Source: an optimization exercise on an open RTL-to-GDS flow (aim: a short achievable clock period and few clock cycles). Production flows keep margins and buffers that such runs may drop. Function was checked by simulation only, so behaviour that the tests miss may differ from the original. Some runs may be left out. An edit can pass the tests and still lose a function that they never use. No activity file was given, so power comes from the tool's default toggle rates.

**flow/config.mk**
```make
export PLATFORM = sky130hd
export DESIGN_NAME = PROCESSOR
export DESIGN_NICKNAME = PROCESSOR
export VERILOG_FILES = /design/flow/design.v
export SDC_FILE = /design/flow/constraint.sdc
export NUM_CORES = 4
export LEC_CHECK = 0
export CAP_MARGIN = 20
export CORE_MARGIN = 2
export CORE_UTILIZATION = 40
export PLACE_DENSITY = 0.6
export SLEW_MARGIN = 20
```
**flow/constraint.sdc**
```tcl
create_clock -name core_clock -period 10.0 [get_ports {Clk}]
set_input_delay 2.0000 -clock core_clock [delete_from_list [all_inputs] [get_ports {Clk}]]
set_output_delay 2.0000 -clock core_clock [all_outputs]
set_load 0.01 [all_outputs]
```
**flow/design.v**
```verilog
`timescale 1ns / 1ps
module register(
    input CLK,
    input WE,
    input wire [31:0] Data,
    output reg [31:0] Dout
    );
	 always @(posedge CLK) 
		if (WE) 
			Dout<=Data;
endmodule
`timescale 1ns / 1ps
module registerPC(
    input CLK,
    input WE,
	 input reset,
    input wire [31:0] Data,
    output reg [31:0] Dout
    );
	 wire resetin;
	 assign resetin=reset;
	 always @(posedge CLK) 
		if (WE& ~resetin) 
			Dout<=Data;
		else if (resetin) begin
			Dout<=32'b0; 
		end
endmodule
`timescale 1ns / 1ps
module AND_5_input(output g,
	input a,
	input b,
	input c,
	input d,
	input e);
  and  and1(f1,a,b,c,d),
            and2(g,f1,e);
endmodule
module decoder32(
    input [4:0] Awr,
    output out0,
    output out1,
    output out2,
    output out3,
    output out4,
    output out5,
    output out6,
    output out7,
    output out8,
    output out9,
    output out10,
    output out11,
    output out12,
    output out13,
    output out14,
    output out15,
    output out16,
    output out17,
    output out18,
    output out19,
    output out20,
    output out21,
    output out22,
    output out23,
    output out24,
    output out25,
    output out26,
    output out27,
    output out28,
    output out29,
    output out30,
    output out31
    );
	not  Inv4(Nota, Awr[4]);
	not  Inv3(Notb, Awr[3]);
	not  Inv2(Notc, Awr[2]);
	not  Inv1(Notd, Awr[1]);
	not  Inv0(Note, Awr[0]);
	AND_5_input a0(out0,  Nota,Notb,Notc,Notd,Note);  
	AND_5_input a1(out1,  Nota,Notb,Notc,Notd,Awr[0]);  
	AND_5_input a2(out2,  Nota,Notb,Notc,Awr[1],Note);  
	AND_5_input a3(out3,  Nota,Notb,Notc,Awr[1],Awr[0]);
	AND_5_input a4(out4,  Nota,Notb,Awr[2],Notd,Note);
	AND_5_input a5(out5,  Nota,Notb,Awr[2],Notd,Awr[0]);
	AND_5_input a6(out6,  Nota,Notb,Awr[2],Awr[1],Note);
	AND_5_input a7(out7,  Nota,Notb,Awr[2],Awr[1],Awr[0]);
	AND_5_input a8(out8,    Nota,Awr[3],Notc,Notd,Note);
	AND_5_input a9(out9,    Nota,Awr[3],Notc,Notd,Awr[0]);
	AND_5_input a10(out10,  Nota,Awr[3],Notc,Awr[1],Note);
	AND_5_input a11(out11,  Nota,Awr[3],Notc,Awr[1],Awr[0]);
	AND_5_input a12(out12,  Nota,Awr[3],Awr[2],Notd,Note);
	AND_5_input a13(out13,  Nota,Awr[3],Awr[2],Notd,Awr[0]);
	AND_5_input a14(out14,  Nota,Awr[3],Awr[2],Awr[1],Note);
	AND_5_input a15(out15,  Nota,Awr[3],Awr[2],Awr[1],Awr[0]);
	AND_5_input a16(out16,  Awr[4],Notb,Notc,Notd,Note);
	AND_5_input a17(out17,  Awr[4],Notb,Notc,Notd,Awr[0]);
	AND_5_input a18(out18,  Awr[4],Notb,Notc,Awr[1],Note);
	AND_5_input a19(out19,  Awr[4],Notb,Notc,Awr[1],Awr[0]);
	AND_5_input a20(out20,  Awr[4],Notb,Awr[2],Notd,Note);
	AND_5_input a21(out21,  Awr[4],Notb,Awr[2],Notd,Awr[0]);
	AND_5_input a22(out22,  Awr[4],Notb,Awr[2],Awr[1],Note);
	AND_5_input a23(out23,  Awr[4],Notb,Awr[2],Awr[1],Awr[0]);
	AND_5_input a24(out24,  Awr[4],Awr[3],Notc,Notd,Note);
	AND_5_input a25(out25,  Awr[4],Awr[3],Notc,Notd,Awr[0]);
	AND_5_input a26(out26,  Awr[4],Awr[3],Notc,Awr[1],Note);
	AND_5_input a27(out27,  Awr[4],Awr[3],Notc,Awr[1],Awr[0]);
	AND_5_input a28(out28,  Awr[4],Awr[3],Awr[2],Notd,Note);
	AND_5_input a29(out29,  Awr[4],Awr[3],Awr[2],Notd,Awr[0]);
	AND_5_input a30(out30,  Awr[4],Awr[3],Awr[2],Awr[1],Note);
	AND_5_input a31(out31,  Awr[4],Awr[3],Awr[2],Awr[1],Awr[0]);  
endmodule
`timescale 1ns / 1ps
module MUX(
    output [31:0] datout,
    input [31:0] datin0,
    input [31:0] datin1,
    input [31:0] datin2,
    input [31:0] datin3,
    input [31:0] datin4,
    input [31:0] datin5,
    input [31:0] datin6,
    input [31:0] datin7,
    input [31:0] datin8,
    input [31:0] datin9,
    input [31:0] datin10,
    input [31:0] datin11,
    input [31:0] datin12,
    input [31:0] datin13,
    input [31:0] datin14,
    input [31:0] datin15,
    input [31:0] datin16,
    input [31:0] datin17,
    input [31:0] datin18,
    input [31:0] datin19,
    input [31:0] datin20,
    input [31:0] datin21,
    input [31:0] datin22,
    input [31:0] datin23,
    input [31:0] datin24,
    input [31:0] datin25,
    input [31:0] datin26,
    input [31:0] datin27,
    input [31:0] datin28,
    input [31:0] datin29,
    input [31:0] datin30,
    input [31:0] datin31,
    input [4:0] sel
    );
	assign datout = (sel==5'b00000) ? datin0 :
							(sel==5'b00001) ? datin1 :
							(sel==5'b00010) ? datin2 :
							(sel==5'b00011) ? datin3 :
							(sel==5'b00100) ? datin4 :
							(sel==5'b00101) ? datin5 :
							(sel==5'b00110) ? datin6 :
							(sel==5'b00111) ? datin7 :
							(sel==5'b01000) ? datin8 :
							(sel==5'b01001) ? datin9 :
							(sel==5'b01010) ? datin10 :
							(sel==5'b01011) ? datin11 :
							(sel==5'b01100) ? datin12 :
							(sel==5'b01101) ? datin13 :
							(sel==5'b01110) ? datin14 :
							(sel==5'b01111) ? datin15 :
							(sel==5'b10000) ? datin16 :
							(sel==5'b10001) ? datin17 :
							(sel==5'b10010) ? datin18 :
							(sel==5'b10011) ? datin19 :
							(sel==5'b10100) ? datin20 :
							(sel==5'b10101) ? datin21 :
							(sel==5'b10110) ? datin22 :
							(sel==5'b10111) ? datin23 :
							(sel==5'b11000) ? datin24 :
							(sel==5'b11001) ? datin25 :
							(sel==5'b11010) ? datin26 :
							(sel==5'b11011) ? datin27 :
							(sel==5'b11100) ? datin28 :
							(sel==5'b11101) ? datin29 :
							(sel==5'b11110) ? datin30 :
							(sel==5'b11111) ? datin31 :
							32'bX;
endmodule
`timescale 1ns / 1ps
module MUX2_1(
			input [31:0] data0, 
			input [31:0] data1, 
			input  select,
			output [31:0] dataout
    );
	assign dataout = (select==0) ? data0 : 
						  (select==1) ? data1 : 
							32'bx;
endmodule
`timescale 1ns / 1ps
module MUX2_1_5b(
    		input [4:0] data0, 
			input [4:0] data1, 
			input  select,
			output [4:0] dataout
    );
	assign dataout = (select==0) ? data0 : 
						  (select==1) ? data1 : 
							5'bx;
endmodule
`timescale 1ns / 1ps
module registerfile(
    input wire [4:0] Adr1,		 
    input wire [4:0] Adr2,
    input wire [4:0] Awr,      
    input wire [31:0] Din,		 
    input wire WrEn,          
    input wire Clk,
    output wire [31:0] Dout1,  
    output wire [31:0] Dout2  
    );
	wire wren [0:31]; 
	wire decout [0:31]; 
	decoder32 dec(Awr,decout[0],decout[1],decout[2],decout[3],decout[4],decout[5],decout[6],decout[7],decout[8],decout[9],decout[10],decout[11],decout[12],decout[13],decout[14],decout[15],decout[16],decout[17],decout[18],decout[19],decout[20],decout[21],decout[22],decout[23],decout[24],decout[25],decout[26],decout[27],decout[28],decout[29],decout[30],decout[31]);
	assign wren[1]=decout[1]&WrEn;
	assign wren[2]=decout[2]&WrEn;
	assign wren[3]=decout[3]&WrEn;
	assign wren[4]=decout[4]&WrEn;
	assign wren[5]=decout[5]&WrEn;
	assign wren[6]=decout[6]&WrEn;
	assign wren[7]=decout[7]&WrEn;
	assign wren[8]=decout[8]&WrEn;
	assign wren[9]=decout[9]&WrEn;
	assign wren[10]=decout[10]&WrEn;
	assign wren[11]=decout[11]&WrEn;
	assign wren[12]=decout[12]&WrEn;
	assign wren[13]=decout[13]&WrEn;
	assign wren[14]=decout[14]&WrEn;
	assign wren[15]=decout[15]&WrEn;
	assign wren[16]=decout[16]&WrEn;
	assign wren[17]=decout[17]&WrEn;
	assign wren[18]=decout[18]&WrEn;
	assign wren[19]=decout[19]&WrEn;
	assign wren[20]=decout[20]&WrEn;
	assign wren[21]=decout[21]&WrEn;
	assign wren[22]=decout[22]&WrEn;
	assign wren[23]=decout[23]&WrEn;
	assign wren[24]=decout[24]&WrEn;
	assign wren[25]=decout[25]&WrEn;
	assign wren[26]=decout[26]&WrEn;
	assign wren[27]=decout[27]&WrEn;
	assign wren[28]=decout[28]&WrEn;
	assign wren[29]=decout[29]&WrEn;
	assign wren[30]=decout[30]&WrEn;
	assign wren[31]=decout[31]&WrEn;
	wire [31:0] dout [0:31]; 
   register re0(Clk, 1'b1, 32'd0, dout[0]); 
	register re1(Clk, wren[1], Din, dout[1]);
	register re2(Clk, wren[2], Din, dout[2]);
	register re3(Clk, wren[3], Din, dout[3]);
	register re4(Clk, wren[4], Din, dout[4]);
	register re5(Clk, wren[5], Din, dout[5]);
	register re6(Clk, wren[6], Din, dout[6]);
	register re7(Clk, wren[7], Din, dout[7]);
	register re8(Clk, wren[8], Din, dout[8]);
	register re9(Clk, wren[9], Din, dout[9]);
	register re10(Clk, wren[10], Din, dout[10]);
	register re11(Clk, wren[11], Din, dout[11]);
	register re12(Clk, wren[12], Din, dout[12]);
	register re13(Clk, wren[13], Din, dout[13]);
	register re14(Clk, wren[14], Din, dout[14]);
	register re15(Clk, wren[15], Din, dout[15]);
	register re16(Clk, wren[16], Din, dout[16]);
	register re17(Clk, wren[17], Din, dout[17]);
	register re18(Clk, wren[18], Din, dout[18]);
	register re19(Clk, wren[19], Din, dout[19]);
	register re20(Clk, wren[20], Din, dout[20]);
	register re21(Clk, wren[21], Din, dout[21]);
	register re22(Clk, wren[22], Din, dout[22]);
	register re23(Clk, wren[23], Din, dout[23]);
	register re24(Clk, wren[24], Din, dout[24]);
	register re25(Clk, wren[25], Din, dout[25]);
	register re26(Clk, wren[26], Din, dout[26]);
	register re27(Clk, wren[27], Din, dout[27]);
	register re28(Clk, wren[28], Din, dout[28]);
	register re29(Clk, wren[29], Din, dout[29]);
	register re30(Clk, wren[30], Din, dout[30]);
	register re31(Clk, wren[31], Din, dout[31]);
	MUX mux1(Dout1,dout[0],dout[1],dout[2],dout[3],dout[4],dout[5],dout[6],dout[7],dout[8],dout[9],dout[10],dout[11],dout[12],dout[13],dout[14],dout[15],dout[16],dout[17],dout[18],dout[19],dout[20],dout[21],dout[22],dout[23],dout[24],dout[25],dout[26],dout[27],dout[28],dout[29],dout[30],dout[31] ,Adr1);
	MUX mux2(Dout2,dout[0],dout[1],dout[2],dout[3],dout[4],dout[5],dout[6],dout[7],dout[8],dout[9],dout[10],dout[11],dout[12],dout[13],dout[14],dout[15],dout[16],dout[17],dout[18],dout[19],dout[20],dout[21],dout[22],dout[23],dout[24],dout[25],dout[26],dout[27],dout[28],dout[29],dout[30],dout[31] ,Adr2);
endmodule
`timescale 1ns / 1ps
module Imm_conv_16_32(
    input wire [5:0] Opcode,
    input wire [15:0] Immed_in,
    output wire [31:0] Immed_out
    );
	 wire [31:0] pre_Immed_out;
assign pre_Immed_out = ((Opcode==6'b111000)||(Opcode==6'b110000)||(Opcode==6'b000011)||(Opcode==6'b000111)||(Opcode==6'b001111)||(Opcode==6'b011111)||(Opcode==6'b111111)||(Opcode==6'b000000)||(Opcode==6'b000001)) ? {{16{Immed_in[15]}}, Immed_in} :  
						     ((Opcode==6'b110010)||(Opcode==6'b110011)) ? {16'b0000000000000000, Immed_in} :   
							  ((Opcode==6'b111001)) ? {Immed_in, 16'b0000000000000000} :   
							  32'b0;
assign Immed_out =     ((Opcode==6'b111000)||(Opcode==6'b110000)||(Opcode==6'b000011)||(Opcode==6'b000111)||(Opcode==6'b001111)||(Opcode==6'b011111)) ? pre_Immed_out :  
						     ((Opcode==6'b110010)||(Opcode==6'b110011)) ? pre_Immed_out :   
							  ((Opcode==6'b111001)) ? pre_Immed_out :   
							  ((Opcode==6'b111111)||(Opcode==6'b000000)||(Opcode==6'b000001))? {pre_Immed_out<<2}: 
							  32'b0;
endmodule
`timescale 1ns / 1ps
module DECSTAGE(
        input wire [31:0] Instr,
    input wire RF_WrEn,
    input wire [31:0] ALU_out,
    input wire [31:0] MEM_out,
    input wire RF_WrData_sel,
    input wire RF_B_sel,
    input wire Clk,
    output wire [31:0] Immed,
    output wire [31:0] RF_A,
    output wire [31:0] RF_B
    );
wire [4:0] readre2;
wire [31:0] Writedat;
wire [4:0] Instr_part1; 
assign Instr_part1 = {Instr[15:11]};
wire [4:0] Instr_part2; 
assign Instr_part2 = {Instr[20:16]};
wire [4:0] Instr_part3; 
assign Instr_part3 = {Instr[25:21]};  
wire [15:0] Instr_part4; 
assign Instr_part4 = {Instr[15:0]};
wire [5:0] Opcode; 
assign Opcode = {Instr[31:26]};
Imm_conv_16_32 converter(Opcode,Instr_part4,Immed);
MUX2_1 mult_input(ALU_out,MEM_out,RF_WrData_sel,Writedat); 
MUX2_1_5b multi_addr(Instr_part1,Instr_part2,RF_B_sel, readre2); 
registerfile registers(Instr_part3,readre2,Instr_part2,Writedat,RF_WrEn,Clk,RF_A,RF_B);
endmodule
`timescale 1ns / 1ps
module ALU(
    input [31:0] A,
    input [31:0] B,
    input [3:0] Op,
    output reg [31:0] Out,
    output reg Zero
    );
reg [31:0] TEMP; 
always @(A or B or Op) begin
	case(Op)
	4'b0000: TEMP = (A + B);
	4'b0001: TEMP = (A - B);
	4'b0010: TEMP = (A & B);
	4'b0011: TEMP = (A | B);
	4'b0100: TEMP = ~A;
	4'b1000: TEMP = {A[31], A[31:1]};
	4'b1010: TEMP = (A >> 1);
	4'b1001: TEMP = (A << 1);
	4'b1100: TEMP = {A[30:0], A[31]};
	4'b1101: TEMP = {A[0], A[31:1]};
	default: TEMP = 32'b0;
	endcase
	Out <= TEMP;
	Zero <= ~( |TEMP);
end
endmodule
`timescale 1ns / 1ps
module ALUSTAGE(
    input [31:0] RF_A,
    input [31:0] RF_B,
    input [31:0] Immed,
    input ALU_Bin_sel,
    input [3:0] ALU_func,
    output [31:0] ALU_out
    );
reg [31:0]TEMP;
reg [31:0]TEMP2;
wire Zero;
always @(RF_B or Immed or ALU_Bin_sel) begin
	case(ALU_Bin_sel)
	1'b0: TEMP = RF_B;
	1'b1: TEMP = Immed;
	endcase
end
ALU alu_Ins(
			.A (RF_A),
			.B (TEMP),
			.Op (ALU_func),
			.Out (ALU_out),
			.Zero (Zero)
			);
endmodule
`timescale 1ns / 1ps
module Dir_or_ZeroF(
			input wire sel,
			input wire [31:0] Inp,
			output wire [31:0] Out
    );
	assign Out = (sel==1'b1) ? Inp : 
					 {{24'b000000000000000000000000}, {Inp[7:0]}}; 
endmodule
`timescale 1ns / 1ps
module IFSTAGE(
    input wire [31:0] PC_Immed,
    input wire PC_sel,
    input wire PC_LdEn,
    input wire Reset,
    input wire Clk,
    output wire [9:0] Imem_addr
    );
	wire [31:0] PCin;
	wire [31:0] PCout;
	wire [31:0] datain0;
	wire [31:0] datain1;
	wire resetin;
	assign resetin=Reset;
	registerPC PC(Clk,PC_LdEn,resetin,PCin,PCout);
	wire [31:0]adder4;
	wire [31:0]plus4;
	assign plus4 = 32'b00000000000000000000000000000100;
	assign adder4 = PCout + plus4;
	assign datain0 = adder4; 
	assign datain1 = adder4 + PC_Immed; 
	MUX2_1 multip( datain0, datain1,PC_sel,PCin);
	wire [9:0]addr10bits;
	assign addr10bits = {PCout[11:2]};
	assign Imem_addr = addr10bits;
endmodule
`timescale 1ns / 1ps
module datapath(
			input wire Clk,
			output wire [31:0] Instrsave, 
			output wire [31:0] RF_Asave,
			output wire [31:0] RF_Bsave,
			output wire [9:0] Imem_addr,
			input wire [31:0] Imem_data,
			output wire [9:0] Dmem_addr,
			output wire [31:0] Dmem_wdata,
			output wire Dmem_we,
			input wire [31:0] Dmem_rdata,
			input wire PC_sel, 
			input wire PC_LdEn, 
			input wire Reset, 
			input wire RF_B_sel, 
			input wire RF_WrEn, 
		   input wire RF_WrData_sel, 
			input wire ALU_Bin_sel, 
			input wire [3:0] ALU_func, 
			input wire MEM_WrEn, 
			input wire MEM_out_sel, 
			input wire RF_B2_seldir 
    );
	 wire [31:0] Immed; 
	 wire [31:0] Instr;
IFSTAGE ifstg(Immed,PC_sel,PC_LdEn,Reset,Clk,Imem_addr);
assign Instr = Imem_data;
wire WE;
assign WE=1'b1;
register InstrReg(Clk,WE, Instr, Instrsave);
     wire [31:0] ALU_outsave;
     wire [31:0] MEM_out2save;
     wire [31:0] RF_A;
     wire [31:0] RF_B;
DECSTAGE decstg(Instrsave ,RF_WrEn , ALU_outsave, MEM_out2save, RF_WrData_sel, RF_B_sel, Clk, Immed, RF_A, RF_B );
register RF_AReg(Clk,WE, RF_A, RF_Asave);
register RF_BReg(Clk,WE, RF_B, RF_Bsave);
wire [31:0] ALU_out;
wire [31:0] MEM_out2;
register ALU_outReg(Clk,WE, ALU_out, ALU_outsave);
register MEM_out2Reg(Clk,WE, MEM_out2, MEM_out2save);
ALUSTAGE alustg(RF_Asave, RF_Bsave, Immed, ALU_Bin_sel, ALU_func, ALU_out);
    wire [9:0] ALU_MEM_Addr;
	 assign ALU_MEM_Addr = {ALU_out[11:2]}; 
	 wire [31:0] RF_B2;
	wire [31:0] MEM_out;
	assign Dmem_addr = ALU_MEM_Addr;
	assign Dmem_wdata = RF_B2;
	assign Dmem_we = MEM_WrEn;
	assign MEM_out = Dmem_rdata;
	Dir_or_ZeroF MemOutSelection(MEM_out_sel, MEM_out,MEM_out2);
	Dir_or_ZeroF RFB2Selection(RF_B2_seldir, RF_B,RF_B2);
endmodule
`timescale 1ns / 1ps
module CONTROL(
		input wire Clk,
		input wire [31:0] Instr,
		input wire Resetin,
		input wire [31:0] RF_A,
		input wire [31:0] RF_B,
		output reg PC_sel,
		output reg PC_LdEn,
		output wire Reset,
		output reg RF_B_sel,
		output reg  RF_WrEn,
		output reg  RF_WrData_sel,
		output reg ALU_Bin_sel,
		output reg [3:0] ALU_func,
		output reg MEM_WrEn,
		output reg MEM_out_sel,
		output reg RF_B2_seldir
    );
assign Reset=Resetin;
wire [5:0] Opcode; 
assign Opcode = {Instr[31:26]};
wire is_alu    = (Opcode==6'b100000);
wire is_imm    = (Opcode==6'b111000) || (Opcode==6'b111001) || (Opcode==6'b110000) || (Opcode==6'b110010) || (Opcode==6'b110011);
wire is_load   = (Opcode==6'b000011) || (Opcode==6'b001111);
wire is_store  = (Opcode==6'b000111) || (Opcode==6'b011111);
wire is_b      = (Opcode==6'b111111);
wire is_beq    = (Opcode==6'b000000); 
wire is_bne    = (Opcode==6'b000001);
localparam S_IF  = 3'd0; 
localparam S_DEC = 3'd1; 
localparam S_EX  = 3'd2; 
localparam S_MEM = 3'd3; 
localparam S_WB  = 3'd4; 
reg [2:0] state;
reg [2:0] next_state;
always @(posedge Clk)
	if (Reset==1'b1)
		state <= S_IF;
	else
		state <= next_state;
always @(*) begin
	RF_B_sel = is_store || is_b || is_beq || is_bne; 
	ALU_Bin_sel = !is_alu; 
	if (is_alu)
		ALU_func = {Instr[3:0]}; 
	else if (Opcode==6'b110010)
		ALU_func = 4'b0010; 
	else if (Opcode==6'b110011)
		ALU_func = 4'b0011; 
	else
		ALU_func = 4'b0000; 
	MEM_out_sel = (Opcode==6'b001111); 
	RF_B2_seldir = (Opcode==6'b011111); 
	RF_WrData_sel = is_load; 
	PC_sel = 1'b0;
	PC_LdEn = 1'b0;
	RF_WrEn = 1'b0;
	MEM_WrEn = 1'b0;
	next_state = S_IF;
	case (state)
	S_IF: next_state = S_DEC;
	S_DEC: next_state = S_EX;
	S_EX: begin
		if (is_alu || is_imm || is_load || is_store)
			next_state = (is_alu || is_imm) ? S_WB : S_MEM;
		else begin
			PC_LdEn = 1'b1;
			PC_sel = is_b || (is_beq && (RF_A==RF_B)) || (is_bne && (RF_A!=RF_B));
			next_state = S_IF;
		end
	end
	S_MEM: begin
		if (is_store) begin
			MEM_WrEn = 1'b1;
			PC_LdEn = 1'b1;
			next_state = S_IF;
		end
		else
			next_state = S_WB;
	end
	S_WB: begin
		RF_WrEn = 1'b1;
		PC_LdEn = 1'b1;
		next_state = S_IF;
	end
	default: next_state = S_IF;
	endcase
end
endmodule
`timescale 1ns / 1ps
module PROCESSOR(
			input wire Clk,
			input wire Resetin,
			output wire [9:0] imem_addr,
			input wire [31:0] imem_data,
			output wire [9:0] dmem_addr,
			output wire [31:0] dmem_wdata,
			output wire dmem_we,
			input wire [31:0] dmem_rdata
    );
	wire [31:0] Instr;
	wire [31:0] RF_A;
	wire [31:0] RF_B;
	wire PC_sel;
	wire PC_LdEn;
	wire Reset;
	wire RF_B_sel;
	wire  RF_WrEn;
	wire  RF_WrData_sel;
	wire ALU_Bin_sel;
	wire [3:0] ALU_func;
	wire MEM_WrEn;
	wire MEM_out_sel;
	wire RF_B2_seldir;
	datapath DATA_PATH_STAGE(Clk, Instr, RF_A, RF_B, imem_addr, imem_data, dmem_addr, dmem_wdata, dmem_we, dmem_rdata, PC_sel, PC_LdEn, Reset, RF_B_sel, RF_WrEn, RF_WrData_sel, ALU_Bin_sel, ALU_func, MEM_WrEn, MEM_out_sel, RF_B2_seldir);
	CONTROL  control_stage(Clk, Instr, Resetin, RF_A, RF_B,PC_sel, PC_LdEn, Reset, RF_B_sel, RF_WrEn, RF_WrData_sel, ALU_Bin_sel, ALU_func, MEM_WrEn, MEM_out_sel, RF_B2_seldir);
endmodule
```
**flow/run.sh**
```bash
#!/bin/bash
# synth_recipe.tcl (not shown) runs the flow's synth.tcl, then flattens the netlist and writes it again
# the make line also repeats each setting of config.mk as NAME=value (left out here)
make -C /OpenROAD-flow-scripts/flow DESIGN_CONFIG=/design/flow/config.mk WORK_HOME=/design/flow/orfs CLKGATE_MAP_FILE= SYNTH_SCRIPT=/design/flow/synth_recipe.tcl finish
```
==> results.ini, run 1 <==
[grt]
grt_pass1_wl_mm=306.0
antenna_found_initial=2
grt_start_max_net_pins=65
grt_pass1_vias=42560
groute.usage.overall=0.2957
grt_overflow_total=0

[clock_network]
cts_tree=built
insertion_delay_ns=0.79
cts_hold_buf=0
clk_pin_slew_worst_paths_ns=0.06
cts_setup_buffers=0
root_buffer=clkbuf_16
cts.sinks=1167
post_cts_resize_count=0
cts.path.max_buffers=3

[outcome]
outcome=finished clean

[critical_path]
cp.depth=12
crit_type=register to output pin
end_kind=output pin
critPathSlowestCell=a2111oi_0
r2r_start=DATA_PATH_STAGE.InstrReg.Dout[31]
max_stage_delay_ns=1.04
reg2reg_depth=21
crit_buf_inv=4
start_kind=register
critical_path_arrival_ns=6.94
cp-startpoint=DATA_PATH_STAGE.InstrReg.Dout[27]
cp_top_family=compound AO/OA/AOI/OAI gates
critPathRequiredTime_ns=8.00
crit_fanout=31
reg2reg_to=DATA_PATH_STAGE.ALU_outReg.Dout[30]
endpoint=dmem_wdata[2]
critical_path.most_common_cell=buf_4
r2r_slack_ns=3.13
path_cells=nand3_1, or2_0, buf_4, nand2_1, buf_4, a21o_2, buf_4, a221oi_1, a2111oi_0, nor2_1, o21ai_0, clkdlybuf4s50_1

[logic_synthesis]
yosysMostFrequentCell=edfxtp_1
syn_nets=4896
synthesis.area_um2=55460
synthTopCellsByArea=edfxtp_1 (54%), dfxtp_1 (5.9%), o22ai_1 (3.7%), nor2_1 (2.5%), a22oi_1 (2.4%)
synth_common_cells=edfxtp_1 (1004), nor2_1 (374), o22ai_1 (331)
synthArstFlopShare=0
seq_area_frac_synth=0.6025
synth.avg_cell_area_um2=11.60
synthFlopType=edfxtp_1
yosysWarnings=12
synth_edf_count=1004
synth.distinct_cells=91
syn_inst=4782
synth-seq-cells=1167
synth.largest_area_cell=edfxtp_1
yosysTopAreaCellShare=0.5436

[flow_run]
maxCapViolations=0

[power]
max-vdd-ir-drop_v=0.0001427
p_clk_frac=0.358
switching_share=0.2933
internal-power_mw=9.312
power-per-cell-area_nw_per_um2=208.7
p_comb_frac=0.171
power_frac_seq=0.471
switchingPower_mw=3.865
leakage_nw=20.96

[finish]
drive_gt1_frac=0.1044
diodes=0
multiInputGateArea_um2=20830
final_nets=4903
finish.utilization=0.4591
seq_area_um2=33410
num-fill-cells=12300
area_growth_pct=13.83
finalInstanceArea_um2=63130

[timing]
timing.setup.tns_ns=0
drv_slew=0
worstMarginPinSlew_ns=1.227
hold_ws_ns=0.5474
hold_viol_final=0
timing.fmax_mhz=111.8
finalCritPeriodShare=0.8941
relSlewSlack=0.1751
rsz0062_at_grt=no
finClkSkew_ns=0.03839
fin_crit_ns=8.941
finalSetupViolCount=0

[route]
wl_mm=215.9
first_pass_iters=10
drt_iter0_drc=7792
drc=0
drtAntennaViolNets=0
wl_per_cell_um=32.27
via_per_inst=6.815
vias=45590

[hold_path]
hold_start=control_stage.state[1]
worstHoldPathCells=1
min_path_type=register to register
holdPathEnd=control_stage.state[0]

[placed_design]
portBuffers=118
dpl.hpwl_mm=142.0
place_congestion=1.002

[floorplanning]
die_h_um=376.4
die_area_um2=141600
rows=136
io_pins=119
fp.dieW_um=376.4
initial_utilization=0.4034
core_um2=137500

Testbench counts for the RTL of run 1, summed over its fixed seeds: cycles 128,148.
[run 1: per-layer routing]
layer,up-vias,global-route usage,share of wire
met4,6,0.1293,0.048
li1,19040,-,-
met5,-,0,0.00019
met2,3503,0.4324,0.43
met1,22510,0.4215,0.40
met3,536,0.06389,0.12
[run 1: area by class of cell]
class                      count  share of cell area
clock buffer                 177             0.05758
tap                         1794             0.03556
inverter                      57            0.003389
multi-input combinational   3174              0.3299
timing repair buffer         258             0.03548
sequential                  1167              0.5293
clock inverter                63            0.008780
[run 1: metrics by stage]
stage	total power [mW]	cells	setup WS, ns
6_report	13.18	6690	1.059
5_1_grt	13.54	6690	0.9741
4_1_cts	13.16	6689	1.217
3_5_place_dp	8.504	6449	2.065
3_3_place_gp	8.500	6449	2.119
2_1_floorplan	7.515	4782	3.754
[run 1: kinds of logic (layout without fill, tap and decap cells)]
group           count (synthesis)  after routing  synth area share
compound gates               1649           1649            0.2043
mux                           118            118           0.02211
xor+xnor                      106            106           0.01674
simple gates                 1234           1234            0.1067
fa+ha+maj                      67             67           0.01453
flops                        1167           1167            0.6025
buf+inv                       441            555           0.03316
[run 1: cell usage in the layout (no fill, tap or decap), types with 31 or more instances in the layout]
cell type | synthesis | layout
a211o_1 | 33 | 33
a21o_1 | 59 | 58
a21oi_1 | 252 | 249
a221oi_1 | 145 | 145
a22oi_1 | 179 | 179
a31oi_1 | 66 | 59
and2_1 | 54 | 53
buf_4 | 30 | 139
clkbuf_1 | 283 | 31
clkbuf_16 | 0 | 134
clkdlybuf4s50_1 | 0 | 118
dfxtp_1 | 163 | 161
edfxtp_1 | 1004 | 1004
ha_1 | 46 | 46
inv_1 | 57 | 57
mux2_2 | 36 | 36
mux2i_1 | 82 | 79
nand2_1 | 294 | 284
nand3_1 | 99 | 97
nand4_1 | 58 | 58
nor2_1 | 374 | 337
nor3_1 | 123 | 115
nor4_1 | 66 | 62
o211ai_1 | 32 | 32
o21ai_0 | 228 | 227
o221ai_1 | 70 | 70
o22ai_1 | 331 | 331
xnor2_1 | 45 | 45
xor2_1 | 61 | 61
[run 1: power groups by stage]
stage                     sequential [mW]  combinational [mW]  clock (mW)
after floorplan                      6.17                1.34           0
after global placement               6.30                2.20           0
after detailed placement             6.30                2.20           0
after CTS                            6.20                2.21        4.75
after global routing                 6.22                2.39        4.93
final                                6.21                2.25        4.72
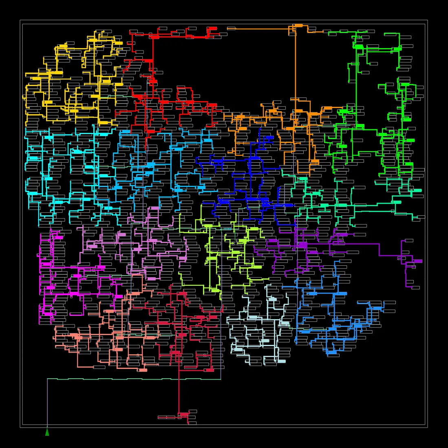
Run 1: the clock tree on the layout
H-tree levels: 4
FFs & Latches: 1167
TritonCTS buffer count: 131

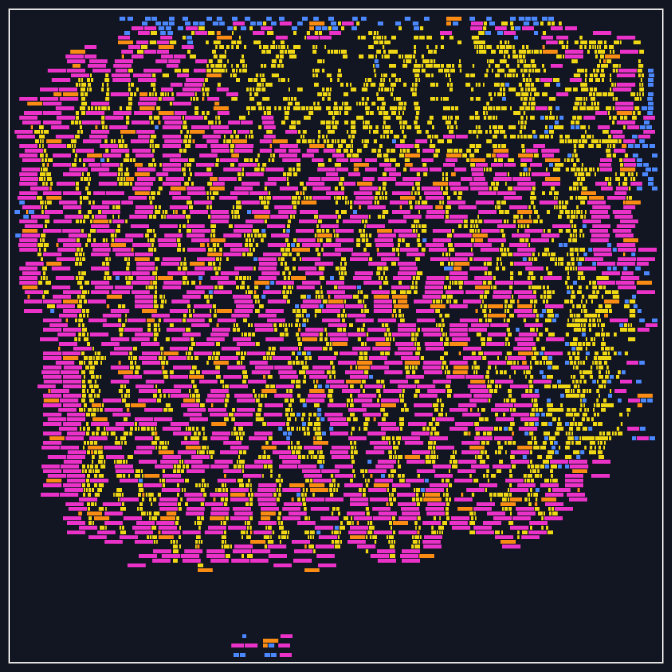
Run 1: cells coloured by class
- remaining logic cells: yellow (cells 3231; share of their area 35%)
- registers: magenta (cells 1167; share of their area 55%)
- clock drivers and dummy loads: orange (cells 240; share of their area 6.9%)
- remaining buffers and delay cells: blue (cells 258; share of their area 3.7%)

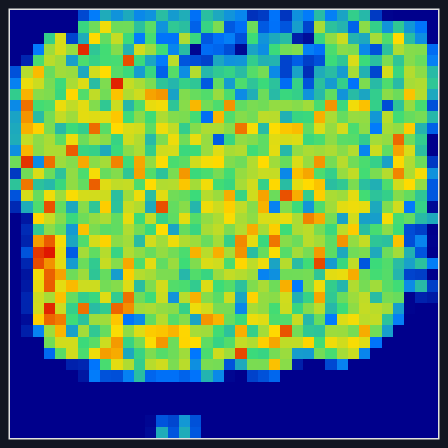
Run 1: placement density heat map
The die is cut into 38 by 38 equal tiles; dark blue is low, red is high, 0 to 100% covered.
- nearly empty tiles: 20%
- fullest tile: 97%
- tiles over 75% full: 9.1%

==> run 2: a larger rewrite; changed files in full <==
==> flow/design.v <==
`timescale 1ns / 1ps
module PROCESSOR(
			input wire Clk,
			input wire Resetin,
			output wire [9:0] imem_addr,
			input wire [31:0] imem_data,
			output wire [9:0] dmem_addr,
			output wire [31:0] dmem_wdata,
			output wire dmem_we,
			input wire [31:0] dmem_rdata
    );
localparam OP_ALU  = 6'b100000;
localparam OP_LI   = 6'b111000;
localparam OP_LUI  = 6'b111001;
localparam OP_ADDI = 6'b110000;
localparam OP_ANDI = 6'b110010;
localparam OP_ORI  = 6'b110011;
localparam OP_LB   = 6'b000011;
localparam OP_LW   = 6'b001111;
localparam OP_SB   = 6'b000111;
localparam OP_SW   = 6'b011111;
localparam OP_B    = 6'b111111;
localparam OP_BEQ  = 6'b000000;
localparam OP_BNE  = 6'b000001;
wire       stall_d;
wire       redirect_e;
reg  [9:0] rtgt_e, rtgtp1_e;
reg  [9:0] pc_f, pcp1_f;
wire [5:0] op_f   = imem_data[31:26];
wire       pred_f = (op_f == OP_B) | (((op_f == OP_BEQ) | (op_f == OP_BNE)) & imem_data[15]);
wire [9:0] tgt_f   = pcp1_f + imem_data[9:0];
wire [9:0] tgtp1_f = pcp1_f + imem_data[9:0] + 10'd1;
assign imem_addr = pc_f;
always @(posedge Clk) begin
	if (Resetin) begin
		pc_f   <= 10'd0;
		pcp1_f <= 10'd1;
	end else if (redirect_e) begin
		pc_f   <= rtgt_e;
		pcp1_f <= rtgtp1_e;
	end else if (!stall_d) begin
		if (pred_f) begin
			pc_f   <= tgt_f;
			pcp1_f <= tgtp1_f;
		end else begin
			pc_f   <= pcp1_f;
			pcp1_f <= pcp1_f + 10'd1;
		end
	end
end
reg [31:0] ir_d;
reg  [9:0] pcp1_d;
reg        v_d;
always @(posedge Clk) begin
	if (Resetin | redirect_e)
		v_d <= 1'b0;
	else if (!stall_d)
		v_d <= 1'b1;
	if (!stall_d) begin
		ir_d   <= imem_data;
		pcp1_d <= pcp1_f;
	end
end
wire [5:0] op_d = ir_d[31:26];
wire [4:0] rs_d = ir_d[25:21];
wire [4:0] rd_d = ir_d[20:16];
wire [4:0] rt_d = ir_d[15:11];
wire [3:0] fn_d = ir_d[3:0];
wire is_alu_d  = (op_d == OP_ALU);
wire is_li_d   = (op_d == OP_LI) | (op_d == OP_ADDI);
wire is_lui_d  = (op_d == OP_LUI);
wire is_andi_d = (op_d == OP_ANDI);
wire is_ori_d  = (op_d == OP_ORI);
wire is_imm_d  = is_li_d | is_lui_d | is_andi_d | is_ori_d;
wire is_lb_d   = (op_d == OP_LB);
wire is_lw_d   = (op_d == OP_LW);
wire is_ld_d   = is_lb_d | is_lw_d;
wire is_sb_d   = (op_d == OP_SB);
wire is_sw_d   = (op_d == OP_SW);
wire is_st_d   = is_sb_d | is_sw_d;
wire is_b_d    = (op_d == OP_B);
wire is_beq_d  = (op_d == OP_BEQ);
wire is_bne_d  = (op_d == OP_BNE);
wire is_br_d   = is_b_d | is_beq_d | is_bne_d;
wire f_add_d = is_alu_d & (fn_d == 4'b0000);
wire f_sub_d = is_alu_d & (fn_d == 4'b0001);
wire f_and_d = is_alu_d & (fn_d == 4'b0010);
wire f_or_d  = is_alu_d & (fn_d == 4'b0011);
wire f_not_d = is_alu_d & (fn_d == 4'b0100);
wire f_sra_d = is_alu_d & (fn_d == 4'b1000);
wire f_srl_d = is_alu_d & (fn_d == 4'b1010);
wire f_sll_d = is_alu_d & (fn_d == 4'b1001);
wire f_rol_d = is_alu_d & (fn_d == 4'b1100);
wire f_ror_d = is_alu_d & (fn_d == 4'b1101);
wire one_op_d = f_not_d | f_sra_d | f_srl_d | f_sll_d | f_rol_d | f_ror_d;
wire use1_d   = !is_b_d;
wire use2_d   = (is_alu_d & !one_op_d) | is_st_d | is_beq_d | is_bne_d;
wire [4:0] r2_d = is_alu_d ? rt_d : rd_d;
wire wr_d     = v_d & (is_alu_d | is_imm_d | is_ld_d) & (rd_d != 5'd0);
wire useimm_d = is_imm_d | is_ld_d | is_st_d;
wire [31:0] imm_d = is_lui_d ? {ir_d[15:0], 16'b0} :
                    (is_andi_d | is_ori_d) ? {16'b0, ir_d[15:0]} :
                    {{16{ir_d[15]}}, ir_d[15:0]};
wire       pred_d  = is_b_d | ((is_beq_d | is_bne_d) & ir_d[15]);
wire       nz_d    = |ir_d[9:0];
wire [9:0] tgt_d   = pcp1_d + ir_d[9:0];
wire [9:0] rtgt_d  = pred_d ? pcp1_d : tgt_d;
reg [31:0] rf [1:31];
wire [31:0] rf1 = (rs_d == 5'd0) ? 32'd0 : rf[rs_d];
wire [31:0] rf2 = (r2_d == 5'd0) ? 32'd0 : rf[r2_d];
reg        wr_m, ld_m, lb_m, we_m;
reg  [4:0] rd_m;
reg [31:0] res_m, wdata_m;
wire [31:0] ldv_m = lb_m ? {24'b0, dmem_rdata[7:0]} : dmem_rdata;
wire [31:0] wbv_m = ld_m ? ldv_m : res_m;
reg        v_e, wr_e, ld_e;
reg  [4:0] rd_e;
wire hitE1 = wr_e & (rd_e == rs_d);
wire hitE2 = wr_e & (rd_e == r2_d);
wire hitM1 = wr_m & (rd_m == rs_d);
wire hitM2 = wr_m & (rd_m == r2_d);
assign stall_d = v_d & ld_e & ((use1_d & hitE1) | (use2_d & hitE2));
wire [31:0] a_d  = hitM1 ? wbv_m : rf1;
wire [31:0] r2v_d = hitM2 ? wbv_m : rf2;
reg [31:0] a_e, b_e, r2_e;
reg        fa_e, fb_e, fr2_e;
reg        st_e, sb_e, lb_e, beq_e, bne_e, brc_e, pred_e;
reg        s_add, s_sub, s_and, s_or, s_not, s_sra, s_srl, s_sll, s_rol, s_ror;
wire go_d = v_d & !stall_d & !redirect_e;
always @(posedge Clk) begin
	if (Resetin) begin
		v_e  <= 1'b0;
		wr_e <= 1'b0;
		ld_e <= 1'b0;
		st_e <= 1'b0;
		brc_e <= 1'b0;
	end else begin
		v_e  <= go_d;
		wr_e <= go_d & wr_d;
		ld_e <= go_d & is_ld_d;
		st_e <= go_d & is_st_d;
		brc_e <= go_d & (is_beq_d | is_bne_d) & nz_d;
	end
	rd_e   <= rd_d;
	a_e    <= a_d;
	b_e    <= useimm_d ? imm_d : r2v_d;
	r2_e   <= r2v_d;
	fa_e   <= hitE1;
	fb_e   <= hitE2 & !useimm_d;
	fr2_e  <= hitE2;
	sb_e   <= is_sb_d;
	lb_e   <= is_lb_d;
	beq_e  <= is_beq_d;
	bne_e  <= is_bne_d;
	pred_e <= pred_d;
	rtgt_e <= rtgt_d;
	rtgtp1_e <= rtgt_d + 10'd1;
	s_add <= f_add_d | is_li_d | is_lui_d | is_ld_d | is_st_d;
	s_sub <= f_sub_d;
	s_and <= f_and_d | is_andi_d;
	s_or  <= f_or_d | is_ori_d;
	s_not <= f_not_d;
	s_sra <= f_sra_d;
	s_srl <= f_srl_d;
	s_sll <= f_sll_d;
	s_rol <= f_rol_d;
	s_ror <= f_ror_d;
end
wire [31:0] A  = fa_e  ? res_m : a_e;
wire [31:0] B  = fb_e  ? res_m : b_e;
wire [31:0] R2 = fr2_e ? res_m : r2_e;
wire [31:0] sum = A + B;
wire [31:0] dif = A - B;
wire [31:0] res_e = ({32{s_add}} & sum)
                  | ({32{s_sub}} & dif)
                  | ({32{s_and}} & (A & B))
                  | ({32{s_or}}  & (A | B))
                  | ({32{s_not}} & ~A)
                  | ({32{s_sra}} & {A[31], A[31:1]})
                  | ({32{s_srl}} & {1'b0, A[31:1]})
                  | ({32{s_sll}} & {A[30:0], 1'b0})
                  | ({32{s_rol}} & {A[30:0], A[31]})
                  | ({32{s_ror}} & {A[0], A[31:1]});
wire eq_e    = (A == R2);
wire taken_e = (beq_e & eq_e) | (bne_e & !eq_e);
assign redirect_e = brc_e & (taken_e != pred_e);
always @(posedge Clk) begin
	if (Resetin) begin
		wr_m <= 1'b0;
		we_m <= 1'b0;
	end else begin
		wr_m <= wr_e;
		we_m <= st_e;
	end
	ld_m    <= ld_e;
	lb_m    <= lb_e;
	rd_m    <= rd_e;
	res_m   <= res_e;
	wdata_m <= sb_e ? {24'b0, R2[7:0]} : R2;
end
always @(posedge Clk)
	if (wr_m)
		rf[rd_m] <= wbv_m;
assign dmem_addr  = res_m[11:2];
assign dmem_wdata = wdata_m;
assign dmem_we    = we_m;
endmodule
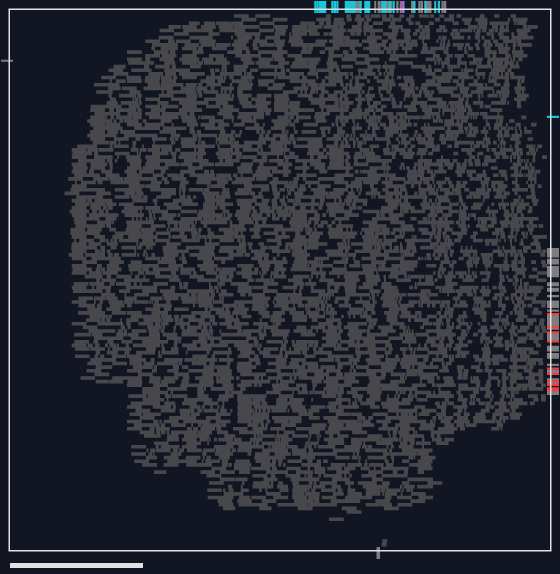
Run 2: ports around the boundary
Scale bar: 100 um. Pins as bars across the die edge, other pins in grey.
- `dmem_addr`: red (pins 10; direction output; edge right)
- `dmem_we`: magenta (pins 1; direction output; edge top)
- `imem_data`: cyan (pins 32; direction input; edge 31 top, 1 right)

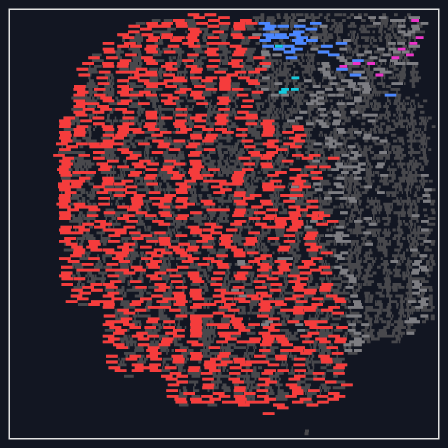
Run 2: sequential cells grouped by signal name
- `ir_d`: blue (placed flops 32)
- `rtgtp1_e`: magenta (placed flops 10; where top right)
- `rd_e`: cyan (placed flops 5)
- `rf`: red (placed flops 992)

==> run 2 against run 1 <==
  * Non-clock buffer count is 18 lower
  * Routed wire length is 4.7% higher
  * Count of clock-buffer cells in the layout grew 7
  * First-iteration DRC count down 19%
  * Clock skew decreased by 0.0097 ns
  * Final area grew 16%
  * Critical path type is now register to register
  * Register-to-register slack better by 1.1 ns
  * Sequential power rose by 2%
  * Global-route usage fell by 2.5 points
  * Setup slack better by 3.2 ns
  * Still clean on timing, DRC and antenna
==> results.ini, run 2 <==
[logic_synthesis]
yosysMostFrequentCell=edfxtp_1  ; unchanged
synth_edf_count=1034  ; was 1004
synth.distinct_cells=93  ; was 91
synthArstFlopShare=0  ; unchanged
yosysWarnings=1  ; was 12
synthesis.area_um2=64540  ; was 55460 um2
synth_common_cells=edfxtp_1 (1034), nand2_1 (510), mux4_2 (324)  ; was edfxtp_1 (1004), nor2_1 (374), o22ai_1 (331)
synthTopCellsByArea=edfxtp_1 (48%), mux4_2 (11%), dfxtp_1 (7.5%), mux2i_1 (4.9%), nand2_1 (3.0%)  ; was edfxtp_1 (54%), dfxtp_1 (5.9%), o22ai_1 (3.7%), nor2_1 (2.5%), a22oi_1 (2.4%)
syn_nets=5198  ; was 4896
synth.avg_cell_area_um2=12.87  ; was 11.60 um2

[finish]
multi_input_gates=3178  ; was 3174
buffers_excl_clock=240  ; was 258
seq_area_um2=35920  ; was 33410 um2
diodes=3  ; was 0
multiInputGateArea_um2=26750  ; was 20830 um2
layout_common_cells=edfxtp_1 (1034), nand2_1 (508), mux4_2 (324), mux2i_1 (316), a21oi_1 (238)  ; was edfxtp_1 (1004), nor2_1 (337), o22ai_1 (331), nand2_1 (284), a21oi_1 (249)
multi_input_area_share=0.3664  ; was 0.3299
design.seq.count=1276  ; was 1167
drive_gt1_frac=0.1608  ; was 0.1044
clk_share=0.06419  ; was 0.06636
layout_commonest_cell=edfxtp_1  ; unchanged
clockBufferCount=184  ; was 177

[timing]
drv_slew=0  ; unchanged
fin_crit_ns=5.735  ; was 8.941 ns
hold_viol_final=0  ; unchanged
rsz0062_at_grt=no  ; unchanged

[clock_network]
cts_setup_buffers=0  ; unchanged
cts.sinks=1276  ; was 1167
post_cts_resize_count=0  ; unchanged
htreeDepth=4  ; unchanged
root_buffer=clkbuf_16  ; unchanged

[floorplanning]
die_area_um2=164600  ; was 141600 um2
io_pins=119  ; unchanged
rows=147  ; was 136

[flow_run]
maxCapViolations=0  ; unchanged

[placed_design]
dpl.hpwl_mm=142.1  ; was 142.0 mm
dp_cells=7024  ; was 6449

[critical_path]
critical_path_arrival_ns=6.40  ; was 6.94 ns
crit_fanout=85  ; was 31
crit_type=register to register  ; was register to output pin
critPathRequiredTime_ns=10.67  ; was 8.00 ns
end_kind=register  ; was output pin
r2r_slack_ns=4.27  ; was 3.13 ns
critPathSlowestCell=nand2_8  ; was a2111oi_0

[power]
max-vdd-ir-drop_v=0.0001104  ; was 0.0001427 V
p_comb_frac=0.163  ; was 0.171
switching_share=0.2799  ; was 0.2933

[route]
wl_mm=226.1  ; was 215.9 mm
vias=46540  ; was 45590
drc=0  ; unchanged

[hold_path]
hold_start=ld_e  ; was control_stage.state[1]
worstHoldPathCells=0  ; was 1

[grt]
grt_most_used_layer=met2  ; unchanged
grt_start_max_net_pins=142  ; was 65
antenna_found_initial=2  ; unchanged

[outcome]
outcome=finished clean  ; unchanged

Testbench counts for the RTL of run 2, summed over its fixed seeds: cycles 35,596.
[run 2: per-layer routing]
metal	vias up	part of all wire	wire [um]
li1	19510	-	-
met1	23480	0.39	87940
met2	3031	0.45	102000
met3	515	0.11	25830
met4	2	0.046	10290
met5	-	0.00015	35
[run 2: stage by stage]
| step | hold slack (ns) | utilization | setup WS, ns | cell area, um2 | power, mW |
|---|---|---|---|---|---|
| floorplan | 0.3096 | - | 5.231 | 64540 | 7.775 |
| global placement | 0.3353 | 0.4245 | 4.176 | 68080 | 8.594 |
| detailed placement | 0.3358 | 0.4252 | 4.241 | 68200 | 8.617 |
| CTS | 0.3439 | 0.4544 | 4.477 | 72890 | 13.88 |
| global route | 0.3454 | 0.4551 | 4.051 | 72990 | 14.32 |
| finish | 0.3420 | 0.4551 | 4.265 | 72990 | 13.92 |
[run 2: power groups by stage]
| stage | Sequential, mW | Clock (mW) | Combinational (mW) |
|---|---|---|---|
| final | 6.34 | 5.32 | 2.26 |
| after global routing | 6.35 | 5.55 | 2.41 |
| after CTS | 6.33 | 5.37 | 2.18 |
| after detailed placement | 6.45 | 0 | 2.17 |
| after global placement | 6.45 | 0 | 2.15 |
| after floorplan | 6.34 | 0 | 1.44 |
[run 2: kinds of logic after synthesis]
logic type / Yosys count / share of synthesized area
AND/OR/NAND/NOR: 1220 / 0.08682
AO/OA/AOI/OAI: 1057 / 0.1147
buffers and inverters: 559 / 0.03600
multiplexers: 676 / 0.1683
XOR/XNOR: 106 / 0.01439
adder cells (fa/ha/maj): 119 / 0.02354
flip-flops: 1276 / 0.5562
[run 2: worst reg2reg max path: cells and delay by family, from the launching register on]
family,cells,cell delay (ns)
buf+inv,1,0.81
compound gates,5,1.55
mux,1,0.62
simple gates,3,2.09
flops,1,0.57
[run 2: worst max-delay path by stage]
stage	endpoint	from	slack (ns)	depth (start not counted)
3_3_place_gp	pcp1_f[8]	imem_data[27]	4.18	13
5_1_grt	b_e[26]	ir_d[29]	4.05	10
2_1_floorplan	pcp1_f[8]	imem_data[27]	5.23	14
4_1_cts	b_e[26]	ir_d[29]	4.48	10
3_5_place_dp	pcp1_f[8]	imem_data[27]	4.24	13
6_report	b_e[26]	ir_d[29]	4.27	10
==> run 3: changes to the inputs <==
--- a/flow/design.v
+++ b/flow/design.v
@@ -48,19 +48,9 @@
 		end
 	end
 end
-reg [31:0] ir_d;
-reg  [9:0] pcp1_d;
-reg        v_d;
-always @(posedge Clk) begin
-	if (Resetin | redirect_e)
-		v_d <= 1'b0;
-	else if (!stall_d)
-		v_d <= 1'b1;
-	if (!stall_d) begin
-		ir_d   <= imem_data;
-		pcp1_d <= pcp1_f;
-	end
-end
+wire [31:0] ir_d   = imem_data;
+wire  [9:0] pcp1_d = pcp1_f;
+wire        v_d    = 1'b1;
 wire [5:0] op_d = ir_d[31:26];
 wire [4:0] rs_d = ir_d[25:21];
 wire [4:0] rd_d = ir_d[20:16];
@@ -101,10 +91,9 @@
 wire [31:0] imm_d = is_lui_d ? {ir_d[15:0], 16'b0} :
                     (is_andi_d | is_ori_d) ? {16'b0, ir_d[15:0]} :
                     {{16{ir_d[15]}}, ir_d[15:0]};
-wire       pred_d  = is_b_d | ((is_beq_d | is_bne_d) & ir_d[15]);
+wire       pred_d  = pred_f;
 wire       nz_d    = |ir_d[9:0];
-wire [9:0] tgt_d   = pcp1_d + ir_d[9:0];
-wire [9:0] rtgt_d  = pred_d ? pcp1_d : tgt_d;
+wire [9:0] rtgt_d  = pred_d ? pcp1_d : tgt_f;
 reg [31:0] rf [1:31];
 wire [31:0] rf1 = (rs_d == 5'd0) ? 32'd0 : rf[rs_d];
 wire [31:0] rf2 = (r2_d == 5'd0) ? 32'd0 : rf[r2_d];
--- a/flow/config.mk
+++ b/flow/config.mk
@@ -5,8 +5,10 @@
 export SDC_FILE = /design/flow/constraint.sdc
 export NUM_CORES = 4
 export LEC_CHECK = 0
+export ABC_CLOCK_PERIOD_IN_PS = 3000
 export CAP_MARGIN = 20
 export CORE_MARGIN = 2
 export CORE_UTILIZATION = 40
 export PLACE_DENSITY = 0.6
+export SETUP_SLACK_MARGIN = 5
 export SLEW_MARGIN = 20
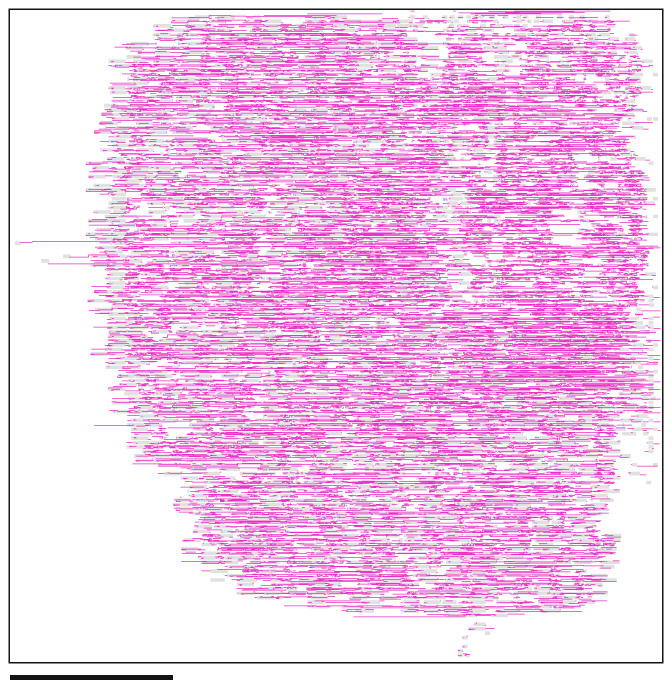
Run 3: the metal 1 layer
Scale bar: 100 um. Cells faint in the background.
- main direction: horizontal
- wire length on this layer: 90.9 mm
final wirelength: 244.7 mm
vias post-DR: 49410
met1 usage in global routing: 0.3850

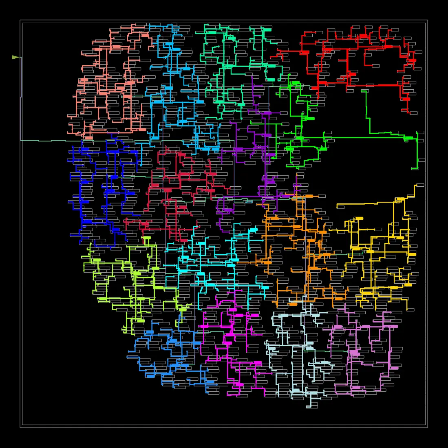
Run 3: the clock tree on the layout
clock tree root driver cell: clkbuf_16
FFs & Latches: 1228
TritonCTS buffer count: 137

==> run 3 against run 2 <==
  * Critical path type is now primary input to register
  * Global-route usage up 2.7 points
  * Critical endpoint is now b_e[14]
  * Still clean
  * Sequential share of layout area is 1.1 points lower
  * Total power decreased by 2.4%
  * Via count up 6.2%
  * Setup slack improved by 0.73 ns
  * Area after synthesis decreased by 2.8%
  * Clock skew rose by 0.0051 ns
  * Largest cell class unchanged
  * Sequential cell count is 48 lower
  * Highest routed layer unchanged
==> results.ini, run 3 <==
[finish]
layout_commonest_cell=edfxtp_1  ; unchanged
final_nets=5654  ; was 5193
layout_common_cells=edfxtp_1 (992), nand2_1 (961), mux2i_1 (325), a21oi_1 (317), nand3_1 (242)  ; was edfxtp_1 (1034), nand2_1 (508), mux4_2 (324), mux2i_1 (316), a21oi_1 (238)
stdcell_count=7659  ; was 7288
area_growth_pct=14.29  ; was 13.10%
drive_gt1_frac=0.1309  ; was 0.1608

[critical_path]
critPathRequiredTime_ns=10.64  ; was 10.67 ns
crit_fanout=40  ; was 85
crit_type=primary input to register  ; was register to register
end_kind=register  ; unchanged
r2r_slack_ns=5.14  ; was 4.27 ns

[grt]
groute.usage.overall=0.2982  ; was 0.2709
grt_start_max_net_pins=94  ; was 142
grt_pass1_vias=46850  ; was 44580
grt_pass1_wl_mm=341.8  ; was 321.6 mm
grt_overflow_total=0  ; unchanged

[logic_synthesis]
synth.distinct_cells=83  ; was 93
synthFlopType=edfxtp_1  ; unchanged
synth.largest_area_cell=edfxtp_1  ; unchanged
synth_common_cells=edfxtp_1 (992), nand2_1 (964), mux2i_1 (335)  ; was edfxtp_1 (1034), nand2_1 (510), mux4_2 (324)
synthArstFlopShare=0  ; unchanged
synth-seq-cells=1228  ; was 1276
yosysMostFrequentCell=edfxtp_1  ; unchanged
syn_inst=5466  ; was 5013
synthTopCellsByArea=edfxtp_1 (47%), mux4_2 (7.6%), dfxtp_1 (7.5%), nand2_1 (5.8%), mux2i_1 (5.3%)  ; was edfxtp_1 (48%), mux4_2 (11%), dfxtp_1 (7.5%), mux2i_1 (4.9%), nand2_1 (3.0%)
synth.avg_cell_area_um2=11.48  ; was 12.87 um2

[timing]
finClkSkew_ns=0.03381  ; was 0.02872 ns
rsz0062_at_grt=yes  ; was no
finalSetupViolCount=0  ; unchanged
timing.fmax_mhz=199.7  ; was 174.4 MHz
fin_crit_ns=5.007  ; was 5.735 ns
drv_slew=0  ; unchanged
worstMarginPinSlew_ns=1.121  ; was 1.249 ns
timing.setup.tns_ns=0  ; unchanged

[route]
drc=0  ; unchanged
first_pass_iters=6  ; unchanged
drt_iter0_drc=7630  ; was 6305

[placed_design]
place_congestion=0.9651  ; was 0.9177
portBuffers=118  ; unchanged
dp_cells=7352  ; was 7024

[floorplanning]
rows=145  ; was 147
io_pins=119  ; unchanged
die_area_um2=160000  ; was 164600 um2
fp.dieW_um=400.1  ; was 405.7 um

[clock_network]
htreeDepth=4  ; unchanged
insertion_delay_ns=0.80  ; about the same
cts.sinks=1228  ; was 1276

[power]
power_mw=13.58  ; was 13.92 mW
leakage_nw=25.48  ; was 25.33 nW
max-vdd-ir-drop_v=0.0001530  ; was 0.0001104 V

[outcome]
outcome=finished clean  ; unchanged

Testbench counts for the RTL of run 3, summed over its fixed seeds: cycles 34,408.
## run 3: cell types whose count changed in the layout (fill, tap and decap cells not counted), sizes merged, moves of 29 or more
cell    previous run  this run
a31oi             33        62
edfxtp          1034       992
o21ai            149       178
nor3              55        85
o22ai             81        44
nand2            512       970
buf              122       151
a22oi              7        77
o221ai            69        37
mux4             324       213
nand3            122       245
a21oi            239       323
and3              79        42
## run 3: final timing paths
path / start / endpoint / cells after the start
max: imem_data[27] / b_e[14] / 11
min reg2reg: lb_e / lb_m / 0
max reg2reg: fa_e / ld_e / 12
min: lb_e / lb_m / 0
## run 3: cells by family (layout without fill, tap and decap cells)
group	after synthesis	after routing	synth area share
mux	573	573	0.1344
buf+inv	577	696	0.03813
fa+ha+maj	109	109	0.02210
flops	1228	1228	0.5501
simple gates	1731	1737	0.1194
xor+xnor	132	132	0.01843
compound gates	1116	1118	0.1175
other cells	0	8	0
## run 3: per-layer routing
metal | wire [um] | part of all wire | track usage | up-vias
met5 | 42 | 0.00017 | 0 | -
met4 | 14840 | 0.061 | 0.1658 | 6
met3 | 32180 | 0.13 | 0.09727 | 744
met2 | 106700 | 0.44 | 0.4416 | 3495
met1 | 90930 | 0.37 | 0.3850 | 24550
li1 | - | - | - | 20620
## run 3: power breakdown
group / internal (mW) / total (mW) / switching, mW
sequential: 5.90 / 6.11 / 0.213
clock: 2.97 / 5.11 / 2.14
combinational: 0.770 / 2.35 / 1.58
## run 3: area by class of cell
type / instances / area, um2
diodes: 8 / 20.02
clock buffers: 179 / 3732
clock inverters: 74 / 734.5
fillers: 14020 / 84310
inverters: 169 / 639.4
multi-input cells: 3669 / 26630
flip-flops and latches: 1228 / 34520
well taps: 2058 / 2575
repair buffers: 274 / 2858
## run 3: critical path, stage by stage
cell and delay [ns]:
dlygate4sd2_1 0.39, or4b_4 0.66, buf_4 0.18, o21ai_4 0.31, and2_4 0.44, buf_4 0.59, nand3_1 0.17, a31oi_1 0.29
a211oi_1 0.13, a21oi_2 0.25, a221oi_1 0.13
## run 3: stage by stage
stage	setup slack, ns	utilization	instance area [um2]
final	4.993	0.4596	71710
after global routing	4.958	0.4595	71690
after CTS	4.939	0.4577	71410
after detailed placement	3.162	0.4245	66240
after global placement	3.246	0.4245	66230
after floorplan	5.009	-	62770
==> run 4: changes to the inputs <==
==> flow/flow/run.sh (new file) <==
#!/bin/bash
# Standard layout, with repair_timing aiming for extra setup slack.
set -euo pipefail
bash standard.sh SETUP_SLACK_MARGIN=6.8 finish > standard.log 2>&1
==> flow/standard.sh (new file) <==
#!/bin/bash
# synth_recipe.tcl (not shown) runs the flow's synth.tcl, then flattens the netlist and writes it again
# the make line also repeats each setting of config.mk as NAME=value (left out here)
make -C /OpenROAD-flow-scripts/flow DESIGN_CONFIG=/design/flow/config.mk WORK_HOME=/design/flow/orfs CLKGATE_MAP_FILE= SYNTH_SCRIPT=/design/flow/synth_recipe.tcl "${@:-finish}"
--- a/flow/config.mk
+++ b/flow/config.mk
@@ -10,5 +10,4 @@
 export CORE_MARGIN = 2
 export CORE_UTILIZATION = 40
 export PLACE_DENSITY = 0.6
-export SETUP_SLACK_MARGIN = 5
 export SLEW_MARGIN = 20
removed: flow/run.sh
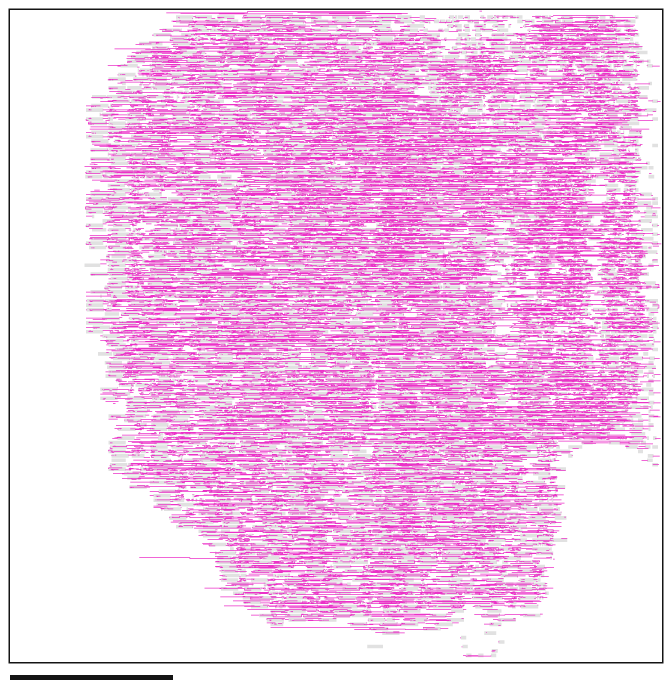
Run 4: the metal 1 layer
Scale bar: 100 um. Cells faint in the background.
vias post-DR: 55870
met1 usage in global routing: 0.4273
final wirelength: 300.0 mm

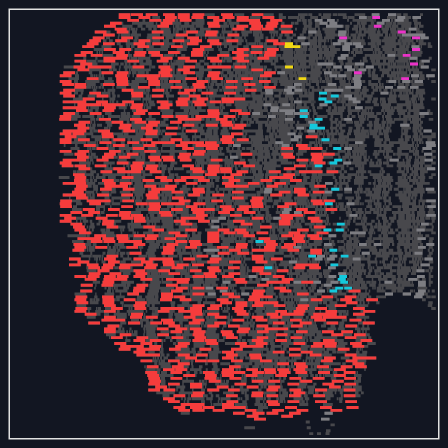
Run 4: sequential cells grouped by signal name
- `rd_e`: yellow (placed flops 5)
- `rtgtp1_e`: magenta (placed flops 10; where top right)
- `rf`: red (placed flops 992)
- `a_e`: cyan (placed flops 32)

==> run 4 against run 3 <==
  * Cell count grew 7.2%
  * Total power increased by 8.1%
  * Non-clock buffer count is 547 higher
  * Die area unchanged
  * Register-to-register slack gained 0.99 ns
  * Area after synthesis unchanged
  * Sequential power about the same
  * Sequential cell count did not move
  * Routed wire length rose by 23%
  * Setup slack better by 0.65 ns
  * Clock skew shrank 0.0030 ns
  * Critical path type unchanged
  * Count of clock-buffer cells in the layout decreased by 5
==> results.ini, run 4 <==
[logic_synthesis]
synth.avg_cell_area_um2=11.48  ; unchanged
synthTopCellsByArea=edfxtp_1 (47%), mux4_2 (7.6%), dfxtp_1 (7.5%), nand2_1 (5.8%), mux2i_1 (5.3%)  ; unchanged
yosysTopAreaCellShare=0.4748  ; unchanged
yosysMostFrequentCell=edfxtp_1  ; unchanged
synthesis.area_um2=62740  ; unchanged
seq_area_frac_synth=0.5501  ; unchanged
syn_inst=5466  ; unchanged
synth_edf_count=992  ; unchanged
synth.largest_area_cell=edfxtp_1  ; unchanged
synthFlopType=edfxtp_1  ; unchanged
yosysWarnings=1  ; unchanged
synth-seq-cells=1228  ; unchanged

[route]
drt_iter0_drc=10230  ; was 7630
drtAntennaViolNets=0  ; unchanged
met2RoutedLength_mm=123.5  ; was 106.7 mm
wl_per_cell_um=36.55  ; was 31.95 um
drc=0  ; unchanged
first_pass_iters=10  ; was 6
met1_length_mm=98.12  ; was 90.93 mm
top_layer_used=met5  ; unchanged

[critical_path]
critical_path_arrival_ns=5.05  ; was 5.64 ns
crit_fanout=32  ; was 40
end_kind=register  ; unchanged
crit_type=primary input to register  ; unchanged
critPathRequiredTime_ns=10.69  ; was 10.64 ns

[timing]
drv_slew=0  ; unchanged
hold_ws_ns=0.3265  ; was 0.3331 ns
finClkSkew_ns=0.03078  ; was 0.03381 ns
worstMarginPinSlew_ns=1.243  ; was 1.121 ns
timing.setup.tns_ns=0  ; unchanged
hold_viol_final=0  ; unchanged
rsz0062_at_grt=yes  ; unchanged
relSlewSlack=0.1706  ; was 0.2471
fin_crit_ns=4.359  ; was 5.007 ns
finalCritPeriodShare=0.4359  ; was 0.5007
timing.fmax_mhz=229.4  ; was 199.7 MHz
finalSetupViolCount=0  ; unchanged

[power]
seq_power_mw=6.11  ; about the same
p_clk_frac=0.347  ; was 0.376
internal-power_mw=10.18  ; was 9.643 mW
leakage_nw=30.65  ; was 25.48 nW
comb_power_mw=3.48  ; was 2.35 mW
power-per-cell-area_nw_per_um2=173.8  ; was 189.4 nW/um2
max-vdd-ir-drop_v=0.0001126  ; was 0.0001530 V
power_frac_seq=0.416  ; was 0.450
power_leader=registers  ; unchanged
p_comb_frac=0.237  ; was 0.173
switching_share=0.3067  ; was 0.2900
pg_clk_mw=5.09  ; was 5.11 mW

[clock_network]
cts-buffers-inserted=135  ; was 137
htreeDepth=4  ; unchanged
insertion_delay_ns=0.82  ; was 0.80 ns
clk_pin_slew_worst_paths_ns=0.06  ; about the same
cts.sinks=1228  ; unchanged
root_buffer=clkbuf_16  ; unchanged
cts_tree=built  ; unchanged
cts.path.max_buffers=3  ; unchanged

[floorplanning]
initial_utilization=0.4021  ; unchanged
die_h_um=400.1  ; unchanged
io_pins=119  ; unchanged
core_um2=156000  ; unchanged
rows=145  ; unchanged
fp.dieW_um=400.1  ; unchanged
die_area_um2=160000  ; unchanged

[hold_path]
min_path_type=register to register  ; unchanged

[placed_design]
place_congestion=0.9520  ; was 0.9651
dpl.hpwl_mm=140.9  ; was 144.1 mm
portBuffers=118  ; unchanged
dp_cells=7354  ; was 7352

[finish]
layout_commonest_cell=edfxtp_1  ; unchanged
drive_gt1_frac=0.3276  ; was 0.1309
area_growth_pct=34.67  ; was 14.29%
stdcell_count=8210  ; was 7659
layout_common_cells=edfxtp_1 (992), nand2_1 (920), buf_4 (370), mux2i_1 (268), a21oi_1 (229)  ; was edfxtp_1 (992), nand2_1 (961), mux2i_1 (325), a21oi_1 (317), nand3_1 (242)
final_nets=6215  ; was 5654
num-fill-cells=12480  ; was 14020
regMostFlops=rf  ; unchanged

[grt]
grt_pass1_wl_mm=397.1  ; was 341.8 mm
grt_pass1_vias=50840  ; was 46850
grt_start_max_net_pins=73  ; was 94
grt_overflow_total=0  ; unchanged
groute.usage.overall=0.3545  ; was 0.2982
antenna_found_initial=12  ; was 8

[outcome]
outcome=finished clean  ; unchanged

[flow_run]
maxCapViolations=0  ; unchanged

-- run 4: final timing paths --
kind                 startpoint   endpoint  slack, ns  cells past startpoint
hold / removal             lb_e       lb_m       0.33                      0
setup reg to reg           fa_e  pcp1_f[0]       6.13                     14
setup / recovery  imem_data[30]     b_e[4]       5.64                     13
hold reg to reg            lb_e       lb_m       0.33                      0
-- run 4: layout make-up --
| class | count | area (um2) | share of cell area |
|---|---|---|---|
| sequential | 1228 | 34600 | 0.4095 |
| multi-input combinational | 3679 | 31270 | 0.3701 |
| timing repair buffer | 821 | 10920 | 0.1293 |
| clock buffer | 174 | 3649 | 0.04318 |
| tap | 2058 | 2575 | 0.03047 |
| clock inverter | 71 | 754.5 | 0.008929 |
| inverter | 169 | 666.9 | 0.007893 |
| timing repair inverter | 6 | 46.29 | 0.0005479 |
| antenna | 4 | 10.01 | 0.0001185 |
-- run 4: cell families after synthesis --
family / synth area share
compound gates: 0.1175
xor+xnor: 0.01843
fa+ha+maj: 0.02210
buf+inv: 0.03813
flops: 0.5501
mux: 0.1344
simple gates: 0.1194
-- run 4: what timing repair did --
| item | 4_1_cts | 5_1_grt |
|---|---|---|
| gates resized for setup | 1147 | 454 |
| gates cloned | 104 | 21 |
| setup buffers | 298 | 182 |
| pin swaps | 220 | 251 |
| setup endpoints to repair | 299 | 641 |
| hold buffers | 0 | 0 |
-- run 4: critical path, cell delays in order --
cell	delay (ns)
buf_12	0.10
buf_4	0.14
nor4b_4	0.28
buf_6	0.17
nand2_8	0.13
a21oi_4	0.30
buf_12	0.32
buf_12	0.31
nand3_1	0.18
a31oi_4	0.34
a211oi_2	0.13
or3_4	0.35
a32o_1	0.23
-- run 4: metal layers --
metal	vias to the layer above	track usage
li1	21850	-
met1	27100	0.4273
met2	5301	0.5090
met3	1599	0.1338
met4	18	0.2753
met5	-	0.01211
-- run 4: through the flow --
| step | area [um2] | setup WS [ns] | utilization | total power, mW |
|---|---|---|---|---|
| finish | 84500 | 5.641 | 0.5416 | 14.69 |
| detailed placement | 66840 | 3.008 | 0.4284 | 8.473 |
| global route | 84490 | 5.681 | 0.5415 | 14.95 |
| global placement | 66840 | 3.172 | 0.4284 | 8.450 |
| floorplan | 64420 | 5.333 | - | 7.630 |
| CTS | 80500 | 5.750 | 0.5160 | 14.14 |
## Run 5: files that changed since run 4, shown whole
==> flow/design.v <==
`timescale 1ns / 1ps
module PROCESSOR(
			input wire Clk,
			input wire Resetin,
			output wire [9:0] imem_addr,
			input wire [31:0] imem_data,
			output wire [9:0] dmem_addr,
			output wire [31:0] dmem_wdata,
			output wire dmem_we,
			input wire [31:0] dmem_rdata
    );
localparam OP_ALU  = 6'b100000;
localparam OP_LI   = 6'b111000;
localparam OP_LUI  = 6'b111001;
localparam OP_ADDI = 6'b110000;
localparam OP_ANDI = 6'b110010;
localparam OP_ORI  = 6'b110011;
localparam OP_LB   = 6'b000011;
localparam OP_LW   = 6'b001111;
localparam OP_SB   = 6'b000111;
localparam OP_SW   = 6'b011111;
localparam OP_B    = 6'b111111;
localparam OP_BEQ  = 6'b000000;
localparam OP_BNE  = 6'b000001;
wire       stall_d;
wire       redirect_e;
reg  [9:0] rtgt_e, rtgtp1_e;
reg  [9:0] pc_f, pcp1_f;
wire [31:0] ir_d = imem_data;
wire [5:0] op_d  = ir_d[31:26];
wire       pred_d  = (op_d == OP_B) | (((op_d == OP_BEQ) | (op_d == OP_BNE)) & ir_d[15]);
wire [9:0] tgt_d   = pcp1_f + ir_d[9:0];
wire [9:0] tgtp1_d = pcp1_f + ir_d[9:0] + 10'd1;
assign imem_addr = pc_f;
always @(posedge Clk) begin
	if (Resetin) begin
		pc_f   <= 10'd0;
		pcp1_f <= 10'd1;
	end else if (redirect_e) begin
		pc_f   <= rtgt_e;
		pcp1_f <= rtgtp1_e;
	end else if (!stall_d) begin
		if (pred_d) begin
			pc_f   <= tgt_d;
			pcp1_f <= tgtp1_d;
		end else begin
			pc_f   <= pcp1_f;
			pcp1_f <= pcp1_f + 10'd1;
		end
	end
end
wire [4:0] rs_d = ir_d[25:21];
wire [4:0] rd_d = ir_d[20:16];
wire [4:0] rt_d = ir_d[15:11];
wire [3:0] fn_d = ir_d[3:0];
wire is_alu_d  = (op_d == OP_ALU);
wire is_li_d   = (op_d == OP_LI) | (op_d == OP_ADDI);
wire is_lui_d  = (op_d == OP_LUI);
wire is_andi_d = (op_d == OP_ANDI);
wire is_ori_d  = (op_d == OP_ORI);
wire is_imm_d  = is_li_d | is_lui_d | is_andi_d | is_ori_d;
wire is_lb_d   = (op_d == OP_LB);
wire is_lw_d   = (op_d == OP_LW);
wire is_ld_d   = is_lb_d | is_lw_d;
wire is_sb_d   = (op_d == OP_SB);
wire is_sw_d   = (op_d == OP_SW);
wire is_st_d   = is_sb_d | is_sw_d;
wire is_b_d    = (op_d == OP_B);
wire is_beq_d  = (op_d == OP_BEQ);
wire is_bne_d  = (op_d == OP_BNE);
wire f_add_d = is_alu_d & (fn_d == 4'b0000);
wire f_sub_d = is_alu_d & (fn_d == 4'b0001);
wire f_and_d = is_alu_d & (fn_d == 4'b0010);
wire f_or_d  = is_alu_d & (fn_d == 4'b0011);
wire f_not_d = is_alu_d & (fn_d == 4'b0100);
wire f_sra_d = is_alu_d & (fn_d == 4'b1000);
wire f_srl_d = is_alu_d & (fn_d == 4'b1010);
wire f_sll_d = is_alu_d & (fn_d == 4'b1001);
wire f_rol_d = is_alu_d & (fn_d == 4'b1100);
wire f_ror_d = is_alu_d & (fn_d == 4'b1101);
wire one_op_d = f_not_d | f_sra_d | f_srl_d | f_sll_d | f_rol_d | f_ror_d;
wire use1_d   = !is_b_d;
wire usert_d  = is_alu_d & !one_op_d;
wire userd_d  = is_st_d | is_beq_d | is_bne_d;
wire wr_d     = (is_alu_d | is_imm_d | is_ld_d) & (rd_d != 5'd0);
wire useimm_d = is_imm_d | is_ld_d | is_st_d;
wire [31:0] imm_d = is_lui_d ? {ir_d[15:0], 16'b0} :
                    (is_andi_d | is_ori_d) ? {16'b0, ir_d[15:0]} :
                    {{16{ir_d[15]}}, ir_d[15:0]};
wire       nz_d   = |ir_d[9:0];
wire [9:0] rtgt_d = pred_d ? pcp1_f : tgt_d;
reg [31:0] rf [1:31];
wire [31:0] rf_rs = rf[rs_d];
wire [31:0] rf_rt = rf[rt_d];
wire [31:0] rf_rd = rf[rd_d];
reg        wr_m, ld_m, lb_m, we_m;
reg  [4:0] rd_m;
reg [31:0] res_m, wdata_m, wbv_w;
wire [31:0] ldv_m = lb_m ? {24'b0, dmem_rdata[7:0]} : dmem_rdata;
wire [31:0] wbv_m = ld_m ? ldv_m : res_m;
reg        v_e, wr_e, ld_e;
reg  [4:0] rd_e;
wire hitE_s = wr_e & (rd_e == rs_d);
wire hitE_t = wr_e & (rd_e == rt_d);
wire hitE_d = wr_e & (rd_e == rd_d);
wire hitM_s = wr_m & (rd_m == rs_d);
wire hitM_t = wr_m & (rd_m == rt_d);
wire hitM_d = wr_m & (rd_m == rd_d);
assign stall_d = ld_e & ((use1_d & hitE_s) | (usert_d & hitE_t) | (userd_d & hitE_d));
reg [31:0] rs_e, rt_e, rdv_e, imm_e;
reg        a_res, a_w, a_rf;
reg        b_res, b_w, b_rf, b_imm;
reg        c_res, c_w, c_rf;
reg        st_e, sb_e, lb_e, beq_e, bne_e, brc_e, pred_e;
reg        s_add, s_sub, s_and, s_or, s_not, s_sra, s_srl, s_sll, s_rol, s_ror;
wire go_d = !stall_d & !redirect_e;
always @(posedge Clk) begin
	if (Resetin) begin
		v_e  <= 1'b0;
		wr_e <= 1'b0;
		ld_e <= 1'b0;
		st_e <= 1'b0;
		brc_e <= 1'b0;
	end else begin
		v_e  <= go_d;
		wr_e <= go_d & wr_d;
		ld_e <= go_d & is_ld_d;
		st_e <= go_d & is_st_d;
		brc_e <= go_d & (is_beq_d | is_bne_d) & nz_d;
	end
	rd_e   <= rd_d;
	rs_e   <= rf_rs;
	rt_e   <= rf_rt;
	rdv_e  <= rf_rd;
	imm_e  <= imm_d;
	a_res  <= hitE_s;
	a_w    <= !hitE_s & hitM_s;
	a_rf   <= !hitE_s & !hitM_s & (rs_d != 5'd0);
	b_imm  <= useimm_d;
	b_res  <= !useimm_d & hitE_t;
	b_w    <= !useimm_d & !hitE_t & hitM_t;
	b_rf   <= !useimm_d & !hitE_t & !hitM_t & (rt_d != 5'd0);
	c_res  <= hitE_d;
	c_w    <= !hitE_d & hitM_d;
	c_rf   <= !hitE_d & !hitM_d & (rd_d != 5'd0);
	sb_e   <= is_sb_d;
	lb_e   <= is_lb_d;
	beq_e  <= is_beq_d;
	bne_e  <= is_bne_d;
	pred_e <= pred_d;
	rtgt_e <= rtgt_d;
	rtgtp1_e <= rtgt_d + 10'd1;
	s_add <= f_add_d | is_li_d | is_lui_d | is_ld_d | is_st_d;
	s_sub <= f_sub_d;
	s_and <= f_and_d | is_andi_d;
	s_or  <= f_or_d | is_ori_d;
	s_not <= f_not_d;
	s_sra <= f_sra_d;
	s_srl <= f_srl_d;
	s_sll <= f_sll_d;
	s_rol <= f_rol_d;
	s_ror <= f_ror_d;
end
wire [31:0] A = ({32{a_res}} & res_m) | ({32{a_w}} & wbv_w) | ({32{a_rf}} & rs_e);
wire [31:0] B = ({32{b_res}} & res_m) | ({32{b_w}} & wbv_w) | ({32{b_rf}} & rt_e) | ({32{b_imm}} & imm_e);
wire [31:0] C = ({32{c_res}} & res_m) | ({32{c_w}} & wbv_w) | ({32{c_rf}} & rdv_e);
wire [31:0] sum = A + B;
wire [31:0] dif = A - B;
wire [31:0] res_e = ({32{s_add}} & sum)
                  | ({32{s_sub}} & dif)
                  | ({32{s_and}} & (A & B))
                  | ({32{s_or}}  & (A | B))
                  | ({32{s_not}} & ~A)
                  | ({32{s_sra}} & {A[31], A[31:1]})
                  | ({32{s_srl}} & {1'b0, A[31:1]})
                  | ({32{s_sll}} & {A[30:0], 1'b0})
                  | ({32{s_rol}} & {A[30:0], A[31]})
                  | ({32{s_ror}} & {A[0], A[31:1]});
wire eq_e    = (A == C);
wire taken_e = (beq_e & eq_e) | (bne_e & !eq_e);
assign redirect_e = brc_e & (taken_e != pred_e);
always @(posedge Clk) begin
	if (Resetin) begin
		wr_m <= 1'b0;
		we_m <= 1'b0;
	end else begin
		wr_m <= wr_e;
		we_m <= st_e;
	end
	ld_m    <= ld_e;
	lb_m    <= lb_e;
	rd_m    <= rd_e;
	res_m   <= res_e;
	wdata_m <= sb_e ? {24'b0, C[7:0]} : C;
	wbv_w   <= wbv_m;
end
always @(posedge Clk)
	if (wr_m)
		rf[rd_m] <= wbv_m;
assign dmem_addr  = res_m[11:2];
assign dmem_wdata = wdata_m;
assign dmem_we    = we_m;
endmodule
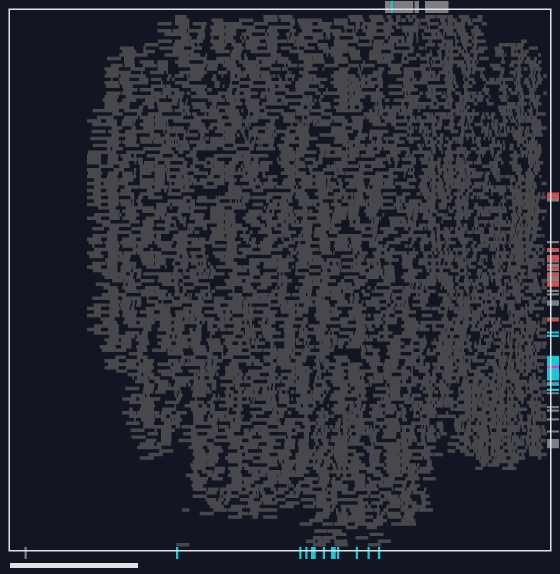
Run 5: ports around the boundary
Scale bar: 100 um. Pins as bars across the die edge, other pins in grey.
- `dmem_we`: magenta (pins 1; direction output; edge right)
- `dmem_addr`: red (pins 10; direction output; edge right)
- `imem_data`: cyan (pins 32; direction input; edge 17 right, 14 bottom, 1 top)
- all pins by edge: 60 right, 44 top, 15 bottom
input/output buffers: 118
Die Span Y: 422.9 um
die width: 422.9 um

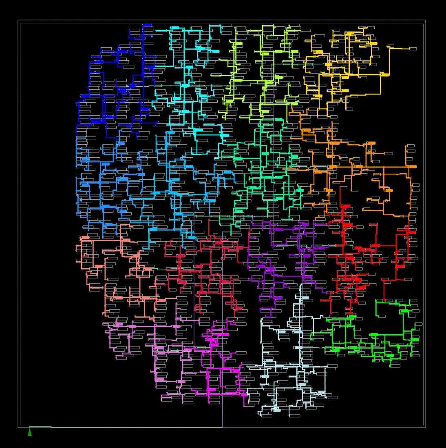
Run 5: the clock tree on the layout
clk sink count: 1299
FFs & Latches: 1299

==> run 5 against run 4 <==
  * Still clean
  * Total power is essentially flat
  * Global-route usage fell by 5.9 points
  * Sequential cell count grew 71
  * Register-to-register slack worse by 0.09 ns
  * Clock skew is 0.0022 ns higher
  * Critical path depth up 5
  * Combinational power shrank 12%
  * Final area increased by 2.5%
  * Via count decreased by 4.8%
  * Clock power grew 3%
  * Non-clock buffer count fell by 203
  * Core utilization decreased by 4.4 points
  * Largest cell class unchanged
==> results.ini, run 5 <==
[clock_network]
cts_tree=built  ; unchanged
cts_setup_buffers=176  ; was 298
htreeDepth=4  ; unchanged
insertion_delay_ns=0.81  ; was 0.82 ns
root_buffer=clkbuf_16  ; unchanged
cts-buffers-inserted=142  ; was 135
cts.path.max_buffers=3  ; unchanged

[logic_synthesis]
synthTopCellsByArea=edfxtp_1 (42%), mux4_2 (20%), dfxtp_1 (8.8%), mux2i_1 (6.2%), nor2_1 (2.2%)  ; was edfxtp_1 (47%), mux4_2 (7.6%), dfxtp_1 (7.5%), nand2_1 (5.8%), mux2i_1 (5.3%)
syn_nets=5302  ; was 5641
synth.largest_area_cell=edfxtp_1  ; unchanged
synth.distinct_cells=87  ; was 83
synth_edf_count=992  ; unchanged
yosysTopAreaCellShare=0.4244  ; was 0.4748
yosysWarnings=1  ; unchanged
synthesis.area_um2=70190  ; was 62740 um2
synth.avg_cell_area_um2=13.69  ; was 11.48 um2
synthFlopType=edfxtp_1  ; unchanged
synth-seq-cells=1299  ; was 1228

[grt]
grt_pass1_vias=50680  ; was 50840
gr-usage-met3=0.07141  ; was 0.1338
antenna_found_initial=18  ; was 12
grt_use_met1=0.3708  ; was 0.4273
groute.usage.overall=0.2952  ; was 0.3545
grt_most_used_layer=met2  ; unchanged

[route]
drt_iter0_drc=8122  ; was 10230
met2RoutedLength_mm=126.0  ; was 123.5 mm
met1_length_mm=97.02  ; was 98.12 mm
top_layer_used=met5  ; unchanged
wl_met3_mm=32.43  ; was 46.72 mm
wl_mm=275.9  ; was 300.0 mm
drc=0  ; unchanged
drtAntennaViolNets=0  ; unchanged
first_pass_iters=13  ; was 10
vias=53210  ; was 55870

[finish]
layout_common_cells=edfxtp_1 (992), mux4_2 (623), mux2i_1 (428), nor2_1 (364), buf_4 (321)  ; was edfxtp_1 (992), nand2_1 (920), buf_4 (370), mux2i_1 (268), a21oi_1 (229)
regMostFlops=rf  ; unchanged
finish.utilization=0.4980  ; was 0.5416
seq_area_um2=36020  ; was 34600 um2
multiInputGateArea_um2=34630  ; was 31270 um2

[critical_path]
endpoint=res_m[31]  ; was b_e[4]
reg2reg_to=res_m[31]  ; was pcp1_f[0]
cp-startpoint=a_w  ; was imem_data[30]
end_kind=register  ; unchanged
critPathRequiredTime_ns=10.68  ; was 10.69 ns
reg2reg_depth=18  ; was 14
crit_type=register to register  ; was primary input to register
r2r_slack_ns=6.04  ; was 6.13 ns
crit_fanout=8  ; was 32

[floorplanning]
rows=153  ; was 145
io_pins=119  ; unchanged
die_area_um2=178800  ; was 160000 um2
core_um2=174000  ; was 156000 um2

[power]
p_comb_frac=0.207  ; was 0.237
p_clk_frac=0.356  ; was 0.347
internal-power_mw=10.46  ; was 10.18 mW
power-per-cell-area_nw_per_um2=169.6  ; was 173.8 nW/um2
pg_clk_mw=5.23  ; was 5.09 mW
power_leader=registers  ; unchanged
max-vdd-ir-drop_v=0.0001730  ; was 0.0001126 V
power_frac_seq=0.437  ; was 0.416

[outcome]
outcome=finished clean  ; unchanged

[timing]
worstMarginPinSlew_ns=1.072  ; was 1.243 ns
finClkSkew_ns=0.03299  ; was 0.03078 ns
timing.setup.tns_ns=0  ; unchanged
drv_slew=0  ; unchanged
fin_crit_ns=3.964  ; was 4.359 ns
hold_viol_final=0  ; unchanged
finalSetupViolCount=0  ; unchanged
relSlewSlack=0.2824  ; was 0.1706
finalCritPeriodShare=0.3964  ; was 0.4359

[placed_design]
dpl.hpwl_mm=151.0  ; was 140.9 mm
place_congestion=0.9287  ; was 0.9520

[flow_run]
maxCapViolations=0  ; unchanged

[hold_path]
hold_start=lb_e  ; unchanged
min_path_type=register to register  ; unchanged

Testbench counts for the RTL of run 5, summed over its fixed seeds: cycles 34,408.
run 5: cell types whose count changed after synthesis, sizes merged, moves of 63 or more:
cell    delta
mux2i    +102
nand2    -670
nor2     +174
nand3    -209
mux4     +410
o221ai    +71
nor3      -63
a222oi    +64
o31ai     +73
dfxtp     +71
run 5: how the worst min path moves through the flow:
stage | slack (ns) | cells after the start | endpoint
2_1_floorplan | 0.31 | 0 | lb_m
3_3_place_gp | 0.33 | 0 | lb_m
3_5_place_dp | 0.34 | 0 | lb_m
4_1_cts | 0.35 | 0 | lb_m
5_1_grt | 0.37 | 0 | lb_m
6_report | 0.36 | 0 | lb_m
run 5: logic make-up (layout without fill, tap and decap cells):
| group | after synthesis | in the layout | synth area share |
|---|---|---|---|
| fa+ha+maj | 109 | 109 | 0.01975 |
| mux | 1069 | 1069 | 0.2637 |
| simple gates | 924 | 928 | 0.05772 |
| buf+inv | 567 | 1025 | 0.03223 |
| xor+xnor | 93 | 93 | 0.01161 |
| compound gates | 1066 | 1066 | 0.1030 |
| flops | 1299 | 1299 | 0.5120 |
| other cells | 0 | 6 | 0 |
run 5: metrics by stage:
stage                     area, um2  hold WS, ns  worst slack, ns  cells  power (mW)
after floorplan               71530       0.3096            5.795   5127       7.949
after global placement        74440       0.3293            4.562   7294       8.791
after detailed placement      74470       0.3361            4.523   7294       8.815
after CTS                     83990       0.3511            6.229   7782       14.37
after global routing          86640       0.3659            5.958   7915       15.07
final                         86650       0.3570            6.036   7920       14.70
run 5: cell type report:
| type | count | share of cell area |
|---|---|---|
| Antenna cell | 6 | 0.0001733 |
| Clock buffer | 189 | 0.04527 |
| Tap cell | 2325 | 0.03357 |
| Timing Repair Buffer | 618 | 0.09152 |
| Timing Repair inverter | 1 | 0.00004332 |
| Multi-Input combinational cell | 3265 | 0.3997 |
| Inverter | 149 | 0.006888 |
| Sequential cell | 1299 | 0.4157 |
| Clock inverter | 68 | 0.007133 |
run 5: critical path: stages (launching register included):
cell and delay (ns):
dfxtp_4 0.38, buf_12 0.16, buf_8 0.13, buf_12 0.12, buf_6 0.10, a222oi_1 0.33, buf_4 0.22, inv_4 0.04
ha_4 0.31, nor2b_4 0.05, o21ai_1 0.13, o211ai_1 0.18, buf_4 0.19, o21ai_4 0.19, a21oi_2 0.10, or3_4 0.39
a21oi_4 0.23, mux2_4 0.32, a211o_1 0.26
==> run 6: changes to the inputs <==
--- a/flow/design.v
+++ b/flow/design.v
@@ -22,8 +22,25 @@
 localparam OP_B    = 6'b111111;
 localparam OP_BEQ  = 6'b000000;
 localparam OP_BNE  = 6'b000001;
+function [31:0] ksadd(input [31:0] x, input [31:0] y, input cin);
+	reg [31:0] g, p, t;
+	integer i, d;
+	begin
+		g = x & y;
+		p = x ^ y;
+		t = p;
+		g[0] = g[0] | (p[0] & cin);
+		for (d = 1; d < 32; d = d * 2)
+			for (i = 31; i >= d; i = i - 1) begin
+				g[i] = g[i] | (p[i] & g[i-d]);
+				p[i] = p[i] & p[i-d];
+			end
+		ksadd = t ^ {g[30:0], cin};
+	end
+endfunction
 wire       stall_d;
-wire       redirect_e;
+wire       eq_e;
+reg        r_eq_e, r_ne_e;
 reg  [9:0] rtgt_e, rtgtp1_e;
 reg  [9:0] pc_f, pcp1_f;
 wire [31:0] ir_d = imem_data;
@@ -32,21 +49,19 @@
 wire [9:0] tgt_d   = pcp1_f + ir_d[9:0];
 wire [9:0] tgtp1_d = pcp1_f + ir_d[9:0] + 10'd1;
 assign imem_addr = pc_f;
+wire [9:0] pc_norm   = stall_d ? pc_f   : (pred_d ? tgt_d   : pcp1_f);
+wire [9:0] pcp1_norm = stall_d ? pcp1_f : (pred_d ? tgtp1_d : pcp1_f + 10'd1);
+wire [9:0] pc_eq     = r_eq_e ? rtgt_e   : pc_norm;
+wire [9:0] pc_ne     = r_ne_e ? rtgt_e   : pc_norm;
+wire [9:0] pcp1_eq   = r_eq_e ? rtgtp1_e : pcp1_norm;
+wire [9:0] pcp1_ne   = r_ne_e ? rtgtp1_e : pcp1_norm;
 always @(posedge Clk) begin
 	if (Resetin) begin
 		pc_f   <= 10'd0;
 		pcp1_f <= 10'd1;
-	end else if (redirect_e) begin
-		pc_f   <= rtgt_e;
-		pcp1_f <= rtgtp1_e;
-	end else if (!stall_d) begin
-		if (pred_d) begin
-			pc_f   <= tgt_d;
-			pcp1_f <= tgtp1_d;
-		end else begin
-			pc_f   <= pcp1_f;
-			pcp1_f <= pcp1_f + 10'd1;
-		end
+	end else begin
+		pc_f   <= eq_e ? pc_eq   : pc_ne;
+		pcp1_f <= eq_e ? pcp1_eq : pcp1_ne;
 	end
 end
 wire [4:0] rs_d = ir_d[25:21];
@@ -111,22 +126,27 @@
 reg        a_res, a_w, a_rf;
 reg        b_res, b_w, b_rf, b_imm;
 reg        c_res, c_w, c_rf;
-reg        st_e, sb_e, lb_e, beq_e, bne_e, brc_e, pred_e;
+reg        st_e, sb_e, lb_e;
 reg        s_add, s_sub, s_and, s_or, s_not, s_sra, s_srl, s_sll, s_rol, s_ror;
-wire go_d = !stall_d & !redirect_e;
+wire go_eq = !stall_d & !r_eq_e;
+wire go_ne = !stall_d & !r_ne_e;
+wire go_d  = eq_e ? go_eq : go_ne;
+wire brc_d = (is_beq_d | is_bne_d) & nz_d;
 always @(posedge Clk) begin
 	if (Resetin) begin
-		v_e  <= 1'b0;
-		wr_e <= 1'b0;
-		ld_e <= 1'b0;
-		st_e <= 1'b0;
-		brc_e <= 1'b0;
+		v_e    <= 1'b0;
+		wr_e   <= 1'b0;
+		ld_e   <= 1'b0;
+		st_e   <= 1'b0;
+		r_eq_e <= 1'b0;
+		r_ne_e <= 1'b0;
 	end else begin
-		v_e  <= go_d;
-		wr_e <= go_d & wr_d;
-		ld_e <= go_d & is_ld_d;
-		st_e <= go_d & is_st_d;
-		brc_e <= go_d & (is_beq_d | is_bne_d) & nz_d;
+		v_e    <= go_d;
+		wr_e   <= go_d & wr_d;
+		ld_e   <= go_d & is_ld_d;
+		st_e   <= go_d & is_st_d;
+		r_eq_e <= go_d & brc_d & (is_beq_d ? !pred_d : pred_d);
+		r_ne_e <= go_d & brc_d & (is_bne_d ? !pred_d : pred_d);
 	end
 	rd_e   <= rd_d;
 	rs_e   <= rf_rs;
@@ -145,9 +165,6 @@
 	c_rf   <= !hitE_d & !hitM_d & (rd_d != 5'd0);
 	sb_e   <= is_sb_d;
 	lb_e   <= is_lb_d;
-	beq_e  <= is_beq_d;
-	bne_e  <= is_bne_d;
-	pred_e <= pred_d;
 	rtgt_e <= rtgt_d;
 	rtgtp1_e <= rtgt_d + 10'd1;
 	s_add <= f_add_d | is_li_d | is_lui_d | is_ld_d | is_st_d;
@@ -164,8 +181,8 @@
 wire [31:0] A = ({32{a_res}} & res_m) | ({32{a_w}} & wbv_w) | ({32{a_rf}} & rs_e);
 wire [31:0] B = ({32{b_res}} & res_m) | ({32{b_w}} & wbv_w) | ({32{b_rf}} & rt_e) | ({32{b_imm}} & imm_e);
 wire [31:0] C = ({32{c_res}} & res_m) | ({32{c_w}} & wbv_w) | ({32{c_rf}} & rdv_e);
-wire [31:0] sum = A + B;
-wire [31:0] dif = A - B;
+wire [31:0] sum = ksadd(A, B, 1'b0);
+wire [31:0] dif = ksadd(A, ~B, 1'b1);
 wire [31:0] res_e = ({32{s_add}} & sum)
                   | ({32{s_sub}} & dif)
                   | ({32{s_and}} & (A & B))
@@ -176,9 +193,7 @@
                   | ({32{s_sll}} & {A[30:0], 1'b0})
                   | ({32{s_rol}} & {A[30:0], A[31]})
                   | ({32{s_ror}} & {A[0], A[31:1]});
-wire eq_e    = (A == C);
-wire taken_e = (beq_e & eq_e) | (bne_e & !eq_e);
-assign redirect_e = brc_e & (taken_e != pred_e);
+assign eq_e = (A == C);
 always @(posedge Clk) begin
 	if (Resetin) begin
 		wr_m <= 1'b0;
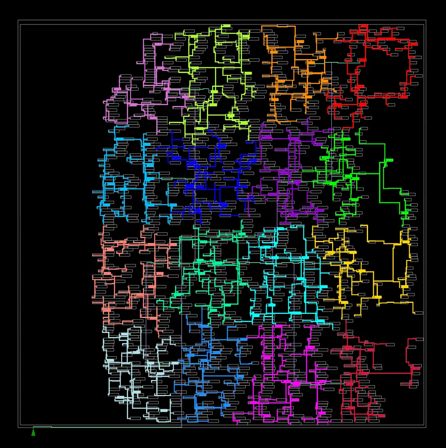
Run 6: the clock tree on the layout
clk sink count: 1297
TritonCTS buffer count: 140
FFs & Latches: 1297

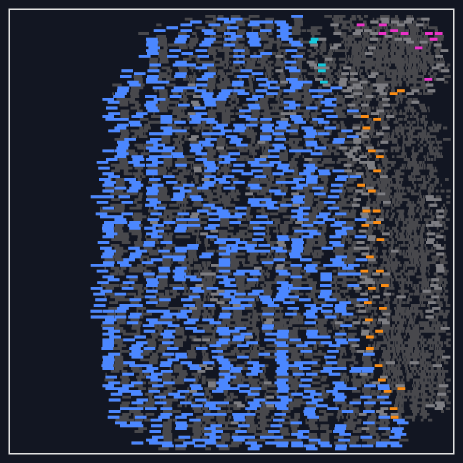
Run 6: sequential cells grouped by signal name
- `rtgtp1_e`: magenta (placed flops 10; where top right)
- `rd_e`: cyan (placed flops 5)
- `wbv_w`: orange (placed flops 32; where a vertical strip on the right)
- `rf`: blue (placed flops 992)
- not coloured: 258
Reg area: 35980 um2
Finished Core Util: 0.5050
Flop+latch power: 6.37 mW

==> run 6 against run 5 <==
  * Routed wire length up 1.7%
  * Sequential cell count down 2
  * Combinational power up 4%
  * Core utilization up 0.70 points
  * Sequential share of layout area down 0.18 points
  * Maximum frequency up 6.0%
  * Critical path type unchanged
  * Final area up 0.30%
  * Still clean
==> results.ini, run 6 <==
[logic_synthesis]
syn_nets=4903  ; was 5302
synthesis.area_um2=69490  ; was 70190 um2
syn_inst=4728  ; was 5127
yosysTopAreaCellShare=0.4287  ; was 0.4244
seq_area_frac_synth=0.5166  ; was 0.5120
synthArstFlopShare=0  ; unchanged
yosysWarnings=1  ; unchanged
yosysMostFrequentCell=edfxtp_1  ; unchanged
synth_common_cells=edfxtp_1 (992), mux4_2 (692), dfxtp_1 (305)  ; was edfxtp_1 (992), mux4_2 (623), mux2i_1 (437)
synth-seq-cells=1297  ; was 1299
synthTopCellsByArea=edfxtp_1 (43%), mux4_2 (22%), dfxtp_1 (8.8%), mux2i_1 (3.3%), mux2_2 (2.6%)  ; was edfxtp_1 (42%), mux4_2 (20%), dfxtp_1 (8.8%), mux2i_1 (6.2%), nor2_1 (2.2%)

[grt]
groute.usage.overall=0.3074  ; was 0.2952
antenna_found_initial=20  ; was 18
grt_most_used_layer=met2  ; unchanged
gr-usage-met3=0.06872  ; was 0.07141
grt_pass1_wl_mm=381.5  ; was 378.5 mm
grt_pass1_vias=49440  ; was 50680
grt_start_max_net_pins=53  ; was 56
grt_use_met1=0.3739  ; was 0.3708

[power]
power-per-cell-area_nw_per_um2=171.5  ; was 169.6 nW/um2
switching_share=0.2847  ; was 0.2884
power_leader=registers  ; unchanged
internal-power_mw=10.66  ; was 10.46 mW
leakage_nw=30.51  ; was 31.16 nW
power_frac_seq=0.427  ; was 0.437
p_clk_frac=0.359  ; was 0.356
max-vdd-ir-drop_v=0.0001502  ; was 0.0001730 V

[critical_path]
r2r_slack_ns=6.26  ; was 6.04 ns
reg2reg_to=res_m[27]  ; was res_m[31]
end_kind=register  ; unchanged
path_cells=buf_12, buf_16, a222oi_1, buf_4, inv_1, ha_4, nand4_1, nor3_4, nand4_1, nand3_4, a31o_4, nand3_4, o211a_1, a2111oi_1, a31oi_1  ; was buf_12, buf_8, buf_12, buf_6, a222oi_1, buf_4, inv_4, ha_4, nor2b_4, o21ai_1, o211ai_1, buf_4, o21ai_4, a21oi_2, or3_4, a21oi_4, mux2_4, a211o_1
critPathSlowestCell=dfxtp_4  ; was or3_4
crit_type=register to register  ; unchanged
critical_path_arrival_ns=4.39  ; was 4.64 ns
start_kind=register  ; unchanged
critPathRequiredTime_ns=10.65  ; was 10.68 ns

[finish]
final_nets=5262  ; was 5651
stdcell_count=7515  ; was 7920
area_growth_pct=25.08  ; was 23.46%
layout_common_cells=edfxtp_1 (992), mux4_2 (692), buf_4 (318), dfxtp_1 (266), mux2i_1 (222)  ; was edfxtp_1 (992), mux4_2 (623), mux2i_1 (428), nor2_1 (364), buf_4 (321)
finalInstanceArea_um2=86910  ; was 86650 um2
drive_gt1_frac=0.4132  ; was 0.3367

[timing]
finClkSkew_ns=0.02875  ; was 0.03299 ns
finalSetupViolCount=0  ; unchanged
setup_slack_ns=6.259  ; was 6.036 ns
timing.fmax_mhz=267.3  ; was 252.3 MHz
timing.setup.tns_ns=0  ; unchanged
fin_crit_ns=3.741  ; was 3.964 ns
worstMarginPinSlew_ns=1.129  ; was 1.072 ns
rsz0062_at_grt=yes  ; unchanged
drv_slew=0  ; unchanged
relSlewSlack=0.2444  ; was 0.2824
hold_viol_final=0  ; unchanged
finalCritPeriodShare=0.3741  ; was 0.3964

[floorplanning]
rows=152  ; was 153
die_area_um2=177100  ; was 178800 um2
initial_utilization=0.4037  ; was 0.4033
core_um2=172100  ; was 174000 um2

[hold_path]
worstHoldPathCells=0  ; unchanged
holdPathEnd=lb_m  ; unchanged
hold_start=lb_e  ; unchanged
min_path_type=register to register  ; unchanged

[clock_network]
clk_pin_slew_worst_paths_ns=0.06  ; about the same
htreeDepth=4  ; unchanged
cts_tree=built  ; unchanged
insertion_delay_ns=0.81  ; about the same
cts_hold_buf=0  ; unchanged
cts.path.max_buffers=3  ; unchanged

[route]
wl_per_cell_um=37.32  ; was 34.83 um
drc=0  ; unchanged
wl_mm=280.5  ; was 275.9 mm
drtAntennaViolNets=0  ; unchanged
drt_iter0_drc=7552  ; was 8122

[outcome]
outcome=finished clean  ; unchanged

[placed_design]
portBuffers=118  ; unchanged
dp_cells=6899  ; was 7294
dpl-instance-area_um2=74970  ; was 74470 um2

[flow_run]
maxCapViolations=0  ; unchanged

Testbench counts for the RTL of run 6, summed over its fixed seeds: cycles 34,408.
-- run 6: changes by cell type after synthesis, moves of 29 or more --
| cell | delta |
|---|---|
| o21ai_0 | -38 |
| o31ai_1 | -72 |
| mux4_2 | +69 |
| nand2_1 | -104 |
| mux2_2 | +149 |
| a21oi_1 | -63 |
| o22ai_1 | -81 |
| xnor2_1 | +39 |
| a221oi_1 | +114 |
| nor2_1 | -142 |
| xor2_1 | -29 |
| o221ai_1 | -34 |
| mux2i_1 | -211 |
-- run 6: area by class of cell --
cell class	count	share of cell area
Inverter	140	0.006435
Timing Repair inverter	1	0.00007198
Sequential cell	1297	0.4140
Clock inverter	57	0.007256
Clock buffer	197	0.04635
Antenna cell	6	0.0001728
Multi-Input combinational cell	2893	0.4023
Tap cell	2310	0.03325
Timing Repair Buffer	614	0.09025
-- run 6: layer usage --
metal,wire length [um],part of all wire,up-vias
met5,42,0.00015,-
met4,21570,0.077,6
met3,30940,0.11,945
met2,131700,0.47,3771
met1,96200,0.34,26600
li1,-,-,20170
-- run 6: kinds of logic after synthesis --
kind of cell | synth area share
adders and majority gates | 0.01995
AOI/OAI and AO/OA | 0.09288
xor gates and xnor gates | 0.01298
muxes | 0.2826
buffers and inverters | 0.03032
DFF | 0.5166
and+or+nand+nor | 0.04467
-- run 6: metrics by stage --
step | hold slack (ns) | power, mW
after floorplan | 0.3096 | 8.052
after global placement | 0.3166 | 8.842
after detailed placement | 0.3197 | 8.861
after CTS | 0.3237 | 14.62
after global routing | 0.3434 | 15.27
final | 0.3256 | 14.90
-- run 6: what timing repair did --
item | 4_1_cts | 5_1_grt
resized for setup | 776 | 163
buffers inserted | 190 | 90
gates cloned | 62 | 14
pin swaps | 129 | 131
endpoints found under the setup margin | 301 | 177
-- run 6: how the worst max path moves through the flow --
stage,from,end,slack [ns],cells after the start
floorplan,imem_data[30],pcp1_f[8],5.49,16
CTS,a_rf,res_m[24],6.29,16
global placement,imem_data[15],pcp1_f[8],4.10,15
global route,imem_data[0],pcp1_f[9],6.17,11
finish,a_rf,res_m[27],6.26,15
detailed placement,imem_data[15],pcp1_f[8],4.29,15
-- run 6: critical path: cells and delay by family, from the launching register on --
kind	cells	cell delay, ns
compound gates	5	1.21
flops	1	0.38
buf+inv	4	0.56
simple gates	5	1.09
fa+ha+maj	1	0.33
## Run 7: files that changed since run 6, shown whole
==> flow/design.v <==
`timescale 1ns / 1ps
module PROCESSOR(
			input wire Clk,
			input wire Resetin,
			output wire [9:0] imem_addr,
			input wire [31:0] imem_data,
			output wire [9:0] dmem_addr,
			output wire [31:0] dmem_wdata,
			output wire dmem_we,
			input wire [31:0] dmem_rdata
    );
localparam OP_ALU  = 6'b100000;
localparam OP_LI   = 6'b111000;
localparam OP_LUI  = 6'b111001;
localparam OP_ADDI = 6'b110000;
localparam OP_ANDI = 6'b110010;
localparam OP_ORI  = 6'b110011;
localparam OP_LB   = 6'b000011;
localparam OP_LW   = 6'b001111;
localparam OP_SB   = 6'b000111;
localparam OP_SW   = 6'b011111;
localparam OP_B    = 6'b111111;
localparam OP_BEQ  = 6'b000000;
localparam OP_BNE  = 6'b000001;
function [31:0] ksadd(input [31:0] x, input [31:0] y, input cin);
	reg [31:0] g, p, t;
	integer i, d;
	begin
		g = x & y;
		p = x ^ y;
		t = p;
		g[0] = g[0] | (p[0] & cin);
		for (d = 1; d < 32; d = d * 2)
			for (i = 31; i >= d; i = i - 1) begin
				g[i] = g[i] | (p[i] & g[i-d]);
				p[i] = p[i] & p[i-d];
			end
		ksadd = t ^ {g[30:0], cin};
	end
endfunction
function [9:0] ksadd10(input [9:0] x, input [9:0] y, input cin);
	reg [9:0] g, p, t;
	integer i, d;
	begin
		g = x & y;
		p = x ^ y;
		t = p;
		g[0] = g[0] | (p[0] & cin);
		for (d = 1; d < 10; d = d * 2)
			for (i = 9; i >= d; i = i - 1) begin
				g[i] = g[i] | (p[i] & g[i-d]);
				p[i] = p[i] & p[i-d];
			end
		ksadd10 = t ^ {g[8:0], cin};
	end
endfunction
wire       stall_d;
wire       eq_e;
reg        r_eq_e, r_ne_e;
reg  [9:0] rtgt_e, rtgtp1_e;
reg  [9:0] pc_f, pcp1_f;
wire [31:0] ir_d = imem_data;
wire [5:0] op_d  = ir_d[31:26];
reg  [1:0] bht [0:63];
reg [63:0] bht_v;
wire [5:0] bidx_d = pcp1_f[5:0];
wire       bpred_d = bht_v[bidx_d] ? bht[bidx_d][1] : ir_d[15];
wire       pred_d  = (op_d == OP_B) | (((op_d == OP_BEQ) | (op_d == OP_BNE)) & bpred_d);
wire [9:0] tgt_d   = ksadd10(pcp1_f, ir_d[9:0], 1'b0);
wire [9:0] tgtp1_d = ksadd10(pcp1_f, ir_d[9:0], 1'b1);
wire [9:0] pcp2_f  = pcp1_f + 10'd1;
assign imem_addr = pc_f;
wire [9:0] pc_norm   = stall_d ? pc_f   : (pred_d ? tgt_d   : pcp1_f);
wire [9:0] pcp1_norm = stall_d ? pcp1_f : (pred_d ? tgtp1_d : pcp2_f);
wire [9:0] pc_eq     = r_eq_e ? rtgt_e   : pc_norm;
wire [9:0] pc_ne     = r_ne_e ? rtgt_e   : pc_norm;
wire [9:0] pcp1_eq   = r_eq_e ? rtgtp1_e : pcp1_norm;
wire [9:0] pcp1_ne   = r_ne_e ? rtgtp1_e : pcp1_norm;
always @(posedge Clk) begin
	if (Resetin)
	begin
		pc_f   <= 10'd0;
		pcp1_f <= 10'd1;
	end else begin
		pc_f   <= eq_e ? pc_eq   : pc_ne;
		pcp1_f <= eq_e ? pcp1_eq : pcp1_ne;
	end
end
wire [4:0] rs_d = ir_d[25:21];
wire [4:0] rd_d = ir_d[20:16];
wire [4:0] rt_d = ir_d[15:11];
wire [3:0] fn_d = ir_d[3:0];
wire is_alu_d  = (op_d == OP_ALU);
wire is_li_d   = (op_d == OP_LI) | (op_d == OP_ADDI);
wire is_lui_d  = (op_d == OP_LUI);
wire is_andi_d = (op_d == OP_ANDI);
wire is_ori_d  = (op_d == OP_ORI);
wire is_imm_d  = is_li_d | is_lui_d | is_andi_d | is_ori_d;
wire is_lb_d   = (op_d == OP_LB);
wire is_lw_d   = (op_d == OP_LW);
wire is_ld_d   = is_lb_d | is_lw_d;
wire is_sb_d   = (op_d == OP_SB);
wire is_sw_d   = (op_d == OP_SW);
wire is_st_d   = is_sb_d | is_sw_d;
wire is_b_d    = (op_d == OP_B);
wire is_beq_d  = (op_d == OP_BEQ);
wire is_bne_d  = (op_d == OP_BNE);
wire f_add_d = is_alu_d & (fn_d == 4'b0000);
wire f_sub_d = is_alu_d & (fn_d == 4'b0001);
wire f_and_d = is_alu_d & (fn_d == 4'b0010);
wire f_or_d  = is_alu_d & (fn_d == 4'b0011);
wire f_not_d = is_alu_d & (fn_d == 4'b0100);
wire f_sra_d = is_alu_d & (fn_d == 4'b1000);
wire f_srl_d = is_alu_d & (fn_d == 4'b1010);
wire f_sll_d = is_alu_d & (fn_d == 4'b1001);
wire f_rol_d = is_alu_d & (fn_d == 4'b1100);
wire f_ror_d = is_alu_d & (fn_d == 4'b1101);
wire one_op_d = f_not_d | f_sra_d | f_srl_d | f_sll_d | f_rol_d | f_ror_d;
wire use1_d   = !is_b_d;
wire usert_d  = is_alu_d & !one_op_d;
wire userd_d  = is_st_d | is_beq_d | is_bne_d;
wire wr_d     = (is_alu_d | is_imm_d | is_ld_d) & (rd_d != 5'd0);
wire useimm_d = is_imm_d | is_ld_d | is_st_d;
wire [31:0] imm_d = is_lui_d ? {ir_d[15:0], 16'b0} :
                    (is_andi_d | is_ori_d) ? {16'b0, ir_d[15:0]} :
                    {{16{ir_d[15]}}, ir_d[15:0]};
wire       nz_d   = |ir_d[9:0];
wire [9:0] rtgt_d   = pred_d ? pcp1_f : tgt_d;
wire [9:0] rtgtp1_d = pred_d ? pcp2_f : tgtp1_d;
reg [31:0] rf [1:31];
wire [31:0] rf_rs = rf[rs_d];
wire [31:0] rf_rt = rf[rt_d];
wire [31:0] rf_rd = rf[rd_d];
reg        wr_m, ld_m, lb_m, we_m;
reg  [4:0] rd_m;
reg [31:0] res_m, wdata_m, wbv_w;
reg  [9:0] addr_m;
wire [31:0] ldv_m = lb_m ? {24'b0, dmem_rdata[7:0]} : dmem_rdata;
wire [31:0] wbv_m = ld_m ? ldv_m : res_m;
reg        v_e, wr_e, ld_e;
reg  [4:0] rd_e;
wire hitE_s = wr_e & (rd_e == rs_d);
wire hitE_t = wr_e & (rd_e == rt_d);
wire hitE_d = wr_e & (rd_e == rd_d);
wire hitM_s = wr_m & (rd_m == rs_d);
wire hitM_t = wr_m & (rd_m == rt_d);
wire hitM_d = wr_m & (rd_m == rd_d);
assign stall_d = ld_e & ((use1_d & hitE_s) | (usert_d & hitE_t) | (userd_d & hitE_d));
reg [31:0] rs_e, rt_e, rdv_e, imm_e;
reg        a_res, a_w, a_rf;
reg        b_res, b_w, b_rf, b_imm;
reg        b_resn, b_wn, b_rfn, b_ones;
reg        c_res, c_w, c_rf;
reg        st_e, sb_e, lb_e;
reg        bc_e, beq_e;
reg  [5:0] bidx_e;
reg        s_ar, s_sub, s_and, s_or, s_not, s_sra, s_srl, s_sll, s_rol, s_ror;
wire go_eq = !stall_d & !r_eq_e;
wire go_ne = !stall_d & !r_ne_e;
wire go_d  = eq_e ? go_eq : go_ne;
wire brc_d = (is_beq_d | is_bne_d) & nz_d;
always @(posedge Clk) begin
	if (Resetin) begin
		v_e    <= 1'b0;
		wr_e   <= 1'b0;
		ld_e   <= 1'b0;
		st_e   <= 1'b0;
		r_eq_e <= 1'b0;
		r_ne_e <= 1'b0;
		bc_e   <= 1'b0;
	end else begin
		bc_e   <= go_d & brc_d;
		v_e    <= go_d;
		wr_e   <= go_d & wr_d;
		ld_e   <= go_d & is_ld_d;
		st_e   <= go_d & is_st_d;
		r_eq_e <= go_d & brc_d & (is_beq_d ? !pred_d : pred_d);
		r_ne_e <= go_d & brc_d & (is_bne_d ? !pred_d : pred_d);
	end
	rd_e   <= rd_d;
	rs_e   <= rf_rs;
	rt_e   <= rf_rt;
	rdv_e  <= rf_rd;
	imm_e  <= imm_d;
	a_res  <= hitE_s;
	a_w    <= !hitE_s & hitM_s;
	a_rf   <= !hitE_s & !hitM_s & (rs_d != 5'd0);
	b_imm  <= useimm_d;
	b_res  <= !useimm_d & !f_sub_d & hitE_t;
	b_w    <= !useimm_d & !f_sub_d & !hitE_t & hitM_t;
	b_rf   <= !useimm_d & !f_sub_d & !hitE_t & !hitM_t & (rt_d != 5'd0);
	b_resn <= f_sub_d & hitE_t;
	b_wn   <= f_sub_d & !hitE_t & hitM_t;
	b_rfn  <= f_sub_d & !hitE_t & !hitM_t & (rt_d != 5'd0);
	b_ones <= f_sub_d & !hitE_t & !hitM_t & (rt_d == 5'd0);
	c_res  <= hitE_d;
	c_w    <= !hitE_d & hitM_d;
	c_rf   <= !hitE_d & !hitM_d & (rd_d != 5'd0);
	sb_e   <= is_sb_d;
	lb_e   <= is_lb_d;
	rtgt_e   <= rtgt_d;
	beq_e    <= is_beq_d;
	bidx_e   <= bidx_d;
	rtgtp1_e <= rtgtp1_d;
	s_ar  <= f_add_d | f_sub_d | is_li_d | is_lui_d | is_ld_d | is_st_d;
	s_sub <= f_sub_d;
	s_and <= f_and_d | is_andi_d;
	s_or  <= f_or_d | is_ori_d;
	s_not <= f_not_d;
	s_sra <= f_sra_d;
	s_srl <= f_srl_d;
	s_sll <= f_sll_d;
	s_rol <= f_rol_d;
	s_ror <= f_ror_d;
end
wire [31:0] A = ({32{a_res}} & res_m) | ({32{a_w}} & wbv_w) | ({32{a_rf}} & rs_e);
wire [31:0] B = ({32{b_res}} & res_m) | ({32{b_w}} & wbv_w) | ({32{b_rf}} & rt_e) | ({32{b_imm}} & imm_e)
              | ({32{b_resn}} & ~res_m) | ({32{b_wn}} & ~wbv_w) | ({32{b_rfn}} & ~rt_e) | {32{b_ones}};
wire [31:0] C = ({32{c_res}} & res_m) | ({32{c_w}} & wbv_w) | ({32{c_rf}} & rdv_e);
wire [31:0] sum = ksadd(A, B, s_sub);
wire [31:0] res_e = ({32{s_ar}} & sum)
                  | ({32{s_and}} & (A & B))
                  | ({32{s_or}}  & (A | B))
                  | ({32{s_not}} & ~A)
                  | ({32{s_sra}} & {A[31], A[31:1]})
                  | ({32{s_srl}} & {1'b0, A[31:1]})
                  | ({32{s_sll}} & {A[30:0], 1'b0})
                  | ({32{s_rol}} & {A[30:0], A[31]})
                  | ({32{s_ror}} & {A[0], A[31:1]});
assign eq_e = (A == C);
always @(posedge Clk) begin
	if (Resetin) begin
		wr_m <= 1'b0;
		we_m <= 1'b0;
	end else begin
		wr_m <= wr_e;
		we_m <= st_e;
	end
	ld_m    <= ld_e;
	lb_m    <= lb_e;
	rd_m    <= rd_e;
	res_m   <= res_e;
	if (ld_e | st_e)
		addr_m <= res_e[11:2];
	wdata_m <= sb_e ? {24'b0, C[7:0]} : C;
	wbv_w   <= wbv_m;
end
always @(posedge Clk)
	if (wr_m)
		rf[rd_m] <= wbv_m;
reg       bu_v, bu_t;
reg [5:0] bu_idx;
always @(posedge Clk) begin
	if (Resetin)
		bu_v <= 1'b0;
	else
		bu_v <= bc_e;
	bu_t   <= !(beq_e ^ eq_e);
	bu_idx <= bidx_e;
end
always @(posedge Clk) begin
	if (Resetin)
		bht_v <= 64'd0;
	else if (bu_v)
		bht_v[bu_idx] <= 1'b1;
	if (bu_v) begin
		if (!bht_v[bu_idx])
			bht[bu_idx] <= bu_t ? 2'b10 : 2'b01;
		else if (bu_t)
			bht[bu_idx] <= (bht[bu_idx] == 2'b11) ? 2'b11 : bht[bu_idx] + 2'b01;
		else
			bht[bu_idx] <= (bht[bu_idx] == 2'b00) ? 2'b00 : bht[bu_idx] - 2'b01;
	end
end
assign dmem_addr  = addr_m;
assign dmem_wdata = wdata_m;
assign dmem_we    = we_m;
endmodule
==> flow/flow/run.sh <==
#!/bin/bash
# Standard layout, with repair_timing aiming for extra setup slack.
set -euo pipefail
bash standard.sh SETUP_SLACK_MARGIN=7.0 finish > standard.log 2>&1
==> flow/config.mk <==
export PLATFORM = sky130hd
export DESIGN_NAME = PROCESSOR
export DESIGN_NICKNAME = PROCESSOR
export VERILOG_FILES = /design/flow/design.v
export SDC_FILE = /design/flow/constraint.sdc
export NUM_CORES = 4
export LEC_CHECK = 0
export ABC_CLOCK_PERIOD_IN_PS = 1500
export CAP_MARGIN = 20
export CORE_MARGIN = 2
export CORE_UTILIZATION = 40
export PLACE_DENSITY = 0.6
export SLEW_MARGIN = 20
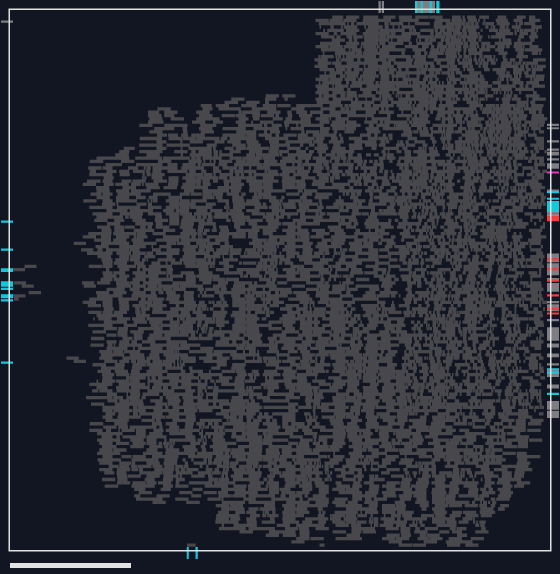
Run 7: ports around the boundary
Scale bar: 100 um. Pins as bars across the die edge, other pins in grey.
- `imem_data`: cyan (pins 32; direction input; edge 13 right, 12 left, 5 top, 2 bottom)
- `dmem_we`: magenta (pins 1; direction output; edge right)
- `dmem_addr`: red (pins 10; direction output; edge right)
Die Span Y: 448.0 um
die width: 448.0 um

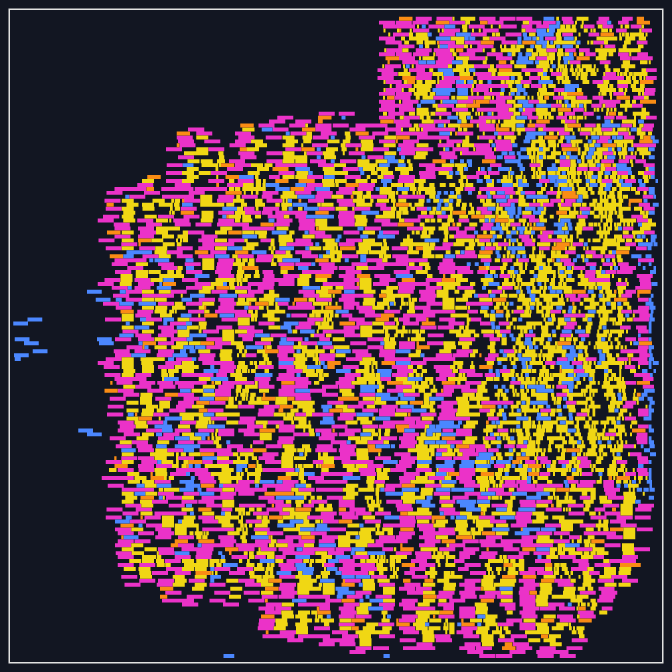
Run 7: cells coloured by class
- registers: magenta (cells 1519; share of their area 43%)
- clock drivers and dummy loads: orange (cells 302; share of their area 5.7%)
- remaining logic cells: yellow (cells 3689; share of their area 39%)
- remaining buffers and delay cells: blue (cells 877; share of their area 12%)
Finished Core Util: 0.5153
final instance area: 100700 um2
Row Count: 162
core area: 195400 um2

==> run 7 against run 6 <==
  * Sequential cell count rose by 222
  * Maximum frequency rose by 8.5%
  * Cell count rose by 20%
  * Via count rose by 20%
  * Global-route usage rose by 0.77 points
  * Critical path depth did not move
  * Setup slack improved by 0.29 ns
  * Sequential power rose by 12%
==> results.ini, run 7 <==
[outcome]
outcome=finished clean  ; unchanged

[clock_network]
cts.path.max_buffers=3  ; unchanged
root_buffer=clkbuf_16  ; unchanged
insertion_delay_ns=0.88  ; was 0.81 ns
cts_hold_buf=0  ; unchanged
cts.sinks=1519  ; was 1297

[hold_path]
worstHoldPathCells=0  ; unchanged
hold_start=bidx_e[2]  ; was lb_e
min_path_type=register to register  ; unchanged

[timing]
fin_crit_ns=3.448  ; was 3.741 ns
finalCritPeriodShare=0.3448  ; was 0.3741
worstMarginPinSlew_ns=1.144  ; was 1.129 ns
relSlewSlack=0.2371  ; was 0.2444
timing.fmax_mhz=290.0  ; was 267.3 MHz
hold_viol_final=0  ; unchanged
timing.setup.tns_ns=0  ; unchanged
rsz0062_at_grt=yes  ; unchanged
finalSetupViolCount=0  ; unchanged
drv_slew=0  ; unchanged
finClkSkew_ns=0.05444  ; was 0.02875 ns

[route]
wl_per_cell_um=36.83  ; was 37.32 um
drc=0  ; unchanged
via_per_inst=6.850  ; was 6.851
wl_mm=332.3  ; was 280.5 mm
drtAntennaViolNets=0  ; unchanged
drt_iter0_drc=11260  ; was 7552

[power]
switchingPower_mw=4.486  ; was 4.243 mW
max-vdd-ir-drop_v=0.0002218  ; was 0.0001502 V
leakage_nw=35.59  ; was 30.51 nW
p_clk_frac=0.387  ; was 0.359
power_frac_seq=0.437  ; was 0.427
internal-power_mw=11.84  ; was 10.66 mW
p_comb_frac=0.177  ; was 0.213

[logic_synthesis]
yosysTopAreaCellShare=0.4304  ; was 0.4287
syn_inst=5662  ; was 4728
syn_nets=5811  ; was 4903
synth_common_cells=edfxtp_1 (1130), mux4_2 (697), nor2_1 (513)  ; was edfxtp_1 (992), mux4_2 (692), dfxtp_1 (305)
seq_area_frac_synth=0.5292  ; was 0.5166
synthTopCellsByArea=edfxtp_1 (43%), mux4_2 (20%), dfxtp_1 (9.9%), mux2i_1 (5.2%), nor2_1 (2.4%)  ; was edfxtp_1 (43%), mux4_2 (22%), dfxtp_1 (8.8%), mux2i_1 (3.3%), mux2_2 (2.6%)
synthArstFlopShare=0  ; unchanged
synth-seq-cells=1519  ; was 1297
synth.largest_area_cell=edfxtp_1  ; unchanged
synth.avg_cell_area_um2=13.92  ; was 14.70 um2
yosysMostFrequentCell=edfxtp_1  ; unchanged
synthFlopType=edfxtp_1  ; unchanged
yosysWarnings=1  ; unchanged
synthesis.area_um2=78840  ; was 69490 um2
synth_edf_count=1130  ; was 992

[critical_path]
max_stage_delay_ns=0.48  ; was 0.38 ns
r2r_start=b_rfn  ; was a_rf
crit_fanout=16  ; was 8
critPathRequiredTime_ns=10.79  ; was 10.65 ns
start_kind=register  ; unchanged
reg2reg_to=res_m[30]  ; was res_m[27]
path_cells=inv_4, buf_4, buf_4, bufbuf_16, o211a_1, nand4_1, ha_1, nand2_1, o21ai_2, or3_1, o21ai_2, nor4_4, nor3_2, or3_1, nand3_1  ; was buf_12, buf_16, a222oi_1, buf_4, inv_1, ha_4, nand4_1, nor3_4, nand4_1, nand3_4, a31o_4, nand3_4, o211a_1, a2111oi_1, a31oi_1
r2r_slack_ns=6.55  ; was 6.26 ns
crit_buf_inv=4  ; unchanged
crit_type=register to register  ; unchanged
critical_path_arrival_ns=4.24  ; was 4.39 ns
end_kind=register  ; unchanged
critPathSlowestCell=ha_1  ; was dfxtp_4

[finish]
final_nets=6399  ; was 5262
multiInputGateArea_um2=37420  ; was 34960 um2
area_growth_pct=27.72  ; was 25.08%
seq_area_um2=41790  ; was 35980 um2
layout_commonest_cell=edfxtp_1  ; unchanged

[placed_design]
portBuffers=118  ; unchanged
dpl.hpwl_mm=160.5  ; was 147.3 mm
dpl-instance-area_um2=83380  ; was 74970 um2
place_congestion=0.9436  ; was 0.9465

[grt]
groute.usage.overall=0.3152  ; was 0.3074
grt_pass1_wl_mm=445.7  ; was 381.5 mm
grt_pass1_vias=57690  ; was 49440
grt_start_max_net_pins=80  ; was 53
grt_overflow_total=0  ; unchanged

[floorplanning]
initial_utilization=0.4035  ; was 0.4037

Testbench counts for the RTL of run 7, summed over its fixed seeds: cycles 34,124.
[run 7: worst max-delay path by stage]
stage / end / slack, ns / depth (start not counted)
after floorplan: pc_f[2] / 5.94 / 10
after global placement: pcp1_f[7] / 4.58 / 10
after detailed placement: pc_f[3] / 4.51 / 10
after CTS: res_m[28] / 6.56 / 17
after global routing: res_m[23] / 6.45 / 17
final: res_m[30] / 6.55 / 15
[run 7: power groups by stage]
| stage | clock, mW | sequential (mW) | combinational, mW |
|---|---|---|---|
| floorplan | 0 | 7.14 | 1.38 |
| global placement | 0 | 7.24 | 1.93 |
| detailed placement | 0 | 7.24 | 1.95 |
| CTS | 6.33 | 7.11 | 2.57 |
| global route | 6.58 | 7.13 | 2.97 |
| finish | 6.31 | 7.13 | 2.88 |
[run 7: timing repair]
action,4_1_cts,5_1_grt
resized for setup,931,339
buffers inserted,396,75
setup endpoints to repair,546,389
pin swaps,173,130
cloned,125,25
[run 7: cells by family (layout without fill, tap and decap cells)]
group | after synthesis | in the layout | share of synthesized area
buffers and inverters | 611 | 1322 | 0.03001
adder cells (fa/ha/maj) | 83 | 83 | 0.01355
AND/OR/NAND/NOR | 1100 | 1113 | 0.06242
AO/OA/AOI/OAI | 1077 | 1078 | 0.09192
multiplexers | 1158 | 1158 | 0.2602
XOR/XNOR | 114 | 114 | 0.01266
flip-flops | 1519 | 1519 | 0.5292
other | 0 | 12 | 0
[run 7: layer usage]
metal  share of wire  track usage  vias up
met1            0.36       0.4204    31320
li1                -            -    23970
met5         0.00060            0        -
met4           0.065       0.1696       16
met3            0.15      0.09995     1087
met2            0.42       0.4579     5416
[run 7: through the flow]
step	worst slack (ns)	instances	power, mW
2_1_floorplan	5.942	5662	8.521
3_3_place_gp	4.582	8087	9.171
3_5_place_dp	4.506	8088	9.189
4_1_cts	6.559	8911	16.01
5_1_grt	6.450	9023	16.68
6_report	6.552	9023	16.33
[run 7: final cells by class]
type / count / area share
repair buffers: 877 / 0.1197
inverters: 143 / 0.005480
well taps: 2624 / 0.03261
multi-input cells: 3546 / 0.3716
clock buffers: 238 / 0.04702
flip-flops and latches: 1519 / 0.4150
clock inverters: 64 / 0.008202
diodes: 12 / 0.0002982

==> screenshots <==
Ports around the boundary.
Scale bar: 100 um. Pins as bars across the die edge, other pins in grey.
shot_01.png
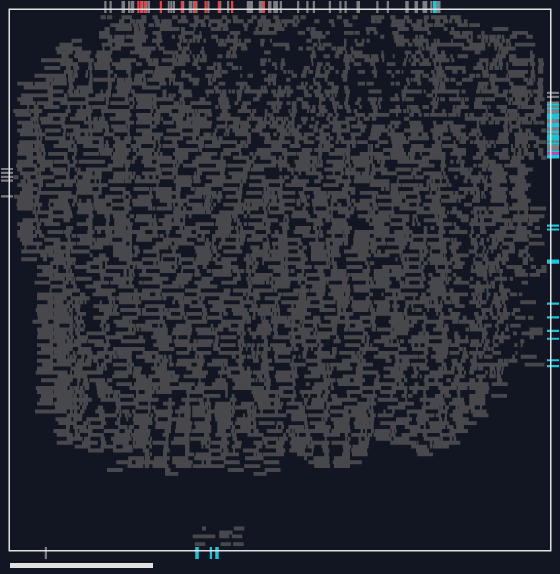
shot_02.png
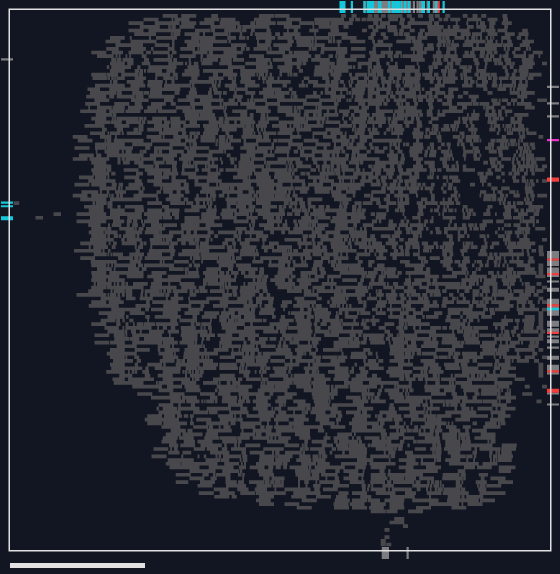
shot_03.png
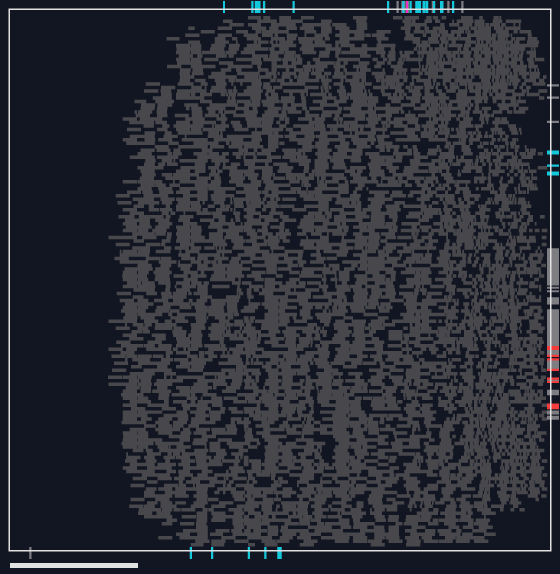
shot_02.png: run 3
shot_01.png: run 1
shot_03.png: run 6

Key to shot_02.png:
- `dmem_addr`: red (pins 10; direction output; edge 9 right, 1 top)
- `dmem_we`: magenta (pins 1; direction output; edge right)
- `imem_data`: cyan (pins 32; direction input; edge 27 top, 4 left, 1 right)
- all pins by edge: 56 top, 52 right, 6 bottom, 5 left


## Gallery

Cells coloured by class.
(a)
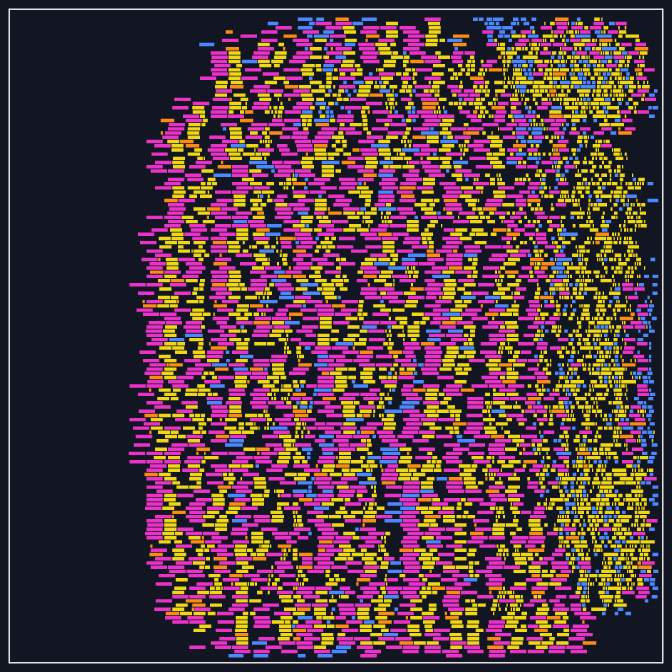
(b)
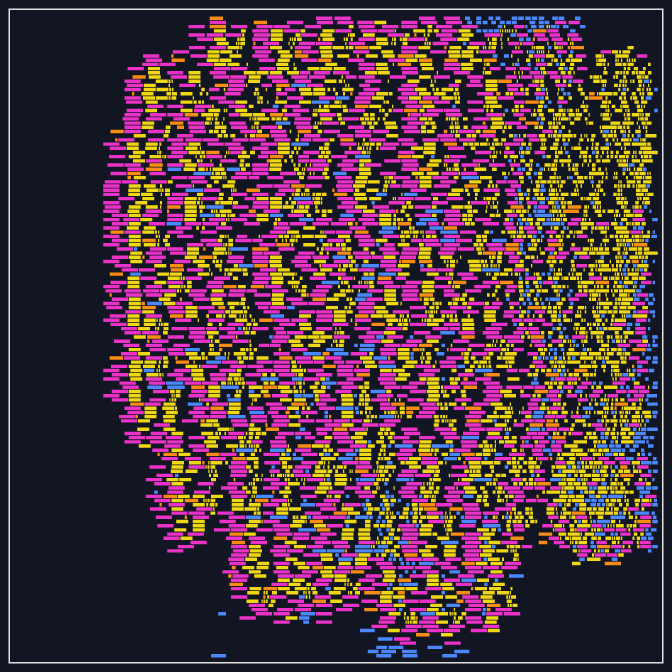
| picture | from |
|---|---|
| (a) | run 6 |
| (b) | run 5 |

Key to (b):
- clock drivers and dummy loads: orange (cells 257; share of their area 5.4%)
- remaining logic cells: yellow (cells 3415; share of their area 42%)
- registers: magenta (cells 1299; share of their area 43%)
- remaining buffers and delay cells: blue (cells 618; share of their area 9.5%)

afterwards: timing with drivers on the ports:
The flow's constraints put no driver on any port. The routed layouts listed below were extracted and timed again, unchanged, in two steps. Step 1, drivers: a clkbuf_16 drives Clk and a buf_2 each remaining input, both assumed. Step 2 times the ports against the registers' clock, not the clock port: input delays grow and output delays shrink by t, the midpoint of the rising clock arrivals with the driver on. a / b / c = ideal ports / drivers / drivers and shift; a / b = the first two.
run | shift t [ns] | slack for setup (ns) | worst setup path at the end | slew at the worst register clock pin (ns)
run 1 | 0.843 | 1.059 / 0.985 / 1.827 | register to output | 0.07 / 0.07
run 2 | 0.865 | 4.265 / 4.265 / 4.191 | input to register | 0.07 / 0.07
run 3 | 0.857 | 4.993 / 5.044 / 4.187 | input to register | 0.07 / 0.07
run 4 | 0.877 | 5.641 / 5.658 / 4.782 | input to register | 0.07 / 0.07
run 5 | 0.877 | 6.036 / 6.036 / 5.413 | input to register | 0.07 / 0.07
run 6 | 0.886 | 6.259 / 6.259 / 5.432 | input to register | 0.07 / 0.07
run 7 | 0.935 | 6.552 / 6.403 / 5.468 | input to register | 0.07 / 0.07
After both steps every run listed still meets setup and hold. The setup slack of run 7, which loses most, moves by -0.149 ns with the drivers and by -1.084 ns with both steps.
